Context: an optimization exercise on an open-source flow, tuned for small area. The choices shown serve that exercise and are no tape-out recipe.
Where RTL was checked, it was by simulation tests only, not by an equivalence proof against the original.
Not every run is shown, and edits may drop behaviour that the tests do not exercise.
The RTL of runs 2 to 6 was laid out without a check of its function.
The flow treats the clock pin as an ideal source, which a real chip does not have.

==> flow/design.v <==
`timescale 1ns / 1ps
module fbsbdecoder(
    input pclk, 
    input resetn, 
    input rx, 
    output [7:0] data_o, 
    output dataValid,
    output reg sample,
    output parity_out
    );
    reg [1:0] RxD_sync;
    always @(posedge pclk or negedge resetn) begin 
        if(~resetn)
            RxD_sync <= 2'b0;
        else
            RxD_sync <= {RxD_sync[0], rx}; 
    end
    reg [2:0] tieoff;
    parameter IDLE = 8'h0; 
    parameter SYNCHIGH0 = 8'h1; 
    parameter SYNCHIGH1 = 8'h2; 
    parameter SYNCHIGH2 = 8'h3; 
    parameter SYNCHIGH3 = 8'h17; 
    parameter SYNCHIGH4 = 8'h18; 
    parameter PENDING = 8'h31; 
    parameter SYNCLOW0 = 8'h4; 
    parameter SYNCLOW1 = 8'h5; 
    parameter SYNCLOW2 = 8'h6; 
    parameter SYNCLOW3 = 8'h19; 
    parameter SYNCLOW4 = 8'h1a; 
    parameter DECODE0 = 8'h7; 
    parameter DECODE1 = 8'h8; 
    parameter DECODE2 = 8'h9; 
    parameter DECODE3 = 8'ha; 
    parameter DECODE4 = 8'hb; 
    parameter DECODE5 = 8'hc; 
    parameter DECODE6 = 8'hd; 
    parameter DECODE7 = 8'he; 
    parameter DECODE8 = 8'hf; 
    parameter DECODE9 = 8'h10; 
    parameter DECODEa = 8'h11; 
    parameter DECODEb = 8'h12; 
    parameter VERIFY0 = 8'h22;
    parameter VERIFY1 = 8'h23;
    parameter VERIFY2 = 8'h24;
    parameter VERIFY3 = 8'h25;
    reg [7:0] nxtState, curState, curStateBuf; 
    reg [5:0] bitcounter;
    reg [30:0] sampleCounter; 
    reg [15:0] nextSamplePoint; 
    reg curParity;
    reg [5:0] curSampledValue, nxtSampledValue;
    reg [3:0] curSampledValueIndex, nxtSampledValueIndex; 
    always @(posedge pclk or negedge resetn) begin 
        if(~resetn) begin 
            sample <= 1'b0; 
            sampleCounter <= 31'h0; 
            nextSamplePoint <= 31'd24;  
        end else begin 
            if((curState == IDLE) || (curState == PENDING)) begin 
                sample <= 1'b0; 
                sampleCounter <= 31'h0; 
                nextSamplePoint <= 31'd8;  
            end else begin 
                sampleCounter <= sampleCounter + 1'b1; 
                if(sampleCounter == nextSamplePoint) begin 
                    sample <= 1'b1;
                end else begin
                    if(curState == VERIFY0) begin
                        sample <= 1'b0;
                        nextSamplePoint <= nextSamplePoint + 31'h50;
                    end
                    if((curState > SYNCLOW2) && ((curState < DECODE9) || (curState[7:4] == 4'h2))) begin
                        if(sampleCounter >= (nextSamplePoint + 31'd3))begin
                            sample <= 1'b0;
                            nextSamplePoint <= nextSamplePoint + 31'd25; 
                        end
                    end else begin
                            if(sampleCounter > nextSamplePoint)begin
                            sample <= 1'b0;
                            if((curState == 8'h1a) && (curSampledValueIndex == 3'h3))
                                nextSamplePoint <= nextSamplePoint + 31'd17;
                            else
                                nextSamplePoint <= nextSamplePoint + 31'd10; 
                        end    
                    end
                end
            end 
        end 
    end 
    function [0:0] decodedValueSync;
        input [4:0] sampledValue;
        integer i; 
        reg [3:0] zeroCounter; 
        reg [3:0] oneCounter; 
        begin 
            zeroCounter = 4'h0; 
            oneCounter = 4'h0; 
            for(i=0;i<5;i=i+1) begin 
                if(sampledValue[i] == 1'b1) begin 
                    oneCounter = oneCounter + 1'b1; 
                end else if(sampledValue[i] == 1'b0) begin 
                    zeroCounter = zeroCounter + 1'b1; 
                end
            end 
            if(oneCounter > zeroCounter) begin 
                decodedValueSync = 1'b1; 
            end else if(oneCounter < zeroCounter) begin 
                decodedValueSync = 1'b0; 
            end else begin 
                decodedValueSync = 1'b0; 
            end 
        end 
    endfunction
    function [2:0] decodedValue;
        input [5:0] sampledValue;
        integer i; 
        reg [3:0] zeroCounter;
        reg [3:0] oneCounter; 
        reg [3:0] one;
        begin 
            zeroCounter = 4'h0; 
            oneCounter = 4'h0; 
            one = 4'h1;
            for(i=0;i<6;i=i+1) begin 
                    if(sampledValue[i] == 1'b1) begin 
                        oneCounter = oneCounter + 1'b1; 
                    end if(sampledValue[i] == 1'b0) begin 
                        zeroCounter = zeroCounter + 1'b1; 
                    end
            end 
            if(oneCounter > zeroCounter) begin
                if(zeroCounter > one) begin 
                    decodedValue = 3'b011; 
                end else begin 
                    decodedValue = 3'b001;
                end
            end
            if(zeroCounter == oneCounter) begin
                decodedValue = 3'b101;
            end
            if(zeroCounter > oneCounter) begin  
                if(oneCounter > one) begin
                    decodedValue = 3'b010;
                end else begin 
                    decodedValue = 3'b000; 
                end
            end
        end
endfunction
    reg [11:0] curRawData;
    reg [11:0] nxtRawData;
    reg curDataValid, nxtDataValid; 
    reg nxtParity;
    reg parity_parity;
    always @(posedge pclk or negedge resetn) begin 
        if(~resetn) begin 
            curState <= IDLE; 
            curRawData <= 12'h0; 
            curDataValid <= 1'b0; 
            curSampledValue <= 5'h0; 
            curSampledValueIndex <= 4'h0; 
            curParity <= 1'b0;
            curStateBuf <= IDLE;
            parity_parity <= 1'b0;
        end else begin 
            curStateBuf <= curState;
            curState <= nxtState; 
            curRawData <= nxtRawData; 
            curDataValid <= nxtDataValid; 
            curSampledValue <= nxtSampledValue; 
            curSampledValueIndex <= nxtSampledValueIndex; 
            curParity <= nxtParity;
            parity_parity <= tieoff[0];           
        end 
    end  
    always @(*) begin 
        nxtState = curState; 
        nxtRawData = curRawData; 
        nxtDataValid = 1'b0; 
        nxtSampledValue = curSampledValue; 
        nxtSampledValueIndex = curSampledValueIndex; 
        nxtParity = curParity;
        tieoff = {2'b00, parity_parity};
        case(curState)
            IDLE: begin 
                nxtParity = 1'b0;
                if(&RxD_sync) begin 
                    nxtState = SYNCHIGH0; 
                    nxtRawData = 12'h0; 
                end 
            end 
            SYNCHIGH0: begin 
                if(sample) begin 
                    nxtSampledValue[nxtSampledValueIndex] = RxD_sync[1]; 
                    nxtSampledValueIndex = curSampledValueIndex + 1'b1; 
                end 
                if(curSampledValueIndex == 4'h5) begin 
                    nxtSampledValueIndex = 4'h0; 
                    if(decodedValueSync(curSampledValue)) begin 
                        nxtState = SYNCHIGH1; 
                    end else begin 
                        nxtState = IDLE; 
                    end 
                end 
            end 
            SYNCHIGH1: begin 
                if(sample) begin 
                    nxtSampledValue[nxtSampledValueIndex] = RxD_sync[1]; 
                    nxtSampledValueIndex = curSampledValueIndex + 1'b1; 
                end 
                if(curSampledValueIndex == 4'h5) begin 
                    nxtSampledValueIndex = 4'h0; 
                    if(decodedValueSync(curSampledValue)) begin 
                        nxtState = SYNCHIGH2; 
                    end else begin 
                        nxtState = IDLE; 
                    end 
                end 
            end 
            SYNCHIGH2: begin 
                if(sample) begin 
                    nxtSampledValue[nxtSampledValueIndex] = RxD_sync[1]; 
                    nxtSampledValueIndex = curSampledValueIndex + 1'b1; 
                end 
                if(curSampledValueIndex == 4'h5) begin 
                    nxtSampledValueIndex = 4'h0; 
                    if(decodedValueSync(curSampledValue)) begin 
                        nxtState = SYNCHIGH3; 
                    end else begin 
                        nxtState = IDLE; 
                    end 
                end 
            end 
            SYNCHIGH3: begin 
                if(sample) begin 
                    nxtSampledValue[nxtSampledValueIndex] = RxD_sync[1]; 
                    nxtSampledValueIndex = curSampledValueIndex + 1'b1; 
                end 
                if(curSampledValueIndex == 4'h5) begin 
                    nxtSampledValueIndex = 4'h0; 
                    if(decodedValueSync(curSampledValue)) begin 
                        nxtState = SYNCHIGH4; 
                    end else begin 
                        nxtState = IDLE; 
                    end 
                end 
            end 
            SYNCHIGH4: begin 
                if(sample) begin 
                    nxtSampledValue[nxtSampledValueIndex] = RxD_sync[1]; 
                    nxtSampledValueIndex = curSampledValueIndex + 1'b1; 
                end 
                if(curSampledValueIndex == 4'h4) begin 
                    nxtSampledValueIndex = 4'h0; 
                    if(decodedValueSync({curSampledValue, 1'b1})) begin 
                        nxtState = PENDING; 
                    end else begin 
                        nxtState = IDLE; 
                    end 
                end 
            end 
            PENDING: begin 
                if(~|RxD_sync) begin 
                    nxtState = SYNCLOW0; 
                end 
            end 
            SYNCLOW0: begin 
                if(sample) begin 
                    nxtSampledValue[nxtSampledValueIndex] = RxD_sync[1]; 
                    nxtSampledValueIndex = curSampledValueIndex + 1'b1; 
                end 
                if(curSampledValueIndex == 4'h5) begin 
                    nxtSampledValueIndex = 4'h0; 
                    if(~decodedValueSync(curSampledValue)) begin 
                        nxtState = SYNCLOW1; 
                    end else begin 
                        nxtState = SYNCLOW0; 
                    end 
                end 
            end 
            SYNCLOW1: begin 
                if(sample) begin 
                    nxtSampledValue[nxtSampledValueIndex] = RxD_sync[1]; 
                    nxtSampledValueIndex = curSampledValueIndex + 1'b1; 
                end 
                if(curSampledValueIndex == 4'h5) begin 
                    nxtSampledValueIndex = 4'h0; 
                    if(~decodedValueSync(curSampledValue)) begin 
                        nxtState = SYNCLOW2; 
                    end else begin 
                        nxtState = IDLE; 
                    end 
                end 
            end 
            SYNCLOW2: begin 
                if(sample) begin 
                    nxtSampledValue[nxtSampledValueIndex] = RxD_sync[1]; 
                    nxtSampledValueIndex = curSampledValueIndex + 1'b1; 
                end 
                if(curSampledValueIndex == 4'h5) begin 
                    nxtSampledValueIndex = 4'h0; 
                    if(~decodedValueSync(curSampledValue)) begin 
                        nxtState = SYNCLOW3; 
                    end else begin 
                        nxtState = IDLE; 
                    end 
                end 
            end 
            SYNCLOW3: begin 
                if(sample) begin 
                    nxtSampledValue[nxtSampledValueIndex] = RxD_sync[1]; 
                    nxtSampledValueIndex = curSampledValueIndex + 1'b1; 
                end 
                if(curSampledValueIndex == 4'h5) begin 
                    nxtSampledValueIndex = 4'h0; 
                    if(~decodedValueSync(curSampledValue)) begin 
                        nxtState = SYNCLOW4; 
                    end else begin 
                        nxtState = IDLE; 
                    end 
                end 
            end 
            SYNCLOW4: begin 
                if(sample) begin 
                    nxtSampledValue[nxtSampledValueIndex] = RxD_sync[1]; 
                    nxtSampledValueIndex = curSampledValueIndex + 1'b1; 
                end 
                if(curSampledValueIndex == 4'h4) begin 
                    nxtSampledValueIndex = 4'h0; 
                    if(~decodedValueSync({curSampledValue, 1'b0})) begin 
                        nxtState = DECODE0; 
                    end else begin 
                        nxtState = IDLE; 
                    end 
                end 
            end 
            DECODE0: begin 
                if(sample) begin 
                    nxtSampledValue[nxtSampledValueIndex] = RxD_sync[1]; 
                    nxtSampledValueIndex = curSampledValueIndex + 1'b1; 
                end
                if(curSampledValueIndex == 4'h6) begin 
                    nxtSampledValueIndex = 4'h0; 
                    nxtRawData[7] = decodedValue(curSampledValue ^ 6'b000111) & 3'b001; 
                    nxtParity = nxtRawData[7];
                    nxtState = DECODE1; 
                end 
            end 
            DECODE1: begin 
                if(sample) begin 
                    nxtSampledValue[nxtSampledValueIndex] = RxD_sync[1]; 
                    nxtSampledValueIndex = curSampledValueIndex + 1'b1; 
                end 
                if(curSampledValueIndex == 4'h6) begin 
                    nxtSampledValueIndex = 4'h0; 
                    nxtRawData[6] = decodedValue(curSampledValue ^ 6'b000111) & 3'b001; 
                    nxtParity = curParity ^ nxtRawData[6];
                    nxtState = DECODE2; 
                end 
            end 
            DECODE2: begin 
                if(sample) begin 
                    nxtSampledValue[nxtSampledValueIndex] = RxD_sync[1]; 
                    nxtSampledValueIndex = curSampledValueIndex + 1'b1; 
                end 
                if(curSampledValueIndex == 4'h6) begin 
                    nxtSampledValueIndex = 4'h0; 
                    nxtRawData[5] = decodedValue(curSampledValue ^ 6'b000111) & 3'b001; 
                    nxtParity = curParity ^ nxtRawData[5];
                    nxtState = DECODE3; 
                end 
            end 
            DECODE3: begin 
                if(sample) begin 
                    nxtSampledValue[nxtSampledValueIndex] = RxD_sync[1]; 
                    nxtSampledValueIndex = curSampledValueIndex + 1'b1; 
                end 
                if(curSampledValueIndex == 4'h6) begin 
                    nxtSampledValueIndex = 4'h0; 
                    nxtRawData[4] = decodedValue(curSampledValue ^ 6'b000111) & 3'b001; 
                    nxtParity = curParity ^ nxtRawData[4];
                    nxtState = DECODE4; 
                end 
            end 
            DECODE4: begin 
                if(sample) begin 
                    nxtSampledValue[nxtSampledValueIndex] = RxD_sync[1]; 
                    nxtSampledValueIndex = curSampledValueIndex + 1'b1; 
                end 
                if(curSampledValueIndex == 4'h6) begin 
                    nxtSampledValueIndex = 4'h0; 
                    nxtRawData[3] = decodedValue(curSampledValue ^ 6'b000111) & 3'b001; 
                    nxtParity = curParity ^ nxtRawData[3];
                    nxtState = DECODE5; 
                end 
            end 
            DECODE5: begin 
                if(sample) begin 
                    nxtSampledValue[nxtSampledValueIndex] = RxD_sync[1]; 
                    nxtSampledValueIndex = curSampledValueIndex + 1'b1; 
                end 
                if(curSampledValueIndex == 4'h6) begin 
                    nxtSampledValueIndex = 4'h0; 
                    nxtRawData[2] = decodedValue(curSampledValue ^ 6'b000111) & 3'b001; 
                    nxtParity = curParity ^ nxtRawData[2];
                    nxtState = DECODE6; 
                end 
            end 
            DECODE6: begin 
                if(sample) begin 
                    nxtSampledValue[nxtSampledValueIndex] = RxD_sync[1]; 
                    nxtSampledValueIndex = curSampledValueIndex + 1'b1; 
                end 
                if(curSampledValueIndex == 4'h6) begin 
                    nxtSampledValueIndex = 4'h0; 
                    nxtRawData[1] = decodedValue(curSampledValue ^ 6'b000111) & 3'b001; 
                    nxtParity = curParity ^ nxtRawData[1];
                    nxtState = DECODE7; 
                end 
            end 
            DECODE7: begin 
                if(sample) begin 
                    nxtSampledValue[nxtSampledValueIndex] = RxD_sync[1]; 
                    nxtSampledValueIndex = curSampledValueIndex + 1'b1; 
                end 
                if(curSampledValueIndex == 4'h6) begin 
                    nxtSampledValueIndex = 4'h0; 
                    nxtRawData[0] = decodedValue(curSampledValue ^ 6'b000111) & 3'b001; 
                    nxtParity = curParity ^ nxtRawData[0];
                    nxtState = DECODE8; 
                end 
            end 
            DECODE8: begin 
                if(sample) begin 
                    nxtSampledValue[nxtSampledValueIndex] = RxD_sync[1]; 
                    nxtSampledValueIndex = curSampledValueIndex + 1'b1; 
                end 
                if(curSampledValueIndex == 4'h5) begin 
                    nxtSampledValueIndex = 4'h0; 
                    {tieoff[2], tieoff[1], tieoff[0]} = decodedValue(curSampledValue ^ 6'b000111); 
                    if(bitcounter == 6'd35)
                        nxtState = VERIFY0;
                    else
                        nxtState = DECODE0; 
                end 
            end 
            DECODE9: begin 
                if(sample) begin 
                    nxtSampledValue[nxtSampledValueIndex] = RxD_sync[1]; 
                    nxtSampledValueIndex = curSampledValueIndex + 1'b1; 
                end 
                if(curSampledValueIndex == 4'h5) begin 
                    nxtSampledValueIndex = 4'h0; 
                    nxtRawData[9] = decodedValue(curSampledValue); 
                    nxtState = DECODEa; 
                end 
            end 
            DECODEa: begin 
                if(sample) begin 
                    nxtSampledValue[nxtSampledValueIndex] = RxD_sync[1]; 
                    nxtSampledValueIndex = curSampledValueIndex + 1'b1; 
                end 
                if(curSampledValueIndex == 4'h5) begin 
                    nxtSampledValueIndex = 4'h0; 
                    nxtRawData[10] = decodedValue(curSampledValue); 
                    nxtState = DECODEb; 
                end 
            end 
            DECODEb: begin 
                if(sample) begin 
                    nxtSampledValue[nxtSampledValueIndex] = RxD_sync[1]; 
                    nxtSampledValueIndex = curSampledValueIndex + 1'b1; 
                end 
                if(curSampledValueIndex == 4'h5) begin 
                    nxtSampledValueIndex = 4'h0; 
                    nxtRawData[11] = decodedValue(curSampledValue); 
                    nxtState = VERIFY0; 
                end 
            end 
            VERIFY0: begin 
                nxtState = VERIFY1; 
            end 
            VERIFY1: begin 
                    nxtState = VERIFY2; 
            end 
            VERIFY2: begin 
                    nxtState = VERIFY3; 
            end 
            VERIFY3: begin 
                    nxtState = IDLE; 
            end 
            default: begin 
                nxtState = IDLE; 
            end 
        endcase 
    end 
    always@(posedge pclk or negedge resetn) begin
        if(~resetn)
            bitcounter <= 6'b0;
        else begin
        if(curStateBuf == DECODE8) begin
            if(curState != curStateBuf) begin
                if(bitcounter < 6'd35)
                    bitcounter <= bitcounter + 1;
            end
        end
        if(curState == IDLE)
            bitcounter <= 6'b0;
        end
    end
    reg validFlag;
    reg validReq;
    reg [4:0] dataValid_reg;
    always@(posedge pclk or negedge resetn) begin
        if(~resetn) begin
            dataValid_reg <= 5'b0;
            validFlag <= 1'b0;
        end else begin
        dataValid_reg[4:1] <= dataValid_reg[3:0];
        if(validReq == 1'b1) begin
            if(validFlag == 1'b0) begin
                dataValid_reg[0] <= 1'b1;
                validFlag <= 1'b1;
            end else begin
                dataValid_reg[0] <= 1'b0;
            end
        end else begin
            dataValid_reg[0] <= 1'b0;
            validFlag <= 1'b0;
        end
        end
    end
    always@(posedge pclk or negedge resetn) begin
        if(~resetn)
            validReq <= 1'b0;
        else if((curStateBuf == DECODE8) && (curState != DECODE8))
            validReq <= 1'b1;
        else
            validReq <= 1'b0;
    end
    assign data_o = curRawData[7:0];
    assign dataValid = dataValid_reg[4];
    assign parity_out = curParity ^ parity_parity;
endmodule
==> flow/run.sh <==
#!/bin/bash
# synth_recipe.tcl (not shown) runs the flow's synth.tcl, then flattens the netlist and writes it again
# the make line also repeats each setting of config.mk as NAME=value (left out here)
make -C /OpenROAD-flow-scripts/flow DESIGN_CONFIG=/design/flow/config.mk WORK_HOME=/design/flow/orfs CLKGATE_MAP_FILE= SYNTH_SCRIPT=/design/flow/synth_recipe.tcl finish
==> flow/config.mk <==
export PLATFORM = sky130hd
export DESIGN_NAME = fbsbdecoder
export DESIGN_NICKNAME = fbsbdecoder
export VERILOG_FILES = /design/flow/design.v
export SDC_FILE = /design/flow/constraint.sdc
export NUM_CORES = 4
export LEC_CHECK = 0
export CAP_MARGIN = 20
export CORE_MARGIN = 2
export CORE_UTILIZATION = 40
export SLEW_MARGIN = 20
==> flow/constraint.sdc <==
create_clock -name core_clock -period 10.0 [get_ports {pclk}]
set_input_delay 2.0000 -clock core_clock [delete_from_list [all_inputs] [get_ports {pclk}]]
set_output_delay 2.0000 -clock core_clock [all_outputs]
set_load 0.01 [all_outputs]
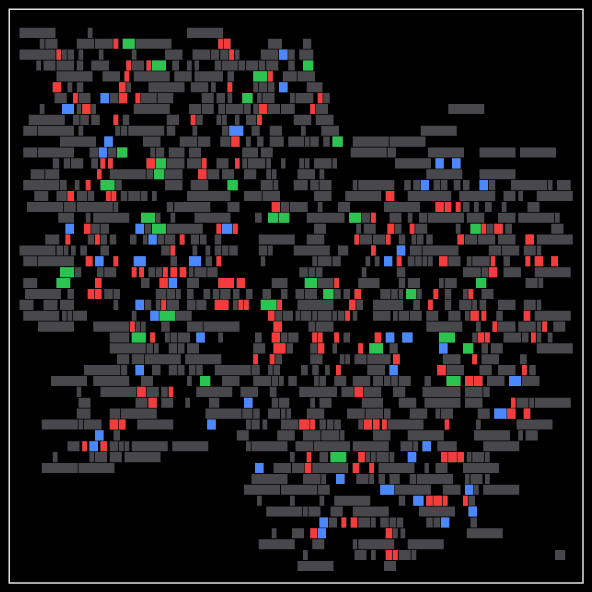
Fig. 1. Selected gate families (run 1).
(4 px per µm)
Red marks NAND gates, cells 153, where all over the die. Blue marks AND and OR gates, cells 46, where all over the die. Green marks AND-OR and OR-AND gates, cells 32.

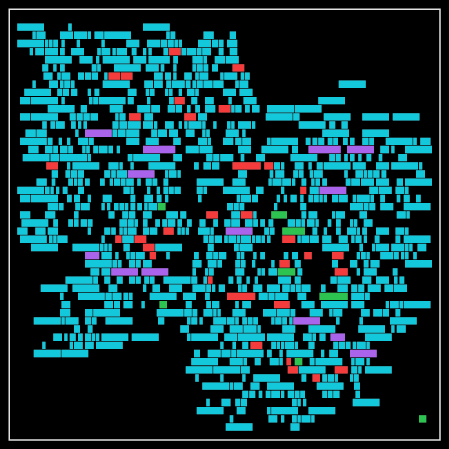
Fig. 2. Cells by drive strength (run 1).
(3 px per µm)
Green marks drive 3 to 4, cells 8, share 0.87%. Cyan marks drive 1 or less, cells 864, share 94%. Purple marks drive 6 and up, cells 13, share 1.4%. Red marks drive 2, cells 32, share 3.5%.

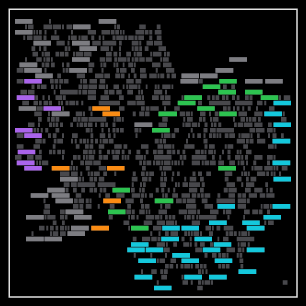
Fig. 3. Register map, names as in the netlist (run 1).
(2 px per µm) Other sequential cells in the stronger grey, the rest of the logic in the fainter grey.
Orange marks curState, sequential cells 6. Purple marks curRawData, sequential cells 8, where middle left. Green marks nextSamplePoint, sequential cells 16. Cyan marks sampleCounter, sequential cells 31.
Another 34 sequential cells are not coloured.

==> impl_metrics.ini, run 1 <==
[layout]
area_delta_synth_final_pct = 7.92
post-route-cell-area_um2 = 8350

[global_routing]
grt_pass1_wl_um = 31400
antenna_found_initial = 0
use_met2_pct = 31.2

[status]
status = no timing/DRC/antenna violations

[worst_setup_path]
reg2reg_depth = 17
reg2reg_slack_ps = 5200
reg2reg_to = curRawData[0]
worstPathArrival_ps = 5080
slowest_stage = fa_1
path_depth = 17
path_class = register to register
crit_path_end_kind = register

[routing]
wl_met3_um = 691
dr.first_iter.drc_count = 585
dr.pass1.iters = 5
wirelength_um = 18400

[die]
initial_core_util_pct = 41.1
rows = 50
die_x_um = 143

[hold_path]
hold_path_class = register to register
hp-start = dataValid_reg[1]

[flow_run]
cap_viol_max_count = 0

[timing]
relSlewSlack_pct = 45.6
setup_viol = 0

[cts]
cts_sinks = 95

[synthesis]
ys_types = 79
## run 1: layout by cell type (no fill, tap or decap), types with 3 or more instances in the layout
master | netlist | routed
nand2b_1 | 6 | 6
o21ai_0 | 39 | 39
and2_1 | 10 | 10
o22ai_1 | 10 | 10
o21ai_1 | 5 | 5
a21o_1 | 4 | 4
clkbuf_16 | 0 | 9
and4_1 | 4 | 4
buf_4 | 0 | 4
a21oi_1 | 61 | 61
o32ai_1 | 6 | 6
or2_2 | 3 | 3
and3_1 | 9 | 9
nor2_1 | 113 | 113
nand2_1 | 82 | 82
nand3_1 | 36 | 36
xnor2_1 | 48 | 48
nor3_1 | 30 | 30
a211oi_1 | 6 | 6
o211ai_1 | 8 | 8
a32oi_1 | 3 | 3
nor2b_1 | 21 | 21
nand4_1 | 25 | 25
mux2_2 | 12 | 12
a31oi_1 | 12 | 12
xor2_1 | 33 | 33
o21a_1 | 11 | 11
inv_1 | 41 | 41
dfrtp_1 | 93 | 93
mux2i_1 | 11 | 11
ha_1 | 70 | 70
nor4_1 | 4 | 4
or3_1 | 12 | 12
clkdlybuf4s50_1 | 0 | 12
==> run 1 -> run 2 <==
==> flow/design.v (replaced) <==
`timescale 1ns / 1ps
module fbsbdecoder(
    input pclk,
    input resetn,
    input rx,
    output [7:0] data_o,
    output dataValid,
    output sample,
    output parity_out
    );
    localparam [4:0] SH0 = 5'd0,  SH4 = 5'd4,  IDLE = 5'd7;
    localparam [4:0] SL0 = 5'd8,  SL4 = 5'd12, PEND = 5'd15;
    localparam [4:0] D0  = 5'd16, D7  = 5'd23, D8 = 5'd24, VER = 5'd25;
    reg [1:0] sync;
    reg       s2;
    reg [4:0] st;
    reg [5:0] cnt;
    reg       half;
    reg [1:0] vote;
    reg [4:0] dd;
    reg [13:0] r;
    reg [7:0] data;
    reg       par, pp;
    reg [2:0] tmr;
    wire idle  = (st == IDLE);
    wire pend  = (st == PEND);
    wire scls  = ~st[4] & ~(st[2] & (st[1] | st[0]));    
    wire dcls  = st[4] & ~(st[3] & st[0]);                
    wire ver   = (st == VER);
    wire lastg = st[2];                                   
    wire low   = st[3];                                   
    wire stuck = ~|r[13:3];
    assign sample = (scls & (dd == 5'd0)) | (dcls & (dd[4:2] == 3'd0) & ~(dd[1] & dd[0]));
    wire ev    = sample & (dd == 5'd0);                   
    wire cap   = sample;
    wire rxs   = sync[1];
    wire v3    = (vote == 2'd3);
    wire sdec  = scls & (cnt[2:0] == (lastg ? 3'd4 : 3'd5));
    wire spass = low ? ~v3 : (lastg ? vote[1] : v3);
    wire ddec  = dcls & ~half & (dd == 5'd24);
    wire ppdec = (st == D8) & half & (dd == 5'd0);
    wire last  = (cnt == 6'd35);
    wire vb    = rxs ^ (dcls & ~half);
    wire [1:0] vinc = (vote == 2'd3) ? 2'd3 : vote + {1'b0, vb};
    always @(posedge pclk or negedge resetn) begin
        if (~resetn) begin
            sync <= 2'b0;
            st   <= IDLE;
            data <= 8'h0;
            par  <= 1'b0;
            pp   <= 1'b0;
            tmr  <= 3'd0;
        end else begin
            sync <= {sync[0], rx};
            tmr  <= tmr + {2'b0, |tmr};
            if (idle) begin
                par <= 1'b0;
                if (&sync) begin
                    st   <= SH0;
                    data <= 8'h0;
                end
            end else if (pend) begin
                if (~|sync) st <= SL0;
            end else if (sdec) begin
                if (spass) st <= lastg ? (low ? D0 : PEND) : st + 5'd1;
                else       st <= (st == SL0) ? SL0 : IDLE;
            end else if (ddec) begin
                if (st == D8) begin
                    st  <= last ? VER : D0;
                    tmr <= 3'd2;
                end else begin
                    st <= st + 5'd1;
                    data[~st[2:0]] <= v3;
                    par <= (st == D0) ? v3 : par ^ v3;
                end
            end else if (ver) begin
                if (dd == 5'd21) st <= IDLE;
            end
            if (ppdec) pp <= v3;
        end
    end
    always @(posedge pclk) begin
        s2 <= rxs;
        if (idle | pend)
            dd <= 5'd9;
        else if (ev)
            dd <= dcls ? 5'd24 : ((st == SL4) & (cnt[2:0] == 3'd3)) ? 5'd18 : 5'd9;
        else if (~(stuck & (dd == 5'd3)))
            dd <= dd - 5'd1;
        if (idle | pend)
            r <= 14'd3278;
        else if (ev)
            r <= r + (dcls ? 14'd5 : ((st == SL4) & (cnt[2:0] == 3'd3)) ? 14'd3 : 14'd2);
        if (idle | (scls & sdec))
            cnt <= 6'd0;
        else if ((scls & cap) | ((st == D8) & ddec))
            cnt <= cnt + 6'd1;
        if (~dcls)
            half <= 1'b0;
        else if (ev)
            half <= ~half;
        if (idle | sdec)
            vote <= 2'd0;
        else if (ddec)
            vote <= (st == D7) ? {1'b0, s2} : 2'd0;
        else if (cap)
            vote <= vinc;
    end
    assign data_o     = data;
    assign dataValid  = &tmr;
    assign parity_out = par ^ pp;
endmodule
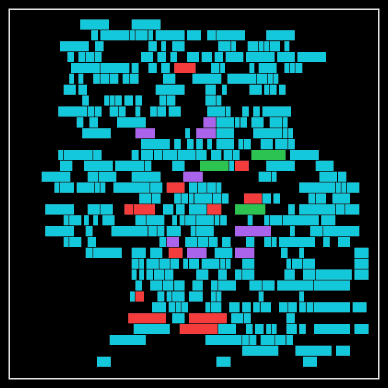
Fig. 4. Cells by drive strength (run 2).
(4 px per µm)
Green marks drive 3 to 4, cells 3, share 0.85%. Red marks drive 2, cells 12, share 3.4%. Cyan marks drive 1 or less, cells 331, share 94%. Purple marks drive 6 and up, cells 8, share 2.3%.
Final Cell Area: 3380 µm²
non-clock buffer count: 13
Syn-to-layout area delta: 9.13%
PnR worst setup slack: 5300 ps

==> impl_metrics.ini, run 2 <==
[global_routing]
grt_use_total_pct = 17.0
grt_max_degree = 21
grt_pass1_wl_um = 11800
first_global_vias = 2391

[worst_setup_path]
critical-path-top-delay-family = buffers and inverters
reg2reg_slack_ps = 6980
reg2reg_depth = 11
slowest_stage = dfstp_2
path_class = register to output port
crit_path_end_kind = output port
path_cells = inv_1 > ha_1 > nor2b_1 > nor3b_1 > o21ai_0 > inv_1 > clkdlybuf4s50_1
worstPathArrival_ps = 2700
critical_path.startpoint = st[0]
path_depth = 7
reg2reg_to = r[8]

[layout]
multi_input_area_um2 = 1860
largest_reg_flops = 14
final_cell_mix = 30 x nand2_1, 29 x dfxtp_1, 24 x o21ai_0

[synthesis]
synth_fa_ha_area_share_pct = 9.53
synth-seq-area-share_pct = 35.0
synth.mux.area_fraction_pct = 1.29
yosysTopAreaCellShare_pct = 18.7
ys_types = 65

[hold_path]
hp-start = sync[0]
hold_path_class = register to register

[timing]
relSlewSlack_pct = 41.7
tns_ps = 0
min_period_over_period_pct = 47.0
setup_viol = 0

[status]
status = no timing/DRC/antenna violations

[cts]
cts_sinks = 49
root_buffer = clkbuf_8

[die]
rows = 32
initial_core_util_pct = 40.7
die_x_um = 92.0

[routing]
dr.first_iter.drc_count = 226
wirelength_um = 6780
dr.pass1.iters = 5

[flow_run]
cap_viol_max_count = 0
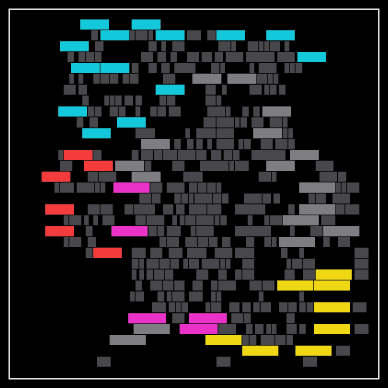
Fig. 5. Register map, names as in the netlist (run 2).
(4 px per µm) Other sequential cells in the stronger grey, the rest of the logic in the fainter grey.
Cyan marks r, sequential cells 14. Red marks cnt, sequential cells 6, where middle left. Magenta marks st, sequential cells 5. Yellow marks data, sequential cells 8, where lower right.
Seq. cell area: 1080 µm²
final core utilization: 44.4%
Seq/total area: 32.1%

-- run 2: worst register-to-register path: stages (launching register included) --
cell and delay, ps:
dfstp_2 440, inv_1 170, ha_1 350, nand4_1 210, nand2_1 140, ha_1 180
inv_1 50, fa_1 390, nor2b_1 240, o2111ai_2 230, or3_1 410, a21oi_1 140
-- run 2: per-stage QoR --
stage,util (%),setup slack [ps]
2_1_floorplan,-,6200
3_3_place_gp,43.0,5670
3_5_place_dp,43.0,5630
4_1_cts,44.4,5290
5_1_grt,44.4,5120
6_report,44.4,5300
-- run 2: per-layer routing --
metal	vias to the layer above	routed length [µm]	global-route usage (%)	share of wire (%)
li1	1283	-	-	-
met1	1208	3420	24.4	50
met2	47	3010	26.3	44
met3	9	249	3.04	3.7
met4	0	103	4.73	1.5
met5	-	0	0	0
==> run 2 -> run 3 <==
--- a/flow/config.mk
+++ b/flow/config.mk
@@ -8,4 +8,5 @@
 export CAP_MARGIN = 20
 export CORE_MARGIN = 2
-export CORE_UTILIZATION = 40
+export CORE_UTILIZATION = 88
+export PLACE_DENSITY = 0.93
 export SLEW_MARGIN = 20
==> impl_metrics.ini, run 3 <==
[synthesis]
synth-seq-area-share_pct = 35.0
synth_most_common_cell = nand2_1
ys_types = 65
ys.flop_type = dfxtp_1
synth_simple_gate_area_share_pct = 22.4
synth_compound_area_share_pct = 21.3
syn_inst = 351
postSynthNetCount = 377
syn-cell-area_um2 = 3100
netlist_top_cells_count = 30 x nand2_1, 29 x dfxtp_1, 24 x o21ai_0
yosysTopAreaCellShare_pct = 18.7
synth_fa_ha_area_share_pct = 9.53
ys_warn_count = 1
synth_edf_count = 0
synthTopCellsByArea = dfxtp_1 19%, dfrtp_1 14%, ha_1 8.9%, o21ai_0 3.9%, nand2_1 3.6%
synth-seq-cells = 49
avgSynthCellArea_um2 = 8.83
synth_top_family_by_area = simple AND/OR/NAND/NOR gates
yosys.area_share.xor_xnor_pct = 5.65
yosysTopAreaCell = dfxtp_1
synth.mux.area_fraction_pct = 1.29
async_reset_ff_share_pct = 40.8

[die]
die_h_um = 63.3
initial_core_util_pct = 92.1
rows = 21
die_x_um = 63.3

[status]
firstError = [ERROR GPL-0301] Utilization 103.085 % exceeds 100%.
haltStage = global placement without I/O
status = aborted with a tool error
==> run 3: cell counts after synthesis <==
No cell type changed its count.
==> run 3: cell families after synthesis <==
family,Yosys count
and+or+nand+nor,124
muxes,4
adders and majority gates,23
xor gates and xnor gates,20
AOI/OAI and AO/OA,96
buffers and inverters,35
DFF,49
==> run 3 -> run 4 <==
--- a/flow/config.mk
+++ b/flow/config.mk
@@ -8,5 +8,5 @@
 export CAP_MARGIN = 20
 export CORE_MARGIN = 2
-export CORE_UTILIZATION = 88
-export PLACE_DENSITY = 0.93
+export CORE_UTILIZATION = 70
+export PLACE_DENSITY = 0.75
 export SLEW_MARGIN = 20
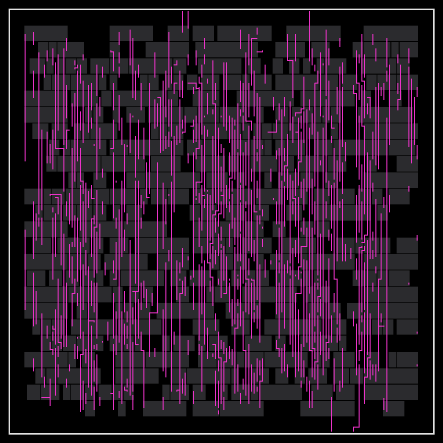
Fig. 6. The metal 2 layer (run 4).
(6 px per µm) Cells faint in the background.
The layer holds 49% of the routed length. The layer carries 3460 µm of wire.
Total Wirelength: 7010 µm
vias after detailed routing: 2653

==> impl_metrics.ini, run 4 <==
[synthesis]
ys_types = 65
avgSynthCellArea_um2 = 8.83
syn-cell-area_um2 = 3100
synthTopCellsByArea = dfxtp_1 19%, dfrtp_1 14%, ha_1 8.9%, o21ai_0 3.9%, nand2_1 3.6%
synth-seq-cells = 49
synth-seq-area-share_pct = 35.0
synth_most_common_cell = nand2_1

[worst_setup_path]
worstPathArrival_ps = 2740
slowest_stage = dfstp_2
crit_path_end_kind = output port
critical_path.startpoint = st[0]

[global_routing]
grt_pass1_wl_um = 12000
use_met3_pct = 6.35
first_global_vias = 2575
use_met2_pct = 51.4

[placement]
place_ws_ps = 5640

[timing]
relSlewSlack_pct = 38.9

[hold_path]
hold_path_class = register to register

[layout]
area_delta_synth_final_pct = 7.07
largest_reg_flops = 14
regArea_um2 = 1080

[die]
initial_core_util_pct = 72.1

[cts]
cts_sinks = 49

[status]
status = no timing/DRC/antenna violations
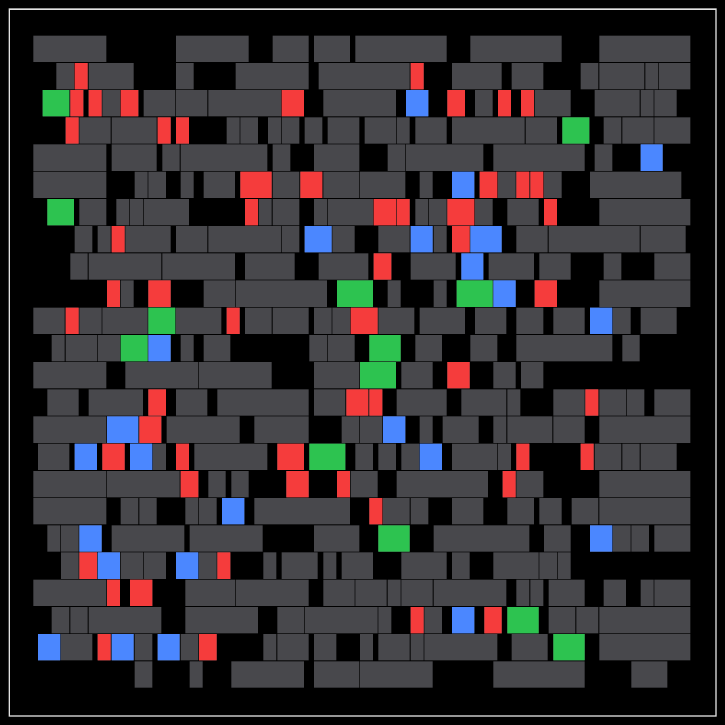
Fig. 7. Selected gate families (run 4).
(10 px per µm)
Red marks NAND gates, cells 55, where all over the die. Blue marks AND and OR gates, cells 24, where all over the die. Green marks AND-OR and OR-AND gates, cells 13, where all over the die.

[run 4: cell counts after synthesis]
Identical to the previous run, type by type.
[run 4: metrics by stage]
step | instances | utilization (%) | instance area (µm²)
floorplan | 351 | - | 3100
global placement | 398 | 74.7 | 3210
detailed placement | 398 | 74.7 | 3210
CTS | 406 | 77.2 | 3320
global route | 406 | 77.2 | 3320
finish | 406 | 77.2 | 3320
[run 4: cell type report]
cell class	count	share of cell area, %
repair buffers	13	3.92
multi-input cells	267	56.2
flip-flops and latches	49	32.7
clock inverters	2	0.490
clock buffers	6	2.83
well taps	52	1.96
inverters	17	1.92
[run 4: per-layer routing]
metal	vias to the layer above	part of all wire (%)
met2	99	49
met3	22	5.7
met1	1255	41
li1	1277	-
met4	0	3.6
met5	-	0
==> run 4 -> run 5 <==
--- a/flow/design.v
+++ b/flow/design.v
@@ -13,5 +13,4 @@
     localparam [4:0] D0  = 5'd16, D7  = 5'd23, D8 = 5'd24, VER = 5'd25;
     reg [1:0] sync;
-    reg       s2;
     reg [4:0] st;
     reg [5:0] cnt;
@@ -22,5 +21,4 @@
     reg [7:0] data;
     reg       par, pp;
-    reg [2:0] tmr;
     wire idle  = (st == IDLE);
     wire pend  = (st == PEND);
@@ -41,4 +39,6 @@
     wire ppdec = (st == D8) & half & (dd == 5'd0);
     wire last  = (cnt == 6'd35);
+    wire sixth = dcls & half & (dd == 5'd0) & (st != D8);
+    wire tmode = idle | ((st == SH0) & (cnt[2:0] == 3'd0));
     wire vb    = rxs ^ (dcls & ~half);
     wire [1:0] vinc = (vote == 2'd3) ? 2'd3 : vote + {1'b0, vb};
@@ -50,8 +50,7 @@
             par  <= 1'b0;
             pp   <= 1'b0;
-            tmr  <= 3'd0;
+            vote <= 2'd0;
         end else begin
             sync <= {sync[0], rx};
-            tmr  <= tmr + {2'b0, |tmr};
             if (idle) begin
                 par <= 1'b0;
@@ -68,9 +67,8 @@
                 if (st == D8) begin
                     st  <= last ? VER : D0;
-                    tmr <= 3'd2;
                 end else begin
                     st <= st + 5'd1;
-                    data[~st[2:0]] <= v3;
-                    par <= (st == D0) ? v3 : par ^ v3;
+                    data[~st[2:0]] <= vote[1];
+                    par <= (st == D0) ? vote[1] : par ^ vote[1];
                 end
             end else if (ver) begin
@@ -78,8 +76,17 @@
             end
             if (ppdec) pp <= v3;
+            if (sdec)
+                vote <= 2'd0;
+            else if (ddec)
+                vote <= (st == D7) ? {1'b0, vote[0]} : 2'd0;
+            else if (ver)
+                vote <= {1'b0, dd == 5'd21};
+            else if (cap)
+                vote <= sixth ? {vinc == 2'd3, rxs} : vinc;
+            else if (tmode)
+                vote <= vote + {1'b0, |vote};
         end
     end
     always @(posedge pclk) begin
-        s2 <= rxs;
         if (idle | pend)
             dd <= 5'd9;
@@ -100,13 +107,7 @@
         else if (ev)
             half <= ~half;
-        if (idle | sdec)
-            vote <= 2'd0;
-        else if (ddec)
-            vote <= (st == D7) ? {1'b0, s2} : 2'd0;
-        else if (cap)
-            vote <= vinc;
     end
     assign data_o     = data;
-    assign dataValid  = &tmr;
+    assign dataValid  = ((st == D0) & ~half & (dd == 5'd18)) | (tmode & (vote == 2'd3));
     assign parity_out = par ^ pp;
 endmodule
==> flow/flow/run.sh (new file) <==
#!/bin/bash
# Own layout flow: the standard ORFS flow (standard.sh) with two changes to synthesis
# and two to placement/CTS:
#  - the combinational logic is mapped with an area-oriented ABC script (flow/area.abc)
#    instead of ORFS's speed script, and adders are left to ABC (no ha/fa cell mapping);
#    everything else in synthesis, including register mapping and naming, is the standard
#    synthesis (synth_recipe.tcl sourcing ORFS's synth.tcl, patched only at the abc call);
#  - ports are buffered with buf_1 instead of the default clkdlybuf4s50_1;
#  - CTS uses small clock buffers and no dummy loads.
# Each tool's output goes to the ORFS logs under orfs/logs; make's output to flow_make.log.
set -euo pipefail
W=$(pwd)
F=$W/flow
# ORFS synth.tcl with the abc call's script swapped for flow/area.abc
sed 's#^  log_cmd abc {\*}\$abc_args#  set abc_args [lreplace $abc_args 1 1 $::env(OWN_ABC_SCRIPT)]\n  log_cmd abc {*}$abc_args#' \
  "$FLOW_HOME/scripts/synth.tcl" > "$W/own_synth_body.tcl"
grep -q OWN_ABC_SCRIPT "$W/own_synth_body.tcl"
sed "s#\$::env(SCRIPTS_DIR)/synth.tcl#$W/own_synth_body.tcl#" "$W/synth_recipe.tcl" > "$W/own_synth.tcl"
grep -q own_synth_body "$W/own_synth.tcl"
export OWN_ABC_SCRIPT=$F/area.abc
export BUFFER_PORTS_ARGS="-buffer_cell sky130_fd_sc_hd__buf_1"
export CTS_ARGS="-sink_clustering_enable -repair_clock_nets -dont_use_dummy_load -buf_list {sky130_fd_sc_hd__clkbuf_8}"
bash "$W/standard.sh" SYNTH_SCRIPT="$W/own_synth.tcl" ADDER_MAP_FILE= finish > "$W/flow_make.log" 2>&1
==> flow/flow/area.abc (new file) <==
strash
ifraig
scorr
dc2
strash
&get -n
&dch -f
&nf -R 1000
&put
topo
stime -c
==> flow/standard.sh (new file) <==
#!/bin/bash
# synth_recipe.tcl (not shown) runs the flow's synth.tcl, then flattens the netlist and writes it again
# the make line also repeats each setting of config.mk as NAME=value (left out here)
make -C /OpenROAD-flow-scripts/flow DESIGN_CONFIG=/design/flow/config.mk WORK_HOME=/design/flow/orfs CLKGATE_MAP_FILE= SYNTH_SCRIPT=/design/flow/synth_recipe.tcl "${@:-finish}"
removed: flow/run.sh
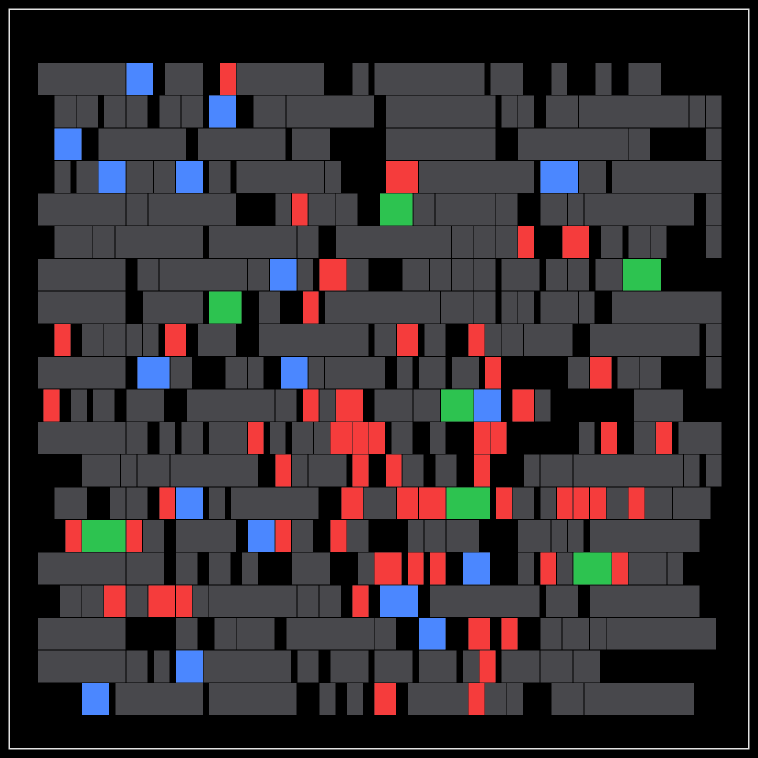
Fig. 8. Selected gate families (run 5).
(12 px per µm)
Blue marks AND and OR gates, cells 17. Red marks NAND gates, cells 56. Green marks AND-OR and OR-AND gates, cells 7.
leading cell type in the layout, fill and taps excluded: nand2_1
multi-input gate share of total cell area: 51.4%
Post-Layout Cell Count: 352

==> impl_metrics.ini, run 5 <==
[status]
status = no timing/DRC/antenna violations

[worst_setup_path]
worstPathArrival_ps = 2300
critical_path.startpoint = st[2]
crit_path_end_kind = output port
path_cells = nand3_1 > or3_1 > nand2_1 > nand3_1 > o41ai_1 > buf_1
slowest_stage = dfstp_2
critical-path-top-delay-family = simple AND/OR/NAND/NOR gates
path_class = register to output port

[routing]
dr.pass1.iters = 5
dr.first_iter.drc_count = 145
wirelength_um = 5130

[global_routing]
antenna_found_initial = 0
grt_use_total_pct = 29.5
grt_pass1_wl_um = 8340
first_global_vias = 1918
grt_max_degree = 23

[placement]
post_dp_cell_area_um2 = 2420
dp_cells = 346
place_ws_ps = 6070

[synthesis]
yosysTopAreaCell = dfxtp_1
synth.mux.area_fraction_pct = 0.919
ys_types = 42
synth_top_family_by_area = simple AND/OR/NAND/NOR gates
syn_inst = 289
async_reset_ff_share_pct = 42.2
synth-seq-area-share_pct = 43.2
ys.flop_type = dfxtp_1
synth_most_common_cell = nand2_1
yosysTopAreaCellShare_pct = 22.5
avgSynthCellArea_um2 = 8.01
synth_compound_area_share_pct = 20.9
yosys.area_share.xor_xnor_pct = 5.68
synthTopCellsByArea = dfxtp_1 22%, dfrtp_1 17%, nand2_1 6.3%, nor2_1 6.0%, a21oi_1 5.6%
netlist_top_cells_count = 39 x nand2_1, 37 x nor2_1, 26 x a21oi_1, 26 x dfxtp_1, 26 x o21ai_0
postSynthNetCount = 292
synth-seq-cells = 45
synth_edf_count = 0

[cts]
cts_tree = done
cts_sinks = 45
root_buffer = clkbuf_8

[die]
rows = 20
initial_core_util_pct = 74.6
dieArea_um2 = 3780

[timing]
setup_viol = 0
relSlewSlack_pct = 42.9
min_period_over_period_pct = 43.0

[hold_path]
hp-start = sync[0]
hold_path_class = register to register

[layout]
final_cell_mix = 39 x nand2_1, 37 x nor2_1, 26 x a21oi_1, 26 x o21ai_0, 26 x dfxtp_1

[flow_run]
cap_viol_max_count = 0
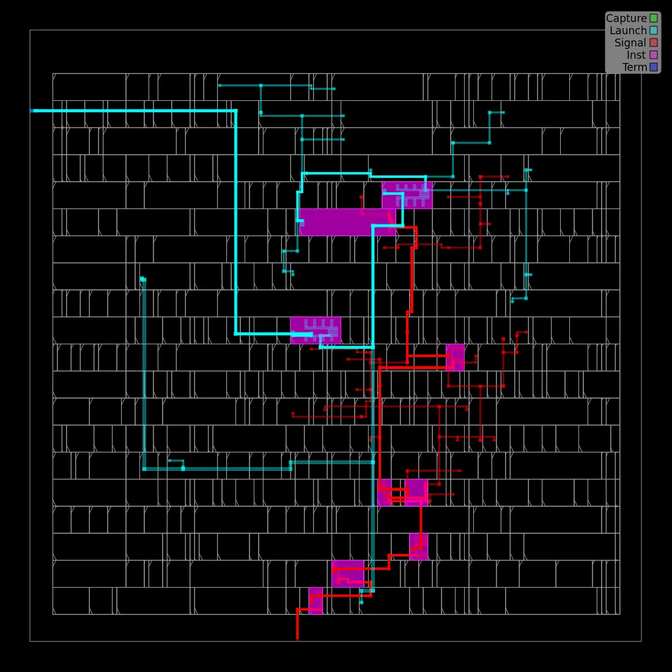
Fig. 9. Worst path highlighted (run 5).
setup TNS: 0 ps
PnR worst setup slack: 5700 ps
final core utilization: 80.5%
Final min period: 4300 ps

## run 5: area by class of cell
type	instances	area (µm²)	area share, %
Timing Repair Buffer	14	60.1	2.40
Inverter	8	30.0	1.20
Multi-Input combinational cell	236	1280	51.4
Sequential cell	45	1000	40.0
Clock buffer	5	68.8	2.75
Tap cell	44	55.1	2.20
## run 5: final timing paths
check | to | slack, ps | cells past startpoint
worst min register to register | sync[1] | 460 | 0
max in group asynchronous | st[0] | 7920 | 2
min in group asynchronous | pp | 1600 | 1
worst min-delay path | sync[1] | 460 | 0
worst max register to register | r[13] | 5900 | 13
worst max-delay path | dataValid | 5700 | 6
## run 5: metal layers
metal | GRT usage [%] | vias up | routed length [µm]
li1 | - | 1096 | -
met1 | 36.2 | 1014 | 2250
met2 | 48.9 | 87 | 2420
met3 | 6.51 | 18 | 288
met5 | 0 | - | 0
met4 | 14.0 | 0 | 165
## run 5: logic make-up after synthesis
kind of cell,Yosys count
compound gates,81
mux,2
simple gates,138
flops,45
xor+xnor,15
buf+inv,8
==> run 5 -> run 6 <==
--- a/flow/flow/run.sh
+++ b/flow/flow/run.sh
@@ -20,4 +20,4 @@
 export OWN_ABC_SCRIPT=$F/area.abc
 export BUFFER_PORTS_ARGS="-buffer_cell sky130_fd_sc_hd__buf_1"
-export CTS_ARGS="-sink_clustering_enable -repair_clock_nets -dont_use_dummy_load -buf_list {sky130_fd_sc_hd__clkbuf_8}"
+export CTS_ARGS="-sink_clustering_enable -repair_clock_nets -dont_use_dummy_load -sink_clustering_size 50 -sink_clustering_max_diameter 200 -buf_list {sky130_fd_sc_hd__clkbuf_16}"
 bash "$W/standard.sh" SYNTH_SCRIPT="$W/own_synth.tcl" ADDER_MAP_FILE= finish > "$W/flow_make.log" 2>&1
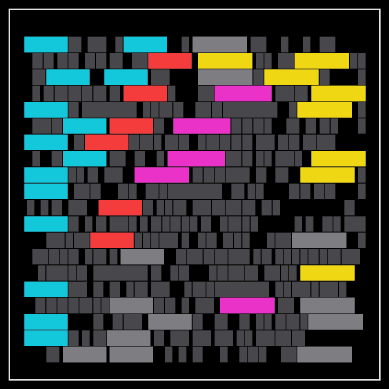
Fig. 10. Register map, names as in the netlist (run 6).
(6 px per µm) Other sequential cells in the stronger grey, the rest of the logic in the fainter grey.
Yellow marks data, sequential cells 8. Magenta marks st, sequential cells 5. Red marks cnt, sequential cells 6. Cyan marks r, sequential cells 14.
Another 12 sequential cells are not coloured.

==> impl_metrics.ini, run 6 <==
[hold_path]
holdPathStages = 0
hold_path_class = register to register

[layout]
final_util_pct = 82.0
largest_reg_flops = 14
final_common_cell = nand2_1

[worst_setup_path]
crit_path_end_kind = output port
critical-path-top-delay-family = simple AND/OR/NAND/NOR gates
worstPathArrival_ps = 2290
reg2reg_to = r[13]
path_class = register to output port
reg2reg_depth = 13

[global_routing]
grt_max_degree = 23
gr-usage-met1_pct = 37.1
antenna_found_initial = 0

[routing]
wl_met2_um = 2480
via_count = 2193
highest_layer = met4
met1_length_um = 2320

[timing]
fin_crit_ps = 4290

[cts]
cts_sinks = 45
root_buffer = clkbuf_16
cts_tree = done

[synthesis]
avgSynthCellArea_um2 = 8.01
postSynthNetCount = 292
synthTopCellsByArea = dfxtp_1 22%, dfrtp_1 17%, nand2_1 6.3%, nor2_1 6.0%, a21oi_1 5.6%
syn_inst = 289
yosysTopAreaCellShare_pct = 22.5
synth_edf_count = 0
syn-cell-area_um2 = 2310

[die]
initial_core_util_pct = 74.6

[status]
status = no timing/DRC/antenna violations

[flow_run]
cap_viol_max_count = 0
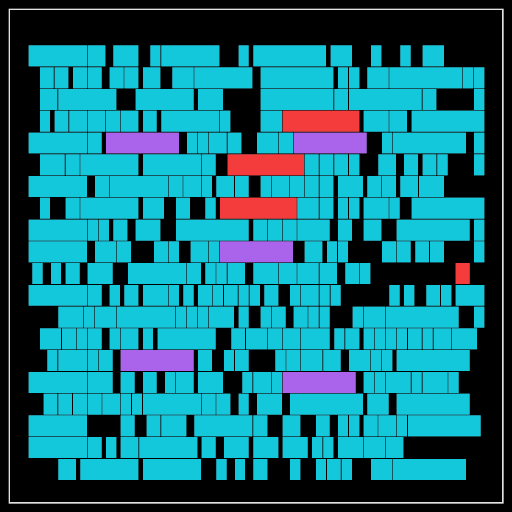
Fig. 11. Cells by drive strength (run 6).
(8 px per µm)
Red marks drive 2, cells 4, share 1.3%. Cyan marks drive 1 or less, cells 298, share 97%. Purple marks drive 6 and up, cells 5, share 1.6%.
Final Cell Area: 2540 µm²
PnR worst setup slack: 5710 ps

-- run 6: final cells by class --
cell class	count	share of cell area, %
Tap cell	44	2.16
Multi-Input combinational cell	236	50.5
Clock buffer	5	4.92
Sequential cell	45	39.3
Inverter	8	1.18
Timing Repair Buffer	13	1.97
-- run 6: logic make-up (layout without fill, tap and decap cells) --
family                 after synthesis  count (layout)  synth area share [%]
AND/OR/NAND/NOR                    138             138                  28.0
AO/OA/AOI/OAI                       81              81                  20.9
flip-flops                          45              45                  43.2
XOR/XNOR                            15              15                  5.68
buffers and inverters                8              26                  1.30
multiplexers                         2               2                 0.919
-- run 6: worst max path at each step --
stage                      from   endpoint  slack, ps  cells past startpoint
after detailed placement  st[2]  dataValid       6070                      6
after CTS                 st[2]  dataValid       5740                      6
final                     st[2]  dataValid       5710                      6
after global placement    st[2]  dataValid       6160                      6
after floorplan           st[2]  dataValid       6440                      5
after global routing      st[3]      r[13]       5570                     13
-- run 6: through the flow --
stage | setup slack [ps] | instances
final | 5710 | 351
after detailed placement | 6070 | 346
after CTS | 5740 | 351
after global placement | 6160 | 346
after floorplan | 6440 | 289
after global routing | 5570 | 351
==> run 6 -> run 7 <==
--- a/flow/design.v
+++ b/flow/design.v
@@ -9,6 +9,6 @@
     output parity_out
     );
-    localparam [4:0] SH0 = 5'd0,  SH4 = 5'd4,  IDLE = 5'd7;
-    localparam [4:0] SL0 = 5'd8,  SL4 = 5'd12, PEND = 5'd15;
+    localparam [4:0] SH0 = 5'd1,  SH4 = 5'd5,  IDLE = 5'd0;
+    localparam [4:0] SL0 = 5'd9,  SL4 = 5'd13, PEND = 5'd8;
     localparam [4:0] D0  = 5'd16, D7  = 5'd23, D8 = 5'd24, VER = 5'd25;
     reg [1:0] sync;
@@ -18,15 +18,15 @@
     reg [1:0] vote;
     reg [4:0] dd;
-    reg [13:0] r;
+    reg [10:0] h;
     reg [7:0] data;
     reg       par, pp;
     wire idle  = (st == IDLE);
     wire pend  = (st == PEND);
-    wire scls  = ~st[4] & ~(st[2] & (st[1] | st[0]));    
+    wire scls  = ~st[4] & (st[2:0] != 3'd0) & ~(st[2] & st[1]);    
     wire dcls  = st[4] & ~(st[3] & st[0]);                
     wire ver   = (st == VER);
-    wire lastg = st[2];                                   
+    wire lastg = st[2] & st[0];                           
     wire low   = st[3];                                   
-    wire stuck = ~|r[13:3];
+    wire stuck = ~|h[10:9];
     assign sample = (scls & (dd == 5'd0)) | (dcls & (dd[4:2] == 3'd0) & ~(dd[1] & dd[0]));
     wire ev    = sample & (dd == 5'd0);                   
@@ -96,7 +96,7 @@
             dd <= dd - 5'd1;
         if (idle | pend)
-            r <= 14'd3278;
-        else if (ev)
-            r <= r + (dcls ? 14'd5 : ((st == SL4) & (cnt[2:0] == 3'd3)) ? 14'd3 : 14'd2);
+            h <= 11'd737;
+        else if (ev & (dcls ? half : (cnt[2:0] == 3'd2)))
+            h <= h + 11'd1;
         if (idle | (scls & sdec))
             cnt <= 6'd0;
--- a/flow/flow/run.sh
+++ b/flow/flow/run.sh
@@ -20,4 +20,4 @@
 export OWN_ABC_SCRIPT=$F/area.abc
 export BUFFER_PORTS_ARGS="-buffer_cell sky130_fd_sc_hd__buf_1"
-export CTS_ARGS="-sink_clustering_enable -repair_clock_nets -dont_use_dummy_load -sink_clustering_size 50 -sink_clustering_max_diameter 200 -buf_list {sky130_fd_sc_hd__clkbuf_16}"
+export CTS_ARGS="-sink_clustering_enable -repair_clock_nets -dont_use_dummy_load -buf_list {sky130_fd_sc_hd__clkbuf_8}"
 bash "$W/standard.sh" SYNTH_SCRIPT="$W/own_synth.tcl" ADDER_MAP_FILE= finish > "$W/flow_make.log" 2>&1
==> flow/flow/area.abc (replaced) <==
strash
ifraig
scorr
dc2
strash
dc2
strash
&get -n
&dch -f
&nf -R 1000
&put
&get -n
&dch -f
&nf -R 1000
&put
topo
stime -c
--- a/flow/config.mk
+++ b/flow/config.mk
@@ -7,6 +7,6 @@
 export LEC_CHECK = 0
 export CAP_MARGIN = 20
-export CORE_MARGIN = 2
-export CORE_UTILIZATION = 70
-export PLACE_DENSITY = 0.75
+export CORE_AREA = 4 4 68 68
+export DIE_AREA = 0 0 72 72
+export PLACE_DENSITY = 0.6
 export SLEW_MARGIN = 20
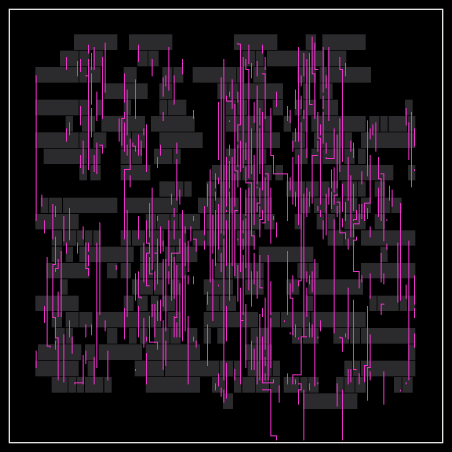
Fig. 12. The metal 2 layer (run 7).
(6 px per µm) Cells faint in the background.
The wires run mostly vertical. The layer carries 2110 µm of wire. The longest straight run is 29.2 µm.

==> impl_metrics.ini, run 7 <==
[die]
initial_core_util_pct = 52.0
die_x_um = 72
dieArea_um2 = 5180

[timing]
setup_viol = 0
relSlewSlack_pct = 38.3

[status]
status = no timing/DRC/antenna violations

[worst_setup_path]
reg2reg_depth = 15
critical_path.endpoint = sample
slowest_stage = nor3_1
critical_path.startpoint = st[0]
worstPathArrival_ps = 2540
crit_path_end_kind = output port

[routing]
highest_layer = met4
via_count = 1895
wirelength_um = 4840
met1_length_um = 2330
wl_met3_um = 325
dr.pass1.iters = 4

[synthesis]
avgSynthCellArea_um2 = 8.14
syn-cell-area_um2 = 2070

[hold_path]
hold_path_end = sync[1]
holdPathStages = 0

[layout]
largest_reg_flops = 11
final_common_cell = nor2_1

[global_routing]
grt_use_total_pct = 20.9
grt_busiest_layer = met1
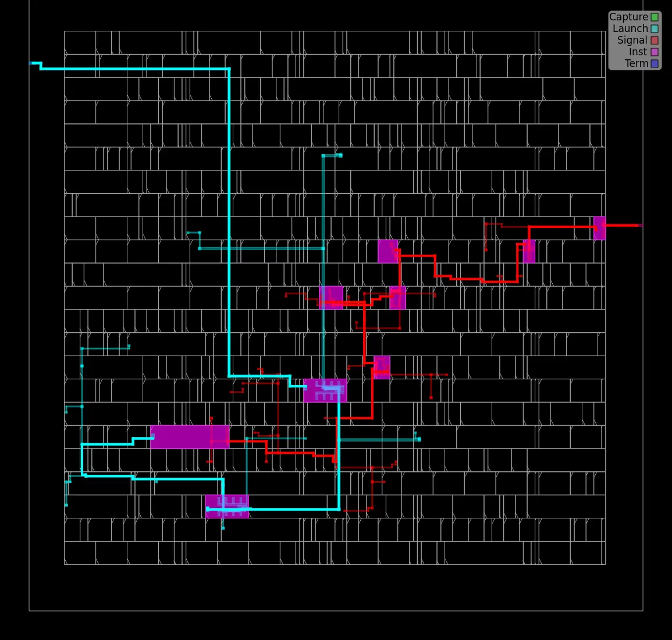
Fig. 13. Worst path highlighted (run 7).
Final min period: 4540 ps
PnR worst setup slack: 5460 ps
Post-Layout Cell Count: 324
final core utilization: 57.0%

run 7: worst max-delay path: cells and delay by family (launching register included):
family	cells	cell delay [ps]
buffers and inverters	2	360
DFF	1	550
AOI/OAI and AO/OA	2	600
and+or+nand+nor	2	740
run 7: cell type report:
type | instances | area, µm² | share of cell area [%]
Tap cell | 50 | 62.6 | 2.76
Inverter | 4 | 15.0 | 0.663
Multi-Input combinational cell | 208 | 1120 | 49.3
Clock buffer | 5 | 68.8 | 3.04
Timing Repair Buffer | 15 | 65.1 | 2.87
Sequential cell | 42 | 936 | 41.3
run 7: stage by stage:
stage	instance area (µm²)	std cells	util, %	hold slack [ps]
global placement	2190	319	55.2	391
CTS	2260	324	57.0	412
detailed placement	2190	319	55.2	394
floorplan	2070	254	-	376
global route	2260	324	57.0	444
finish	2260	324	57.0	405
run 7: cells by family (layout without fill, tap and decap cells):
family	Yosys count	after routing	synth area share, %
flip-flops	42	42	45.3
XOR/XNOR	9	9	3.81
AO/OA/AOI/OAI	66	66	18.5
AND/OR/NAND/NOR	132	132	31.2
multiplexers	1	1	0.484
buffers and inverters	4	24	0.726
==> run 7 -> run 8 <==
--- a/flow/flow/area.abc
+++ b/flow/flow/area.abc
@@ -4,4 +4,7 @@
 dc2
 strash
+&get -n
+&deepsyn -T 30
+&put
 dc2
 strash
--- a/flow/config.mk
+++ b/flow/config.mk
@@ -6,7 +6,7 @@
 export NUM_CORES = 4
 export LEC_CHECK = 0
-export CAP_MARGIN = 20
+export CAP_MARGIN = 0
 export CORE_AREA = 4 4 68 68
 export DIE_AREA = 0 0 72 72
 export PLACE_DENSITY = 0.6
-export SLEW_MARGIN = 20
+export SLEW_MARGIN = 0
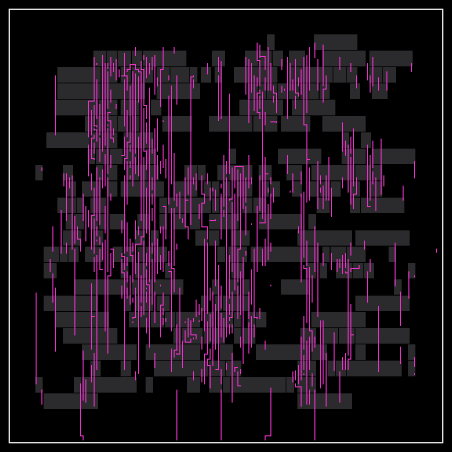
Fig. 14. The metal 2 layer (run 8).
(6 px per µm) Cells faint in the background.
The layer carries 2170 µm of wire. The layer holds 44% of the routed length.

==> impl_metrics.ini, run 8 <==
[worst_setup_path]
slowest_stage = or3_1
worstPathArrival_ps = 2500
worstPathBufferInverterCount = 1
path_class = register to output port
critical-path-top-delay-family = simple AND/OR/NAND/NOR gates
path_cells = or2_0 > or3_1 > nor2_1 > a21o_1 > nand3_1 > o31ai_1 > buf_1
crit_path_end_kind = output port

[placement]
post_dp_cell_area_um2 = 2070
dp_cells = 289

[timing]
relSlewSlack_pct = 33.3
setup_viol = 0

[die]
rows = 23
initial_core_util_pct = 49.4
dieArea_um2 = 5180
die_h_um = 72

[global_routing]
grt_use_total_pct = 20.4
first_global_vias = 1684
grt_max_degree = 20

[synthesis]
postSynthNetCount = 229
synth-seq-cells = 42
netlist_top_cells_count = 24 x a21oi_1, 23 x dfxtp_1, 23 x nor2_1
ys_types = 39
async_reset_ff_share_pct = 45.2
synth_edf_count = 0
synthTopCellsByArea = dfrtp_1 24%, dfxtp_1 23%, a21oi_1 6.1%, nor2_1 4.4%, nor3_1 4.1%
syn-cell-area_um2 = 1960
ys.flop_type = dfxtp_1

[layout]
final_cell_mix = 24 x a21oi_1, 23 x nor2_1, 23 x dfxtp_1
final_util_pct = 53.9
stdcell_count = 294
largest_reg_flops = 11

[cts]
cts_tree = done
cts_sinks = 42

[routing]
via_count = 1830
dr.first_iter.drc_count = 169
dr.pass1.iters = 4

[status]
status = no timing/DRC/antenna violations

[hold_path]
hold_path_class = register to register
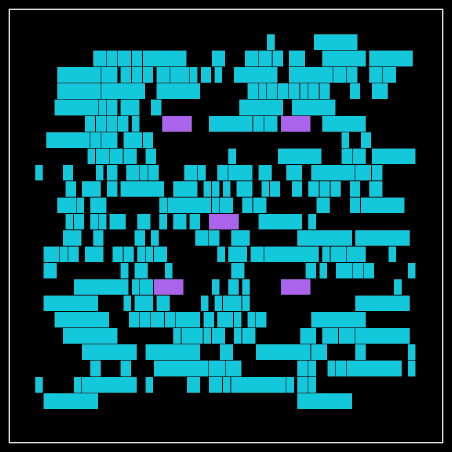
Fig. 15. Cells by drive strength (run 8).
(6 px per µm)
Cyan marks drive 1 or less, cells 239, share 98%. Purple marks drive 6 and up, cells 5, share 2.0%.
Final Cell Area: 2140 µm²
Syn-to-layout area delta: 9.19%
PnR worst setup slack: 5500 ps

[run 8: cells by family (layout without fill, tap and decap cells)]
kind of cell | Yosys count | in the layout | synth area share (%)
AND/OR/NAND/NOR | 106 | 106 | 26.8
multiplexers | 1 | 1 | 0.574
XOR/XNOR | 7 | 7 | 3.13
AO/OA/AOI/OAI | 67 | 67 | 21.2
buffers and inverters | 3 | 21 | 0.574
flip-flops | 42 | 42 | 47.7
[run 8: area by class of cell]
class,count,area [µm²]
Clock buffer,5,68.8
Sequential cell,42,936
Timing Repair Buffer,13,48.8
Tap cell,50,62.6
Fill cell,384,1830
Multi-Input combinational cell,181,1010
Inverter,3,11.3
[run 8: routing by layer]
layer  global-route usage (%)  share of wire, %  wire length [µm]  vias up
met3                     4.85               4.8               233       13
met4                     6.26               2.1               102        0
met1                     29.1                49              2370      880
met5                        0                 0                 0        -
li1                         -                 -                 -      877
met2                     30.5                44              2170       60
[run 8: final timing paths]
path,startpoint,end,cells past startpoint
min reg2reg,sync[0],sync[1],0
min,sync[0],sync[1],0
max in group asynchronous,resetn,st[1],1
max,st[2],dataValid,7
max reg2reg,dd[2],h[10],11
min in group asynchronous,resetn,data[6],1
==> run 8 -> run 9 <==
--- a/flow/flow/area.abc
+++ b/flow/flow/area.abc
@@ -5,5 +5,5 @@
 strash
 &get -n
-&deepsyn -T 30
+&deepsyn -I 4 -J 200
 &put
 dc2
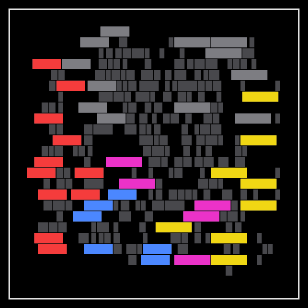
Fig. 16. Register map, names as in the netlist (run 9).
(4 px per µm) Other sequential cells in the stronger grey, the rest of the logic in the fainter grey.
Red marks h, sequential cells 11. Blue marks cnt, sequential cells 6. Magenta marks st, sequential cells 5. Yellow marks data, sequential cells 8.

==> impl_metrics.ini, run 9 <==
[synthesis]
ys_types = 36
async_reset_ff_share_pct = 45.2
synth_most_common_cell = nor2_1
yosys.area_share.xor_xnor_pct = 4.07
ys.flop_type = dfxtp_1
ys_warn_count = 1
avgSynthCellArea_um2 = 8.65
yosysTopAreaCellShare_pct = 24.5
synth.mux.area_fraction_pct = 0
netlist_top_cells_count = 30 x nor2_1, 23 x dfxtp_1, 20 x a21oi_1
syn_inst = 224
synth-seq-cells = 42
synth-seq-area-share_pct = 48.3
syn-cell-area_um2 = 1940
synth_fa_ha_area_share_pct = 0

[layout]
post-route-cell-area_um2 = 2120
largest_reg_flops = 11

[hold_path]
hold_path_end = sync[1]
holdPathStages = 0

[routing]
wl_met2_um = 2070
dr.pass1.iters = 4
wl_met3_um = 277
met1_length_um = 1940
wirelength_um = 4360
highest_layer = met4

[worst_setup_path]
crit_path_end_kind = output port
critical_path.startpoint = st[1]
reg2reg_slack_ps = 6520
reg2reg_to = h[10]
worstPathArrival_ps = 2490
path_class = register to output port
reg2reg_depth = 13
critical_path.endpoint = sample

[global_routing]
use_met3_pct = 4.99
grt_use_total_pct = 18.4
use_met2_pct = 30.0
grt_max_degree = 20
grt_busiest_layer = met2
gr-usage-met1_pct = 23.5

[status]
status = no timing/DRC/antenna violations

[cts]
cts_tree = done

[die]
initial_core_util_pct = 48.8
dieArea_um2 = 5180

[timing]
hold_ws_ps = 424
fin_ws_ps = 5510
fin_crit_ps = 4490
min_period_over_period_pct = 44.9
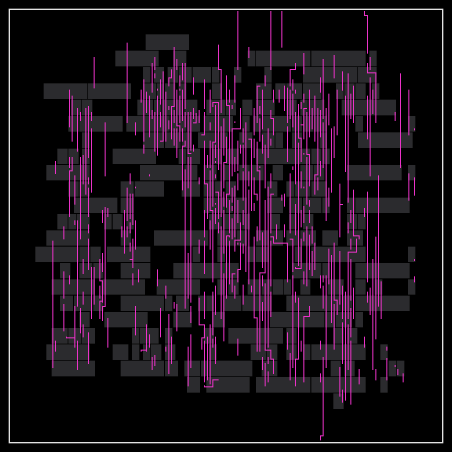
Fig. 17. The metal 2 layer (run 9).
(6 px per µm) Cells faint in the background.
The layer holds 47% of the routed length. 208 nets have wire on it.

[run 9: cell types whose count changed in the layout (fill, tap and decap cells not counted), sizes merged, moves of 3 or more]
cell    delta
a21oi      -4
nand2b     -3
or3        -4
o211ai     -4
xnor2      -3
nor2       +7
nor3       -6
xor2       +5
o21ai      +4
and3       +3
nand2      -4
[run 9: per-stage QoR]
stage          instances  util [%]
5_1_grt              292      53.3
3_3_place_gp         287      51.6
3_5_place_dp         287      51.6
2_1_floorplan        224         -
6_report             292      53.3
4_1_cts              292      53.3
[run 9: final cells by class]
class                   instances  area, µm²  share of cell area [%]
well taps                      50       62.6                    2.95
clock buffers                   5       68.8                    3.25
flip-flops and latches         42        936                    44.2
multi-input cells             178        987                    46.6
repair buffers                 13       48.8                    2.30
inverters                       4       15.0                   0.709
[run 9: critical path, cell delays in order, from the launching register on]
cell and delay, ps:
dfrtp_1 540, or2_0 390, nor2_1 90, a2111oi_0 690
a41o_1 300, buf_1 180
==> run 9 -> run 10 <==
--- a/flow/design.v
+++ b/flow/design.v
@@ -40,5 +40,5 @@
     wire last  = (cnt == 6'd35);
     wire sixth = dcls & half & (dd == 5'd0) & (st != D8);
-    wire tmode = idle | ((st == SH0) & (cnt[2:0] == 3'd0));
+    wire tmr   = cnt[5] & ~dcls;                          
     wire vb    = rxs ^ (dcls & ~half);
     wire [1:0] vinc = (vote == 2'd3) ? 2'd3 : vote + {1'b0, vb};
@@ -50,5 +50,5 @@
             par  <= 1'b0;
             pp   <= 1'b0;
-            vote <= 2'd0;
+            cnt[5] <= 1'b0;
         end else begin
             sync <= {sync[0], rx};
@@ -76,14 +76,10 @@
             end
             if (ppdec) pp <= v3;
-            if (sdec)
-                vote <= 2'd0;
-            else if (ddec)
-                vote <= (st == D7) ? {1'b0, vote[0]} : 2'd0;
-            else if (ver)
-                vote <= {1'b0, dd == 5'd21};
-            else if (cap)
-                vote <= sixth ? {vinc == 2'd3, rxs} : vinc;
-            else if (tmode)
-                vote <= vote + {1'b0, |vote};
+            if (tmr)
+                cnt[5] <= ~(cnt[3] & cnt[0]);
+            else if (idle | sdec)
+                cnt[5] <= 1'b0;
+            else if ((scls & cap) | ((st == D8) & ddec))
+                cnt[5] <= cnt[5] ^ (&cnt[4:0]);
         end
     end
@@ -99,8 +95,16 @@
         else if (ev & (dcls ? half : (cnt[2:0] == 3'd2)))
             h <= h + 11'd1;
-        if (idle | (scls & sdec))
-            cnt <= 6'd0;
+        if (tmr)
+            cnt[4:0] <= (cnt[3] & cnt[0]) ? 5'd0 : cnt[4:0] + 5'd1;
+        else if (idle | sdec)
+            cnt[4:0] <= 5'd0;
         else if ((scls & cap) | ((st == D8) & ddec))
-            cnt <= cnt + 6'd1;
+            cnt[4:0] <= cnt[4:0] + 5'd1;
+        if (idle | sdec)
+            vote <= 2'd0;
+        else if (ddec)
+            vote <= (st == D7) ? {1'b0, vote[0]} : 2'd0;
+        else if (cap)
+            vote <= sixth ? {vinc == 2'd3, rxs} : vinc;
         if (~dcls)
             half <= 1'b0;
@@ -109,5 +113,5 @@
     end
     assign data_o     = data;
-    assign dataValid  = ((st == D0) & ~half & (dd == 5'd18)) | (tmode & (vote == 2'd3));
+    assign dataValid  = ((st == D0) & ~half & (dd == 5'd18)) | (tmr & cnt[3] & cnt[0]);
     assign parity_out = par ^ pp;
 endmodule
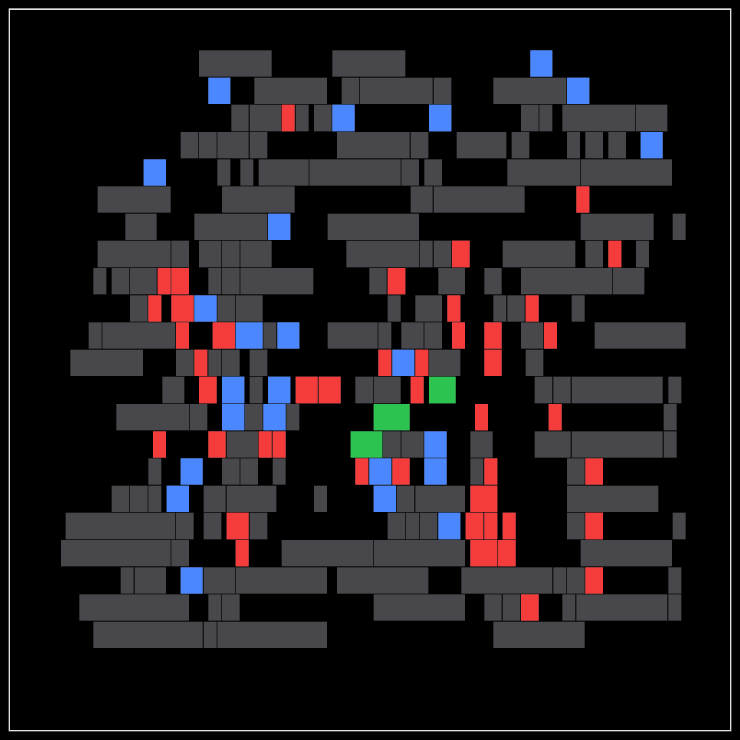
Fig. 18. Selected gate families (run 10).
(10 px per µm)
Blue marks AND and OR gates, cells 24. Red marks NAND gates, cells 45. Green marks AND-OR and OR-AND gates, cells 3.
multi-input gate share of total cell area: 43.9%
Post-Layout Cell Count: 282

==> impl_metrics.ini, run 10 <==
[synthesis]
postSynthNetCount = 217
ys.flop_type = dfxtp_1
yosysTopAreaCellShare_pct = 23.7
ys_warn_count = 1
synth_most_common_cell = nand2_1
synth_compound_area_share_pct = 17.0
avgSynthCellArea_um2 = 8.89
yosys.area_share.xor_xnor_pct = 3.68
ys_types = 35

[layout]
fillers = 377
largest_reg_flops = 11

[global_routing]
first_global_vias = 1481
use_met3_pct = 3.74
use_met2_pct = 26.9

[die]
die_x_um = 72
initial_core_util_pct = 47.9
die_h_um = 72

[flow_run]
cap_viol_max_count = 0

[worst_setup_path]
path_class = register to output port

[placement]
post_dp_cell_area_um2 = 2010
place_ws_ps = 6300

[timing]
setup_viol = 0
min_period_over_period_pct = 40.2

[status]
status = no timing/DRC/antenna violations

[routing]
wirelength_um = 4010

[cts]
cts_tree = done
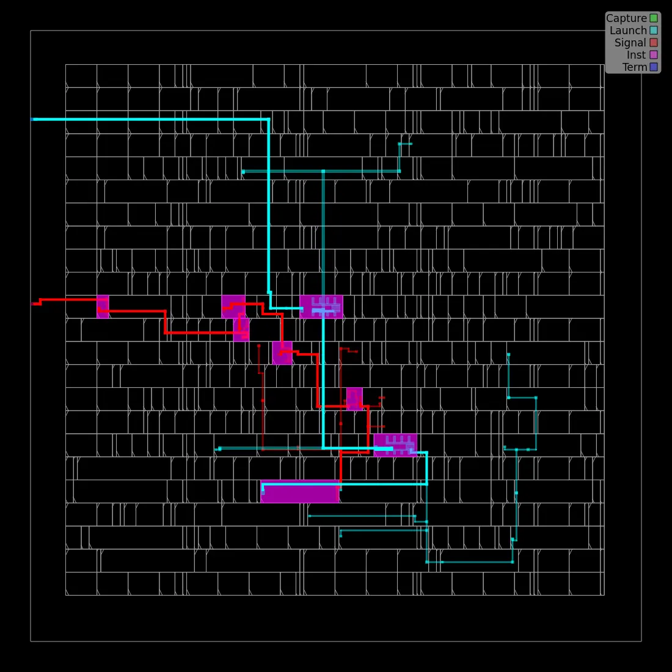
Fig. 19. Worst path highlighted (run 10).
Final min period: 4020 ps
final core utilization: 52.4%
PnR worst setup slack: 5980 ps

[run 10: layer usage]
metal  share of wire [%]  up-vias
li1                    -      823
met1                  49      746
met2                  45       43
met3                 4.9        5
met4                 1.3        0
met5                   0        -
[run 10: final cells by class]
type	count	area share (%)
inverter	2	0.361
tap	50	3.00
timing repair buffer	13	2.34
clock buffer	5	3.31
sequential	42	47.1
multi-input combinational	170	43.9
[run 10: critical path, stage by stage (launching register included)]
cell	delay (ps)
dfrtp_1	480
nor3_1	350
nand2b_1	110
or4_1	390
o21ai_0	210
buf_1	180
[run 10: path summary, 6_finish.rpt]
path	from	endpoint	slack, ps	depth (start not counted)
max in group asynchronous	resetn	cnt[5]	7580	1
setup reg to reg	st[0]	h[10]	6650	12
hold / removal	sync[0]	sync[1]	410	0
min in group asynchronous	resetn	par	1830	1
hold reg to reg	sync[0]	sync[1]	410	0
setup / recovery	st[0]	dataValid	5980	5
==> run 10 -> run 11 <==
==> flow/flow/run.sh (replaced) <==
#!/bin/bash
set -euo pipefail
W=$(pwd)
F=$W/flow
# ORFS synth.tcl with the abc call's script swapped for flow/area.abc
sed 's#^  log_cmd abc {\*}\$abc_args#  set abc_args [lreplace $abc_args 1 1 $::env(OWN_ABC_SCRIPT)]\n  log_cmd abc {*}$abc_args#' \
  "$FLOW_HOME/scripts/synth.tcl" > "$W/own_synth_body.tcl"
grep -q OWN_ABC_SCRIPT "$W/own_synth_body.tcl"
sed "s#\$::env(SCRIPTS_DIR)/synth.tcl#$W/own_synth_body.tcl#" "$W/synth_recipe.tcl" > "$W/own_synth.tcl"
grep -q own_synth_body "$W/own_synth.tcl"
export OWN_ABC_SCRIPT=$F/area.abc
export BUFFER_PORTS_ARGS="-buffer_cell sky130_fd_sc_hd__buf_1"
export POST_CTS_TCL=$F/post_cts.tcl
export CTS_ARGS="-sink_clustering_enable -repair_clock_nets -dont_use_dummy_load -buf_list {sky130_fd_sc_hd__clkbuf_8}"
bash "$W/standard.sh" SYNTH_SCRIPT="$W/own_synth.tcl" ADDER_MAP_FILE= finish > "$W/flow_make.log" 2>&1
==> flow/flow/post_cts.tcl (new file) <==
estimate_parasitics -placement
proc clk_slew_max {} {
  set m 0.0
  foreach pin [get_pins -of_objects [all_registers] -filter "is_clock==1"] {
    foreach p {slew_max_rise slew_max_fall} {
      set v [get_property $pin $p]
      if {$v > $m} { set m $v }
    }
  }
  return $m
}
set limit 0.112
set sizes {sky130_fd_sc_hd__clkbuf_2 sky130_fd_sc_hd__clkbuf_4 sky130_fd_sc_hd__clkbuf_8 sky130_fd_sc_hd__clkbuf_16}
puts "post_cts: clock pin slew before [clk_slew_max]"
foreach inst [get_cells -filter "ref_name=~sky130_fd_sc_hd__clkbuf_*"] {
  set name [get_full_name $inst]
  if {![string match clkbuf_* $name]} { continue }
  set orig [get_property $inst ref_name]
  foreach s $sizes {
    if {$s eq $orig} { break }
    replace_cell $inst $s
    estimate_parasitics -placement
    if {[clk_slew_max] <= $limit} { puts "post_cts: $name $orig -> $s"; set orig $s; break }
    replace_cell $inst $orig
    estimate_parasitics -placement
  }
}
puts "post_cts: clock pin slew after [clk_slew_max]"
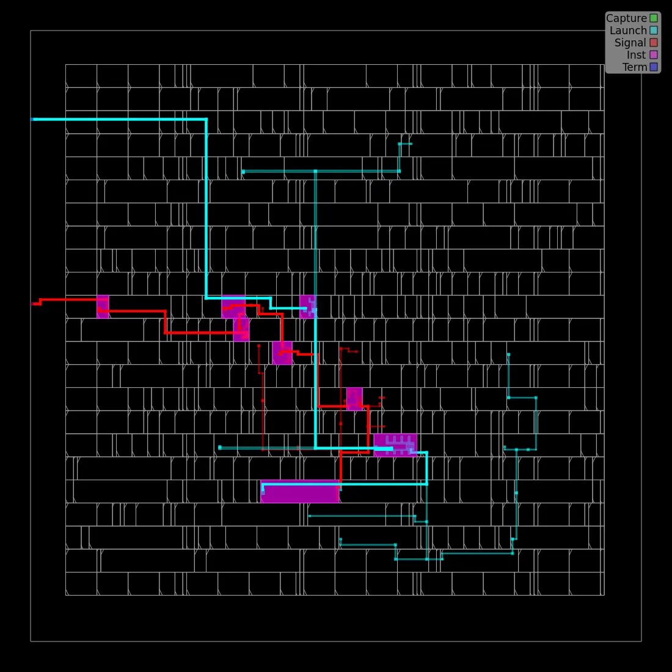
Fig. 20. Worst path highlighted (run 11).
Final min period: 4090 ps
PnR worst setup slack: 5910 ps

==> impl_metrics.ini, run 11 <==
[die]
initial_core_util_pct = 47.9
die_h_um = 72
die_x_um = 72

[synthesis]
synth_most_common_cell = nand2_1
postSynthNetCount = 217
synth-seq-area-share_pct = 51.6
netlist_top_cells_count = 24 x nand2_1, 22 x o21ai_0, 21 x nor2_1

[routing]
dr.first_iter.drc_count = 102
wl_met2_um = 1820
met1_length_um = 1930

[global_routing]
antenna_found_initial = 0
use_met3_pct = 3.74
gr-usage-met1_pct = 23.1
grt_max_degree = 19
grt_pass1_wl_um = 6940

[timing]
tns_ps = 0
min_period_over_period_pct = 40.9

[status]
status = no timing/DRC/antenna violations

[layout]
final_common_cell = nand2_1
final_cell_mix = 24 x nand2_1, 22 x o21ai_0, 21 x nor2_1

[placement]
dp_cells = 277

[worst_setup_path]
critPathMaxStageDelay_ps = 480
path_cells = nor3_1 > nand2b_1 > or4_1 > o21ai_0 > buf_1

[cts]
cts_tree = done
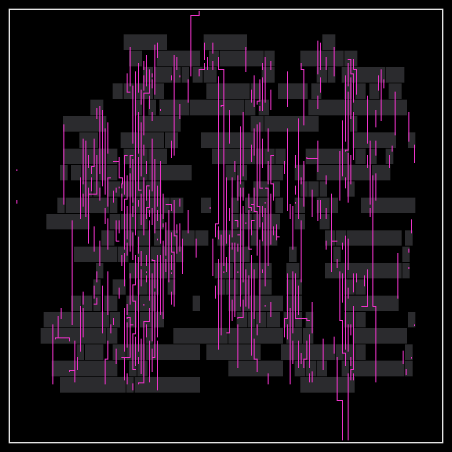
Fig. 21. The metal 2 layer (run 11).
(6 px per µm) Cells faint in the background.
The longest straight run is 32.7 µm. The layer holds 45% of the routed length.
Total Wirelength: 4010 µm
GR Util met2: 26.9%

run 11: cell counts after synthesis:
No cell type changed its count.
run 11: kinds of logic after synthesis:
logic type / count (synthesis) / synth area share [%]
AND/OR/NAND/NOR: 104 / 26.8
AO/OA/AOI/OAI: 57 / 17.0
flip-flops: 42 / 51.6
XOR/XNOR: 8 / 3.68
buffers and inverters: 2 / 0.395
multiplexers: 1 / 0.526
run 11: critical path: cells and delay by family (launching register included):
| family | cells | cell delay [ps] |
|---|---|---|
| AOI/OAI and AO/OA | 1 | 210 |
| buffers and inverters | 1 | 180 |
| DFF | 1 | 480 |
| and+or+nand+nor | 3 | 850 |
run 11: path summary, 6_finish.rpt:
check / from / end / slack, ps / cells after the start
min in group asynchronous: resetn / cnt[5] / 1750 / 1
max in group asynchronous: resetn / sync[0] / 7660 / 1
max reg2reg: dd[3] / h[10] / 6650 / 12
min reg2reg: sync[0] / sync[1] / 410 / 0
max: st[0] / dataValid / 5910 / 5
min: sync[0] / sync[1] / 410 / 0
run 11: final cells by class:
cell class,count,area (µm²)
inverter,2,7.51
tap,50,62.6
timing repair buffer,13,48.8
multi-input combinational,170,913
sequential,42,981
fill,382,1900
clock buffer,5,53.8
==> run 11 -> run 12 <==
--- a/flow/design.v
+++ b/flow/design.v
@@ -95,9 +95,7 @@
         else if (ev & (dcls ? half : (cnt[2:0] == 3'd2)))
             h <= h + 11'd1;
-        if (tmr)
-            cnt[4:0] <= (cnt[3] & cnt[0]) ? 5'd0 : cnt[4:0] + 5'd1;
-        else if (idle | sdec)
+        if (tmr ? (cnt[3] & cnt[0]) : (idle | sdec))
             cnt[4:0] <= 5'd0;
-        else if ((scls & cap) | ((st == D8) & ddec))
+        else if (tmr | (scls & cap) | ((st == D8) & ddec))
             cnt[4:0] <= cnt[4:0] + 5'd1;
         if (idle | sdec)
--- a/flow/config.mk
+++ b/flow/config.mk
@@ -9,4 +9,4 @@
 export CORE_AREA = 4 4 68 68
 export DIE_AREA = 0 0 72 72
-export PLACE_DENSITY = 0.6
+export PLACE_DENSITY = 0.95
 export SLEW_MARGIN = 0
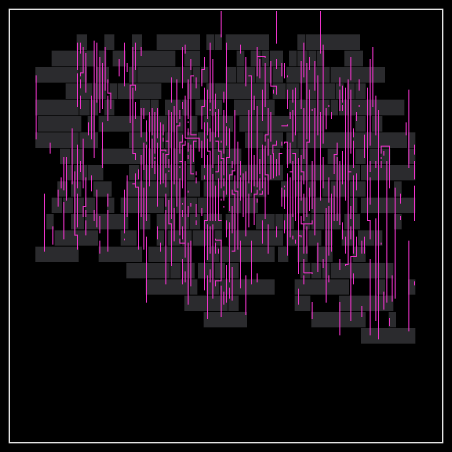
Fig. 22. The metal 2 layer (run 12).
(6 px per µm) Cells faint in the background.
The layer carries 1960 µm of wire. The longest straight run is 38.1 µm. The wires run mostly vertical. The layer holds 47% of the routed length.

==> impl_metrics.ini, run 12 <==
[synthesis]
async_reset_ff_share_pct = 42.9
yosysTopAreaCell = dfxtp_1
netlist_top_cells_count = 32 x nor2_1, 24 x dfxtp_1, 18 x dfrtp_1
synth_most_common_cell = nor2_1
synth_compound_area_share_pct = 19.0
synth_top_family_by_area = simple AND/OR/NAND/NOR gates
ys_warn_count = 1
synthTopCellsByArea = dfxtp_1 25%, dfrtp_1 24%, nor2_1 6.3%, o21ai_0 4.5%, nand3_1 4.2%
syn_inst = 219
ys_types = 31
avgSynthCellArea_um2 = 8.68
yosysTopAreaCellShare_pct = 25.3
synth_fa_ha_area_share_pct = 0

[cts]
cts_sinks = 42
cts_tree = done

[global_routing]
gr-usage-met1_pct = 21.0
use_met3_pct = 4.99
grt_max_degree = 19
antenna_found_initial = 0
grt_busiest_layer = met2

[placement]
place_ws_ps = 6320
dp_cells = 282
post_dp_cell_area_um2 = 2010

[worst_setup_path]
worstPathArrival_ps = 2130
slowest_stage = dfrtp_1
crit_path_end_kind = output port
cp_common_cell = nand3_1
reg2reg_depth = 12
path_depth = 6
path_class = register to output port
worstPathBufferInverterCount = 1

[routing]
wirelength_um = 4140
dr.first_iter.drc_count = 208
met1_length_um = 1720
via_count = 1707

[layout]
post-route-cell-area_um2 = 2050
final_util_pct = 51.7
fillers = 384
area_delta_synth_final_pct = 8.03
largest_reg_flops = 11

[hold_path]
holdPathStages = 0

[die]
dieArea_um2 = 5180
rows = 23
die_x_um = 72

[timing]
fin_crit_ps = 4130
relSlewSlack_pct = 36.4
hold_ws_ps = 423
fin_ws_ps = 5870

[status]
status = no timing/DRC/antenna violations
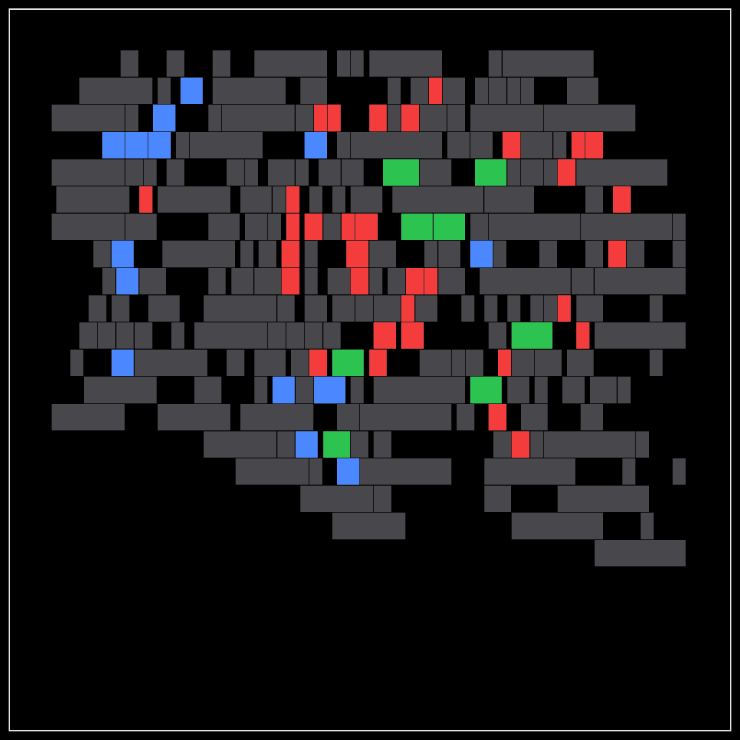
Fig. 23. Selected gate families (run 12).
(10 px per µm)
Blue marks AND and OR gates, cells 14. Red marks NAND gates, cells 33. Green marks AND-OR and OR-AND gates, cells 8.
leading cell type in the layout, fill and taps excluded: nor2_1
Post-Layout Cell Count: 287

[run 12: changes by cell type after synthesis, sizes merged, moves of 4 or more]
| cell | before | now |
|---|---|---|
| o21ai | 22 | 17 |
| nor2 | 21 | 32 |
| nor2b | 1 | 7 |
| or2 | 4 | 0 |
| clkinv | 2 | 7 |
| xnor2 | 4 | 9 |
| a21oi | 19 | 14 |
| nand2 | 24 | 13 |
| edfxtp | 5 | 0 |
| dfxtp | 19 | 24 |
[run 12: cell type report]
| class | count | area (µm²) | area share (%) |
|---|---|---|---|
| inverters | 7 | 26.3 | 1.28 |
| clock buffers | 5 | 41.3 | 2.01 |
| well taps | 50 | 62.6 | 3.05 |
| flip-flops and latches | 42 | 931 | 45.3 |
| multi-input cells | 170 | 943 | 45.9 |
| repair buffers | 13 | 48.8 | 2.38 |
[run 12: final timing paths]
check	from	endpoint	slack, ps
setup / recovery	st[2]	dataValid	5870
hold / removal	sync[0]	sync[1]	420
setup reg to reg	st[2]	st[0]	6800
hold reg to reg	sync[0]	sync[1]	420
max in group asynchronous	resetn	par	7650
min in group asynchronous	resetn	data[3]	1750
==> run 12 -> run 13 <==
--- a/flow/config.mk
+++ b/flow/config.mk
@@ -9,4 +9,4 @@
 export CORE_AREA = 4 4 68 68
 export DIE_AREA = 0 0 72 72
-export PLACE_DENSITY = 0.95
+export PLACE_DENSITY = 0.6
 export SLEW_MARGIN = 0
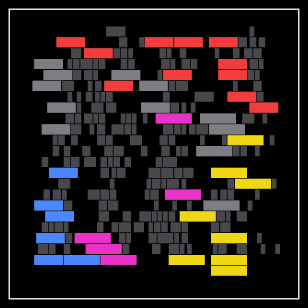
Fig. 24. Register map, names as in the netlist (run 13).
(4 px per µm) Other sequential cells in the stronger grey, the rest of the logic in the fainter grey.
Red marks h, sequential cells 11. Yellow marks data, sequential cells 8. Magenta marks st, sequential cells 5. Blue marks cnt, sequential cells 6, where lower left.
Another 12 sequential cells are not coloured.
Seq/total area: 45.2%
Seq. cell area: 931 µm²
final core utilization: 51.9%

==> impl_metrics.ini, run 13 <==
[die]
initial_core_util_pct = 47.9
taps = 50
rows = 23
dieArea_um2 = 5180
die_x_um = 72

[timing]
setup_viol = 0
tns_ps = 0
fin_crit_ps = 4190
relSlewSlack_pct = 36.0
fin_ws_ps = 5810

[synthesis]
ys_warn_count = 1
synth_edf_count = 0
postSynthNetCount = 222
syn_inst = 219
yosysTopAreaCell = dfxtp_1
synth_compound_area_share_pct = 19.0
synth_most_common_cell = nor2_1
ys.flop_type = dfxtp_1
ys_types = 31
synthTopCellsByArea = dfxtp_1 25%, dfrtp_1 24%, nor2_1 6.3%, o21ai_0 4.5%, nand3_1 4.2%
synth_top_family_by_area = simple AND/OR/NAND/NOR gates
avgSynthCellArea_um2 = 8.68
yosys.area_share.xor_xnor_pct = 4.61
yosysTopAreaCellShare_pct = 25.3
syn-cell-area_um2 = 1900
netlist_top_cells_count = 32 x nor2_1, 24 x dfxtp_1, 18 x dfrtp_1
synth-seq-area-share_pct = 49.0

[layout]
nMultiInputCombCells = 170
n_all_buffers = 13
area_delta_synth_final_pct = 8.36
buf_share_pct = 2.37
final_cell_mix = 32 x nor2_1, 24 x dfxtp_1, 18 x dfrtp_1
n_clock_buffer = 5
fillers = 394
seq_cell_count = 42
clkCellAreaFrac_pct = 2.31
multi_input_area_share_pct = 45.8
multi_input_area_um2 = 943
n_all_inverters = 7

[worst_setup_path]
critical_path.endpoint = sample
critical_path.startpoint = st[2]
reg2reg_to = h[10]
worstPathArrival_ps = 2190
crit_path_end_kind = output port
rr_startpoint = st[0]

[hold_path]
hp-start = sync[0]
hold_path_end = sync[1]
holdPathStages = 0

[global_routing]
antenna_found_initial = 0
grt_use_total_pct = 18.3
grt_pass1_wl_um = 7400
grt_max_degree = 19

[routing]
dr.pass1.iters = 4
dr.first_iter.drc_count = 81
via_count = 1641
wirelength_um = 4240

[status]
status = no timing/DRC/antenna violations

[cts]
cts_sinks = 42

[flow_run]
cap_viol_max_count = 0

[pwr]
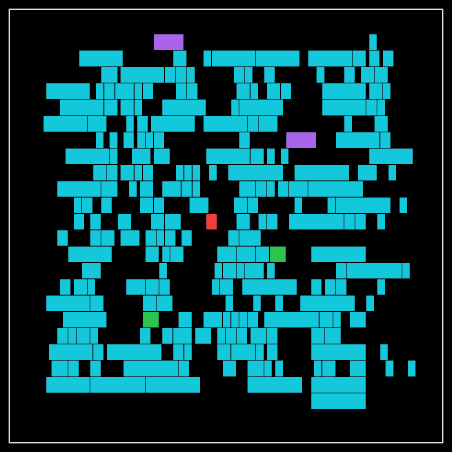
Fig. 25. Cells by drive strength (run 13).
(6 px per µm)
Cyan marks drive 1 or less, cells 232, share 98%. Green marks drive 3 to 4, cells 2, share 0.84%. Red marks drive 2, cells 1, share 0.42%. Purple marks drive 6 and up, cells 2, share 0.84%.

run 13: cell count changes in the layout (fill, tap and decap cells not counted):
cell      delta
clkbuf_8     +1
clkbuf_4     -1
run 13: stage by stage:
step	util (%)	hold slack, ps	cells	cell area (µm²)
2_1_floorplan	-	376	219	1900
3_3_place_gp	50.7	407	282	2010
3_5_place_dp	50.7	419	282	2010
5_1_grt	51.9	487	287	2060
6_report	51.9	459	287	2060
run 13: metal layers:
metal  GRT usage, %  vias to the layer above  routed length (µm)
li1               -                      832                   -
met1           24.7                      761                2030
met2           28.6                       42                1890
met3           3.19                        6                 244
met4           8.35                        0                  63
met5              0                        -                   0
run 13: critical path, cell delays in order (launching register included):
cell and delay [ps]:
dfrtp_1 510, nor3_1 440, a211oi_1 110, nor2b_1 200, a31oi_1 300, clkinv_1 110, buf_1 140
run 13: kinds of logic after synthesis:
family	count (synthesis)
AOI/OAI and AO/OA	58
xor gates and xnor gates	10
buffers and inverters	7
DFF	42
and+or+nand+nor	102
==> run 13 -> run 14 <==
--- a/flow/config.mk
+++ b/flow/config.mk
@@ -9,4 +9,4 @@
 export CORE_AREA = 4 4 68 68
 export DIE_AREA = 0 0 72 72
-export PLACE_DENSITY = 0.6
+export PLACE_DENSITY = 0.85
 export SLEW_MARGIN = 0
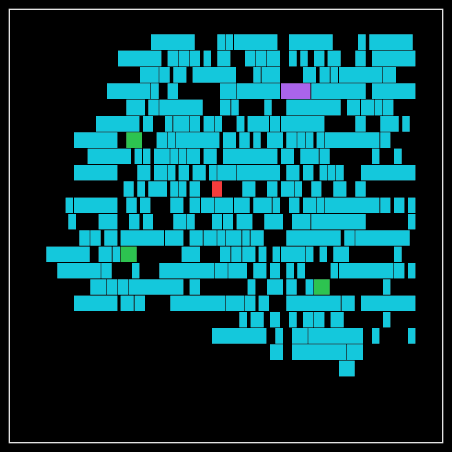
Fig. 26. Cells by drive strength (run 14).
(6 px per µm)
Green marks drive 3 to 4, cells 3, share 1.3%. Purple marks drive 6 and up, cells 1, share 0.42%. Cyan marks drive 1 or less, cells 232, share 98%. Red marks drive 2, cells 1, share 0.42%.
Syn-to-layout area delta: 8.03%
PnR worst setup slack: 5810 ps
Final Cell Area: 2050 µm²

==> impl_metrics.ini, run 14 <==
[synthesis]
yosysTopAreaCell = dfxtp_1
synth.mux.area_fraction_pct = 0
netlist_top_cells_count = 32 x nor2_1, 24 x dfxtp_1, 18 x dfrtp_1
ys.flop_type = dfxtp_1
synth_simple_gate_area_share_pct = 26.1
synth_compound_area_share_pct = 19.0
synthTopCellsByArea = dfxtp_1 25%, dfrtp_1 24%, nor2_1 6.3%, o21ai_0 4.5%, nand3_1 4.2%
postSynthNetCount = 222
syn_inst = 219
synth_fa_ha_area_share_pct = 0
yosysTopAreaCellShare_pct = 25.3
synth_edf_count = 0
syn-cell-area_um2 = 1900

[global_routing]
first_global_vias = 1549
grt_pass1_wl_um = 7250
grt_use_total_pct = 17.7
use_met3_pct = 6.37
gr-usage-met1_pct = 24.0

[worst_setup_path]
critical_path.startpoint = st[2]
critPathMaxStageDelay_ps = 500
slowest_stage = dfrtp_1
crit_path_end_kind = output port
reg2reg_depth = 13

[hold_path]
hold_path_class = register to register
hp-start = sync[0]

[timing]
relSlewSlack_pct = 35.4
min_period_over_period_pct = 41.9
hold_ws_ps = 400
tns_ps = 0

[layout]
n_clock_buffer = 5
n_all_inverters = 7
seq_cell_count = 42
fillers = 377
multi_input_area_share_pct = 45.9
nMultiInputCombCells = 170
regArea_um2 = 931

[routing]
highest_layer = met4
wl_met2_um = 1900
met1_length_um = 1910
via_count = 1700
wl_met3_um = 293
dr.first_iter.drc_count = 241

[die]
rows = 23
die_x_um = 72
taps = 50
die_h_um = 72

[status]
status = no timing/DRC/antenna violations
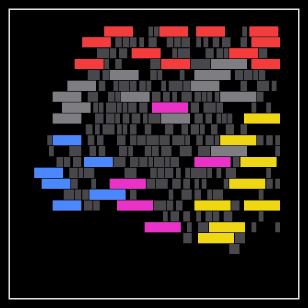
Fig. 27. Register map, names as in the netlist (run 14).
(4 px per µm) Other sequential cells in the stronger grey, the rest of the logic in the fainter grey.
Magenta marks st, sequential cells 5. Yellow marks data, sequential cells 8. Blue marks cnt, sequential cells 6, where middle left. Red marks h, sequential cells 11.
Another 12 sequential cells are not coloured.

==> run 14: cell families after synthesis <==
group / after synthesis
XOR/XNOR: 10
buffers and inverters: 7
flip-flops: 42
AND/OR/NAND/NOR: 102
AO/OA/AOI/OAI: 58
==> run 14: worst max-delay path, delay by kind of cell, from the launching register on <==
family                 cells  cell delay [ps]
AND/OR/NAND/NOR            2              630
AO/OA/AOI/OAI              2              430
buffers and inverters      2              250
flip-flops                 1              500
==> run 14: metrics by stage <==
stage	worst slack, ps	cells	cell area (µm²)	utilization [%]
global placement	6350	282	2010	50.7
detailed placement	6290	282	2010	50.7
global route	5670	287	2050	51.7
floorplan	6570	219	1900	-
finish	5810	287	2050	51.7
==> run 14: worst paths after layout <==
check,endpoint,slack (ps)
max in group asynchronous,par,7650
hold reg to reg,sync[1],400
setup reg to reg,h[10],6810
min in group asynchronous,data[3],1730
setup / recovery,sample,5810
hold / removal,sync[1],400
==> run 14 -> run 15 <==
--- a/flow/flow/area.abc
+++ b/flow/flow/area.abc
@@ -7,6 +7,4 @@
 &deepsyn -I 4 -J 200
 &put
-dc2
-strash
 &get -n
 &dch -f
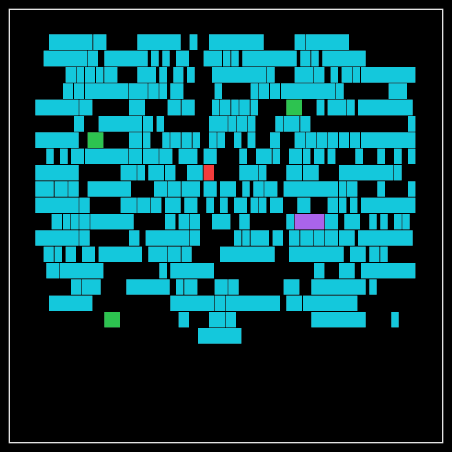
Fig. 28. Cells by drive strength (run 15).
(6 px per µm)
Green marks drive 3 to 4, cells 3, share 1.2%. Cyan marks drive 1 or less, cells 237, share 98%. Red marks drive 2, cells 1, share 0.41%. Purple marks drive 6 and up, cells 1, share 0.41%.

==> impl_metrics.ini, run 15 <==
[layout]
multi_input_area_um2 = 972
n_clock_buffer = 5
regArea_um2 = 931
n_all_buffers = 13
post-route-cell-area_um2 = 2060
largest_class = multi-input gates
final_common_cell = nor2_1

[hold_path]
hold_path_class = register to register
hold_path_end = sync[1]

[synthesis]
synth_fa_ha_area_share_pct = 0
yosys.area_share.xor_xnor_pct = 4.13
yosysTopAreaCellShare_pct = 25.1
ys_types = 34
ys_warn_count = 1
synth_most_common_cell = nor2_1
yosysTopAreaCell = dfxtp_1
netlist_top_cells_count = 31 x nor2_1, 26 x nand2_1, 24 x dfxtp_1

[die]
rows = 23

[routing]
met1_length_um = 1840
dr.pass1.iters = 4

[worst_setup_path]
path_class = register to output port
reg2reg_depth = 13
reg2reg_to = h[10]

[global_routing]
first_global_vias = 1661
antenna_found_initial = 0

[status]
status = no timing/DRC/antenna violations

[placement]
post_dp_cell_area_um2 = 2020
dp_cells = 287

[timing]
relSlewSlack_pct = 37.2
setup_viol = 0
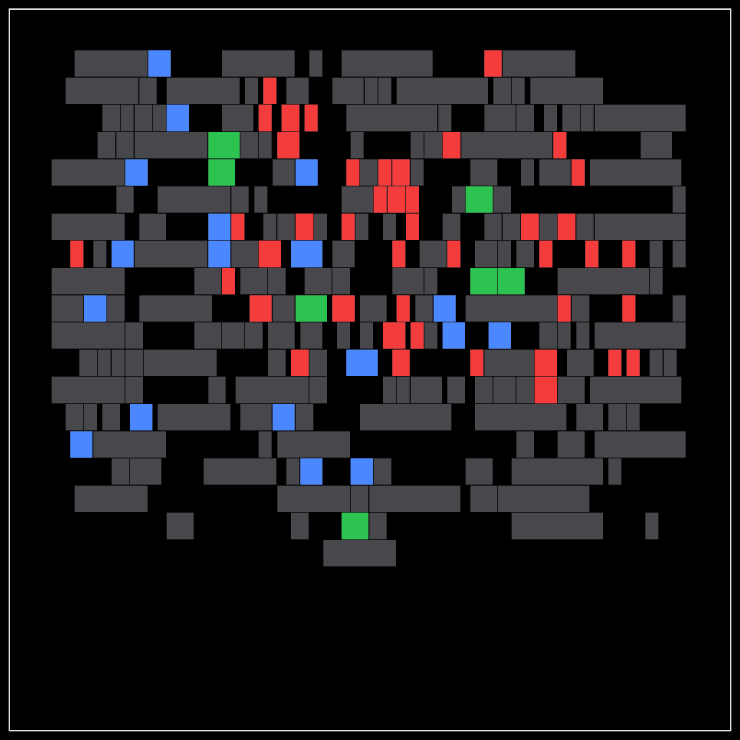
Fig. 29. Selected gate families (run 15).
(10 px per µm)
Green marks AND-OR and OR-AND gates, cells 7. Red marks NAND gates, cells 43. Blue marks AND and OR gates, cells 18.
multi-input gate share of total cell area: 47.1%
Post-Layout Cell Count: 292

## run 15: cell types whose count changed in the layout (fill, tap and decap cells not counted), sizes merged, moves of 4 or more
cell | before | now
nand3 | 16 | 10
a31oi | 6 | 2
clkinv | 7 | 2
nand2 | 13 | 26
nor2b | 7 | 3
## run 15: stage by stage
step	worst slack, ps	hold slack, ps
finish	5750	420
global route	5510	436
detailed placement	6150	396
global placement	6190	390
floorplan	6440	376
## run 15: worst max-delay path, stage by stage (launching register included)
cell	delay, ps
dfxtp_1	370
or3_1	450
nor3_1	440
and2_0	300
a31oi_1	110
clkinv_1	80
buf_1	150
## run 15: how the worst max path moves through the flow
stage                     start     end  slack [ps]  cells after the start
after floorplan           dd[2]  sample        6440                      5
after global placement    dd[2]  sample        6190                      6
after detailed placement  dd[2]  sample        6150                      6
after global routing      dd[2]  sample        5510                      6
final                     dd[2]  sample        5750                      6
## run 15: logic make-up (layout without fill, tap and decap cells)
group	count (synthesis)	after routing
xor gates and xnor gates	9	9
DFF	42	42
and+or+nand+nor	112	112
AOI/OAI and AO/OA	59	59
buffers and inverters	2	20
==> run 15 -> run 16 <==
==> flow/flow/area.abc (replaced) <==
strash
ifraig
scorr
dc2
strash
&get -n
&deepsyn -I 8 -J 200
&put
dc2
strash
&get -n
&dch -f
&nf -R 1000
&put
&get -n
&dch -f
&nf -R 1000
&put
topo
stime -c
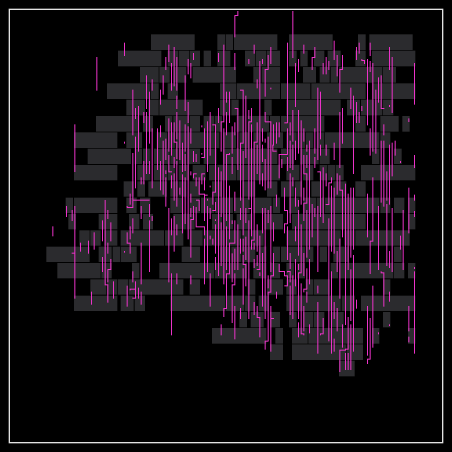
Fig. 30. The metal 2 layer (run 16).
(6 px per µm) Cells faint in the background.
204 nets have wire on it. The layer carries 1900 µm of wire.

==> impl_metrics.ini, run 16 <==
[layout]
area_delta_synth_final_pct = 8.03
fillers = 377
final_cell_mix = 32 x nor2_1, 24 x dfxtp_1, 18 x dfrtp_1

[die]
die_x_um = 72
initial_core_util_pct = 47.9
dieArea_um2 = 5180
die_h_um = 72

[hold_path]
holdPathStages = 0
hold_path_end = sync[1]

[timing]
min_period_over_period_pct = 41.9
setup_viol = 0
tns_ps = 0
relSlewSlack_pct = 35.4
fin_ws_ps = 5810
fin_crit_ps = 4190

[worst_setup_path]
worstPathArrival_ps = 2190
reg2reg_depth = 13
reg2reg_slack_ps = 6810
crit_path_end_kind = output port

[cts]
cts_tree = done

[global_routing]
antenna_found_initial = 0
use_met2_pct = 26.1
grt_use_total_pct = 17.7
grt_pass1_wl_um = 7250

[synthesis]
ys.flop_type = dfxtp_1
yosysTopAreaCellShare_pct = 25.3
yosysTopAreaCell = dfxtp_1
async_reset_ff_share_pct = 42.9
ys_warn_count = 1
netlist_top_cells_count = 32 x nor2_1, 24 x dfxtp_1, 18 x dfrtp_1
ys_types = 31
postSynthNetCount = 222

[placement]
place_ws_ps = 6290

[routing]
met1_length_um = 1910
wl_met3_um = 293
dr.pass1.iters = 4
wl_met2_um = 1900

[status]
status = no timing/DRC/antenna violations
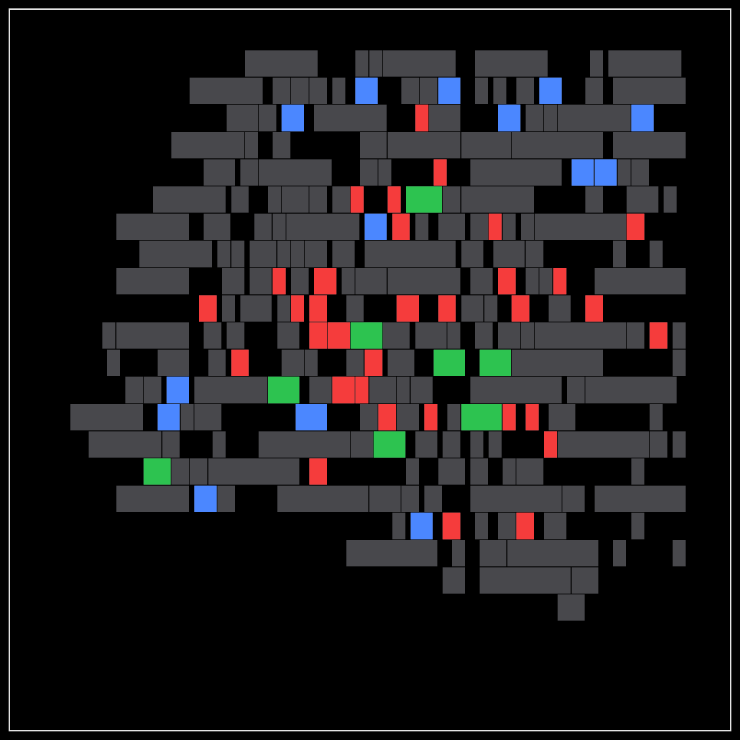
Fig. 31. Selected gate families (run 16).
(10 px per µm)
Green marks AND-OR and OR-AND gates, cells 8, where centre. Red marks NAND gates, cells 33. Blue marks AND and OR gates, cells 14.
Post-Layout Cell Count: 287
multi-input gate share of total cell area: 45.9%

==> run 16: changes by cell type after synthesis, moves of 4 or more <==
cell      delta
nand2_1     -13
nand3_1      +6
clkinv_1     +5
a31oi_1      +4
nor2b_1      +4
==> run 16: critical path: cells and delay by family, from the launching register on <==
family	cells	cell delay (ps)
simple gates	2	630
flops	1	500
buf+inv	2	250
compound gates	2	430
==> run 16: layout make-up <==
cell class                 instances  area, µm²  share of cell area [%]
clock buffer                       5       41.3                    2.01
inverter                           7       26.3                    1.28
sequential                        42        931                    45.3
multi-input combinational        170        943                    45.9
timing repair buffer              13       48.8                    2.38
tap                               50       62.6                    3.05
==> run 16: metrics by stage <==
step	cell area [µm²]	cells
after floorplan	1900	219
after global placement	2010	282
after detailed placement	2010	282
after global routing	2050	287
final	2050	287
==> run 16: worst max path at each step <==
stage / start / to / slack, ps / cells after the start
floorplan: st[2] / sample / 6570 / 5
global placement: st[2] / sample / 6350 / 6
detailed placement: st[2] / sample / 6290 / 6
global route: st[2] / sample / 5670 / 6
finish: st[2] / sample / 5810 / 6
==> run 16: logic make-up after synthesis <==
kind of cell	synth area share [%]
simple gates	26.1
compound gates	19.0
xor+xnor	4.61
buf+inv	1.38
flops	49.0
==> run 16 -> run 17 <==
--- a/flow/design.v
+++ b/flow/design.v
@@ -40,5 +40,5 @@
     wire last  = (cnt == 6'd35);
     wire sixth = dcls & half & (dd == 5'd0) & (st != D8);
-    wire tmr   = cnt[5] & ~dcls;                          
+    wire tmode = idle | ((st == SH0) & (cnt[2:0] == 3'd0));
     wire vb    = rxs ^ (dcls & ~half);
     wire [1:0] vinc = (vote == 2'd3) ? 2'd3 : vote + {1'b0, vb};
@@ -50,5 +50,5 @@
             par  <= 1'b0;
             pp   <= 1'b0;
-            cnt[5] <= 1'b0;
+            vote <= 2'd0;
         end else begin
             sync <= {sync[0], rx};
@@ -76,10 +76,14 @@
             end
             if (ppdec) pp <= v3;
-            if (tmr)
-                cnt[5] <= ~(cnt[3] & cnt[0]);
-            else if (idle | sdec)
-                cnt[5] <= 1'b0;
-            else if ((scls & cap) | ((st == D8) & ddec))
-                cnt[5] <= cnt[5] ^ (&cnt[4:0]);
+            if (sdec)
+                vote <= 2'd0;
+            else if (ddec)
+                vote <= (st == D7) ? {1'b0, vote[0]} : 2'd0;
+            else if (ver)
+                vote <= {1'b0, dd == 5'd21};
+            else if (cap)
+                vote <= sixth ? {vinc == 2'd3, rxs} : vinc;
+            else if (tmode)
+                vote <= vote + {1'b0, |vote};
         end
     end
@@ -95,14 +99,8 @@
         else if (ev & (dcls ? half : (cnt[2:0] == 3'd2)))
             h <= h + 11'd1;
-        if (tmr ? (cnt[3] & cnt[0]) : (idle | sdec))
-            cnt[4:0] <= 5'd0;
-        else if (tmr | (scls & cap) | ((st == D8) & ddec))
-            cnt[4:0] <= cnt[4:0] + 5'd1;
-        if (idle | sdec)
-            vote <= 2'd0;
-        else if (ddec)
-            vote <= (st == D7) ? {1'b0, vote[0]} : 2'd0;
-        else if (cap)
-            vote <= sixth ? {vinc == 2'd3, rxs} : vinc;
+        if (idle | (scls & sdec))
+            cnt <= 6'd0;
+        else if ((scls & cap) | ((st == D8) & ddec))
+            cnt <= cnt + 6'd1;
         if (~dcls)
             half <= 1'b0;
@@ -111,5 +109,5 @@
     end
     assign data_o     = data;
-    assign dataValid  = ((st == D0) & ~half & (dd == 5'd18)) | (tmr & cnt[3] & cnt[0]);
+    assign dataValid  = ((st == D0) & ~half & (dd == 5'd18)) | (tmode & (vote == 2'd3));
     assign parity_out = par ^ pp;
 endmodule
--- a/flow/flow/area.abc
+++ b/flow/flow/area.abc
@@ -5,5 +5,5 @@
 strash
 &get -n
-&deepsyn -I 8 -J 200
+&deepsyn -I 4 -J 200
 &put
 dc2
--- a/flow/config.mk
+++ b/flow/config.mk
@@ -9,4 +9,4 @@
 export CORE_AREA = 4 4 68 68
 export DIE_AREA = 0 0 72 72
-export PLACE_DENSITY = 0.85
+export PLACE_DENSITY = 0.6
 export SLEW_MARGIN = 0
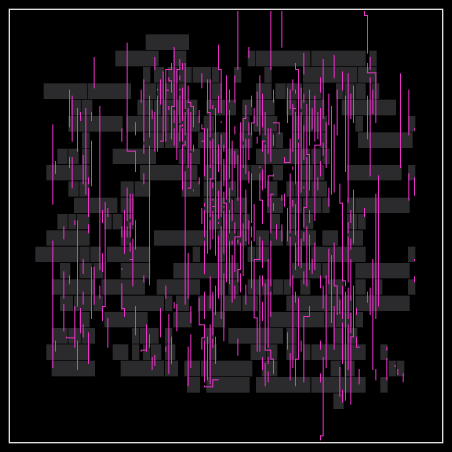
Fig. 32. The metal 2 layer (run 17).
(6 px per µm) Cells faint in the background.
The layer carries 2070 µm of wire. The layer holds 47% of the routed length. 209 nets have wire on it.

==> impl_metrics.ini, run 17 <==
[synthesis]
avgSynthCellArea_um2 = 8.65
netlist_top_cells_count = 30 x nor2_1, 23 x dfxtp_1, 20 x a21oi_1
synth-seq-area-share_pct = 48.3
yosysTopAreaCellShare_pct = 24.5
ys_warn_count = 1
synth_most_common_cell = nor2_1
ys.flop_type = dfxtp_1
synth-seq-cells = 42
yosysTopAreaCell = dfrtp_1
ys_types = 36

[global_routing]
grt_use_total_pct = 18.4
first_global_vias = 1634

[routing]
dr.first_iter.drc_count = 164
wirelength_um = 4390
via_count = 1734

[layout]
final_common_cell = nor2_1
regArea_um2 = 936
post-route-cell-area_um2 = 2090
final_cell_mix = 30 x nor2_1, 23 x dfxtp_1, 20 x a21oi_1
stdcell_count = 292
multi_input_area_um2 = 987
final_util_pct = 52.6

[cts]
cts_sinks = 42

[worst_setup_path]
path_cells = or2_0 > nor2_1 > a2111oi_0 > a41o_1 > buf_1
critPathMaxStageDelay_ps = 710
critical_path.startpoint = st[1]
crit_path_end_kind = output port
worstPathBufferInverterCount = 1
path_depth = 5
path_class = register to output port
reg2reg_slack_ps = 6470
worstPathArrival_ps = 2630

[hold_path]
hp-start = sync[0]
hold_path_class = register to register
hold_path_end = sync[1]

[status]
status = no timing/DRC/antenna violations

[placement]
dp_cells = 287
place_ws_ps = 5830
post_dp_cell_area_um2 = 2050

[die]
dieArea_um2 = 5180
die_h_um = 72
die_x_um = 72

[flow_run]
cap_viol_max_count = 0

[timing]
fin_crit_ps = 4630
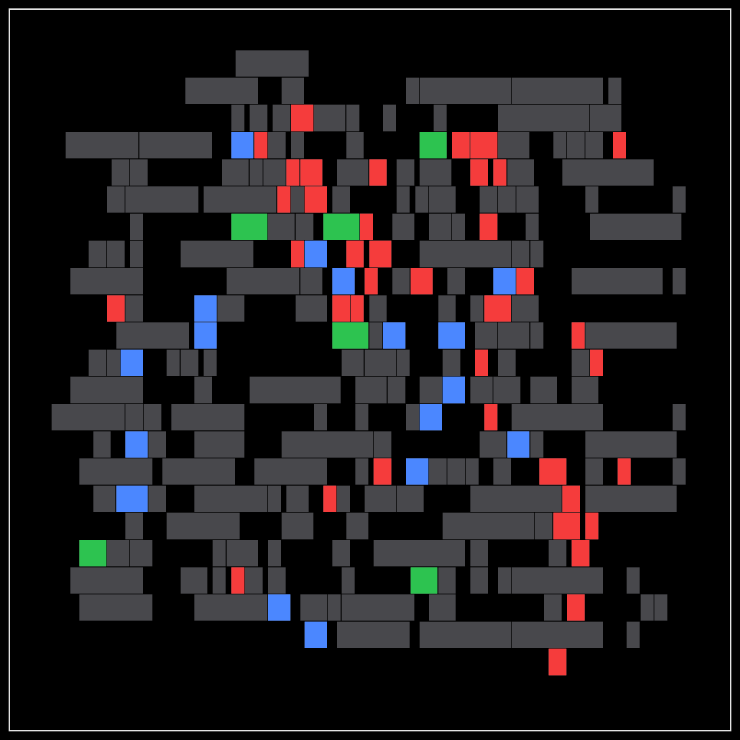
Fig. 33. Selected gate families (run 17).
(10 px per µm)
Blue marks AND and OR gates, cells 17. Red marks NAND gates, cells 39. Green marks AND-OR and OR-AND gates, cells 6.

-- run 17: cell count changes in the layout (fill, tap and decap cells not counted), sizes merged, moves of 3 or more --
cell,before,now
nand2,13,17
nor2b,7,4
a21oi,14,20
a22oi,3,0
xnor2,9,2
xor2,1,7
a31o,3,0
clkinv,7,4
nand3b,0,4
nand3,16,13
-- run 17: logic make-up after synthesis --
| family | synth area share (%) |
|---|---|
| buffers and inverters | 0.774 |
| AOI/OAI and AO/OA | 19.6 |
| DFF | 48.3 |
| xor gates and xnor gates | 4.07 |
| and+or+nand+nor | 27.3 |
-- run 17: layer usage --
metal	up-vias	global-route usage [%]	part of all wire (%)
met2	58	30.1	47
met5	-	0	0
met4	0	6.26	2.0
met1	795	23.6	45
li1	869	-	-
met3	12	4.99	6.0
-- run 17: layout make-up --
| cell class | instances | area share, % |
|---|---|---|
| Clock buffer | 5 | 1.97 |
| Tap cell | 50 | 2.99 |
| Sequential cell | 42 | 44.8 |
| Timing Repair Buffer | 13 | 2.33 |
| Multi-Input combinational cell | 178 | 47.2 |
| Inverter | 4 | 0.718 |

==> gallery <==
Cells by drive strength.
(a)
(6 px per µm)
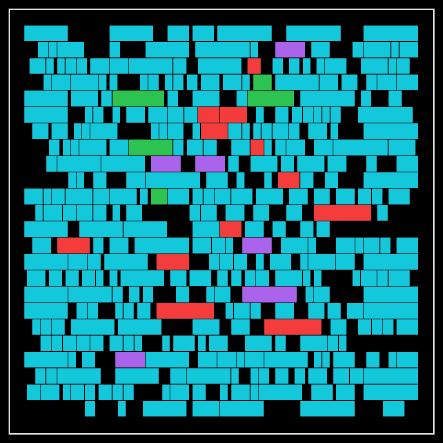
(b)
(6 px per µm)
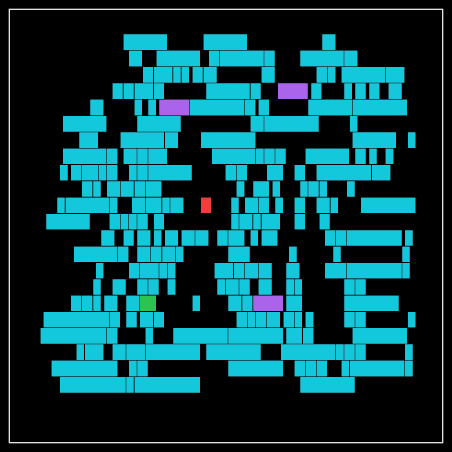
(c)
(6 px per µm)
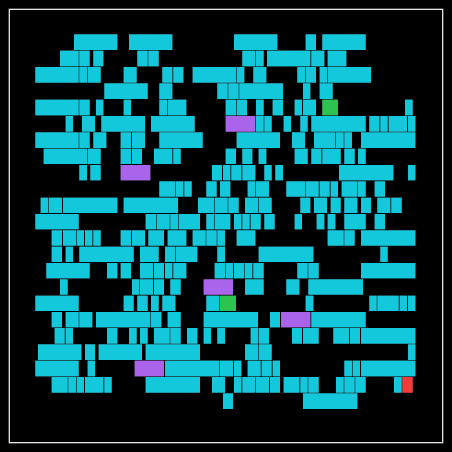
(d)
(6 px per µm)
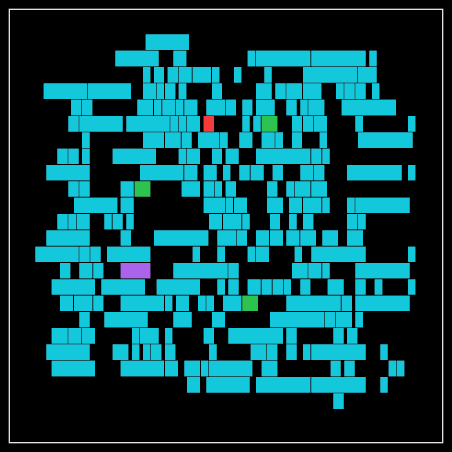
(e)
(6 px per µm)
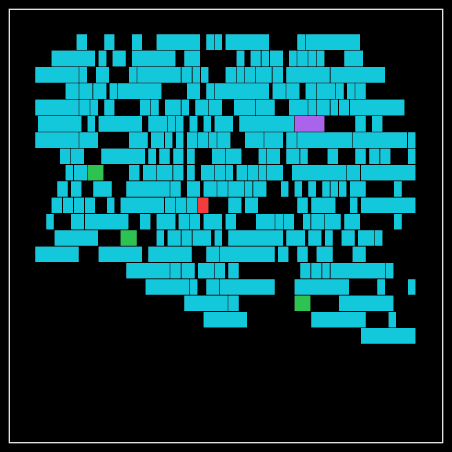
(f)
(8 px per µm)
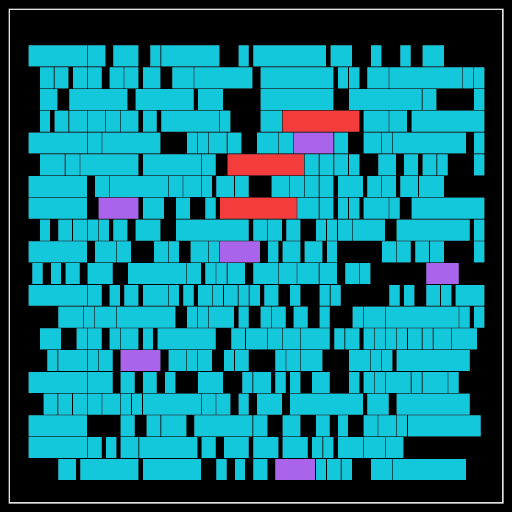
| picture | from |
|---|---|
| (e) | run 12 |
| (c) | run 7 |
| (a) | run 4 |
| (d) | run 17 |
| (f) | run 5 |
| (b) | run 11 |

Key to (f):
Purple marks drive 6 and up, cells 6, share 1.9%. Red marks drive 2, cells 3, share 0.97%. Cyan marks drive 1 or less, cells 299, share 97%.


==> screenshots <==
Worst path highlighted.
panel A
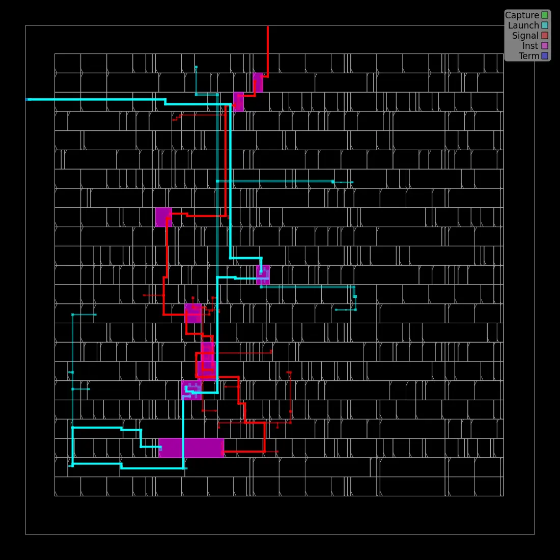
panel B
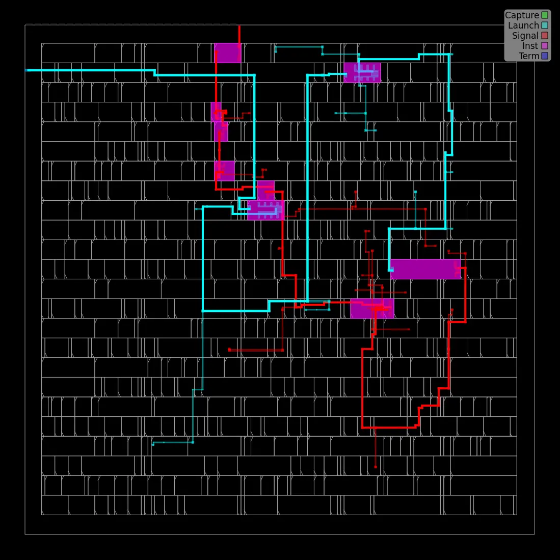
panel C
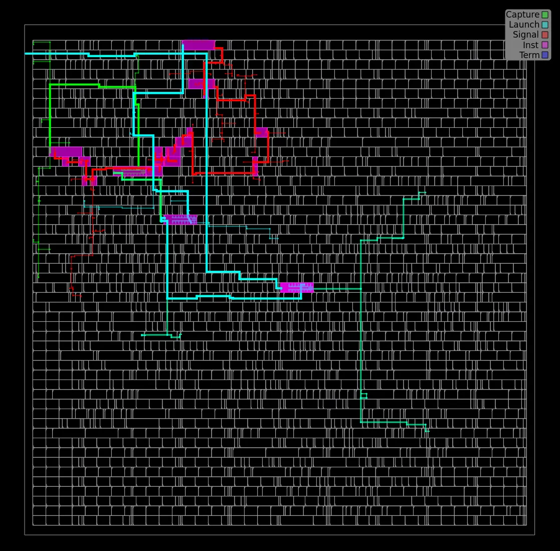
panel D
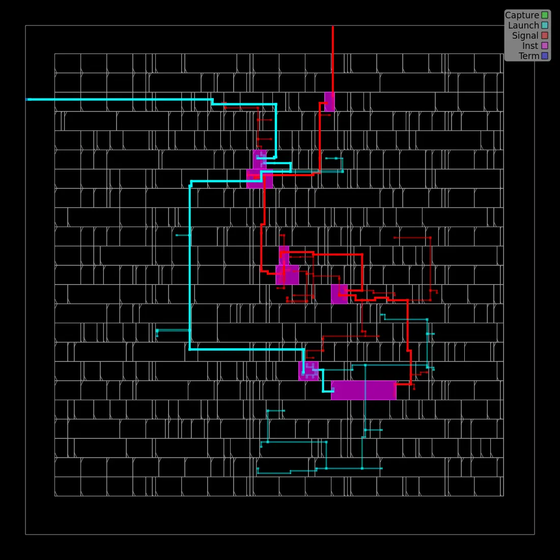
panel B: run 4
panel D: run 17
panel C: run 1
panel A: run 13
Of these, highest utilization: panel B

-- port drivers added, routing unchanged --
In the flow no input, the clock included, has a driving cell. The finished layouts below were timed again as built, in two steps.
Step 1: set_driving_cell puts a clkbuf_16 on pclk and a buf_2 on each other input, an assumption about the parent block.
Step 2, shift: input delay + t, output delay - t, t = (earliest + latest rising clock arrival at the registers) / 2. This alone moves slack from input paths to output paths.
a / b / c = ideal ports / drivers / drivers and shift; a / b = the first two.
run	shift t [ns]	setup WS [ns]	worst setup path at the end	worst slew at a driven data input, ns	cell pins on the clock port's net
run 1	0.398	5.197 / 5.197 / 5.197	register to register	0.03	1
run 2	0.333	5.300 / 5.270 / 5.602	register to output	0.03	1
run 4	0.335	5.257 / 5.231 / 5.566	register to output	0.03	1
run 5	0.322	5.699 / 5.671 / 5.903	register to register	0.03	1
run 6	0.311	5.706 / 5.673 / 5.914	register to register	0.03	1
run 7	0.313	5.463 / 5.435 / 5.748	register to output	0.03	1
run 8	0.312	5.499 / 5.470 / 5.782	register to output	0.03	1
run 9	0.306	5.511 / 5.486 / 5.792	register to output	0.03	1
run 10	0.307	5.983 / 5.958 / 6.265	register to output	0.03	1
run 11	0.383	5.914 / 5.890 / 6.273	register to output	0.03	1
run 12	0.383	5.870 / 5.846 / 6.228	register to output	0.03	1
run 13	0.392	5.808 / 5.784 / 6.175	register to output	0.03	1
run 14	0.398	5.806 / 5.784 / 6.182	register to output	0.03	1
run 15	0.385	5.745 / 5.721 / 6.106	register to output	0.03	1
run 16	0.398	5.806 / 5.784 / 6.182	register to output	0.03	1
run 17	0.370	5.367 / 5.345 / 5.715	register to output	0.03	1
After both steps every run listed still meets setup and hold.
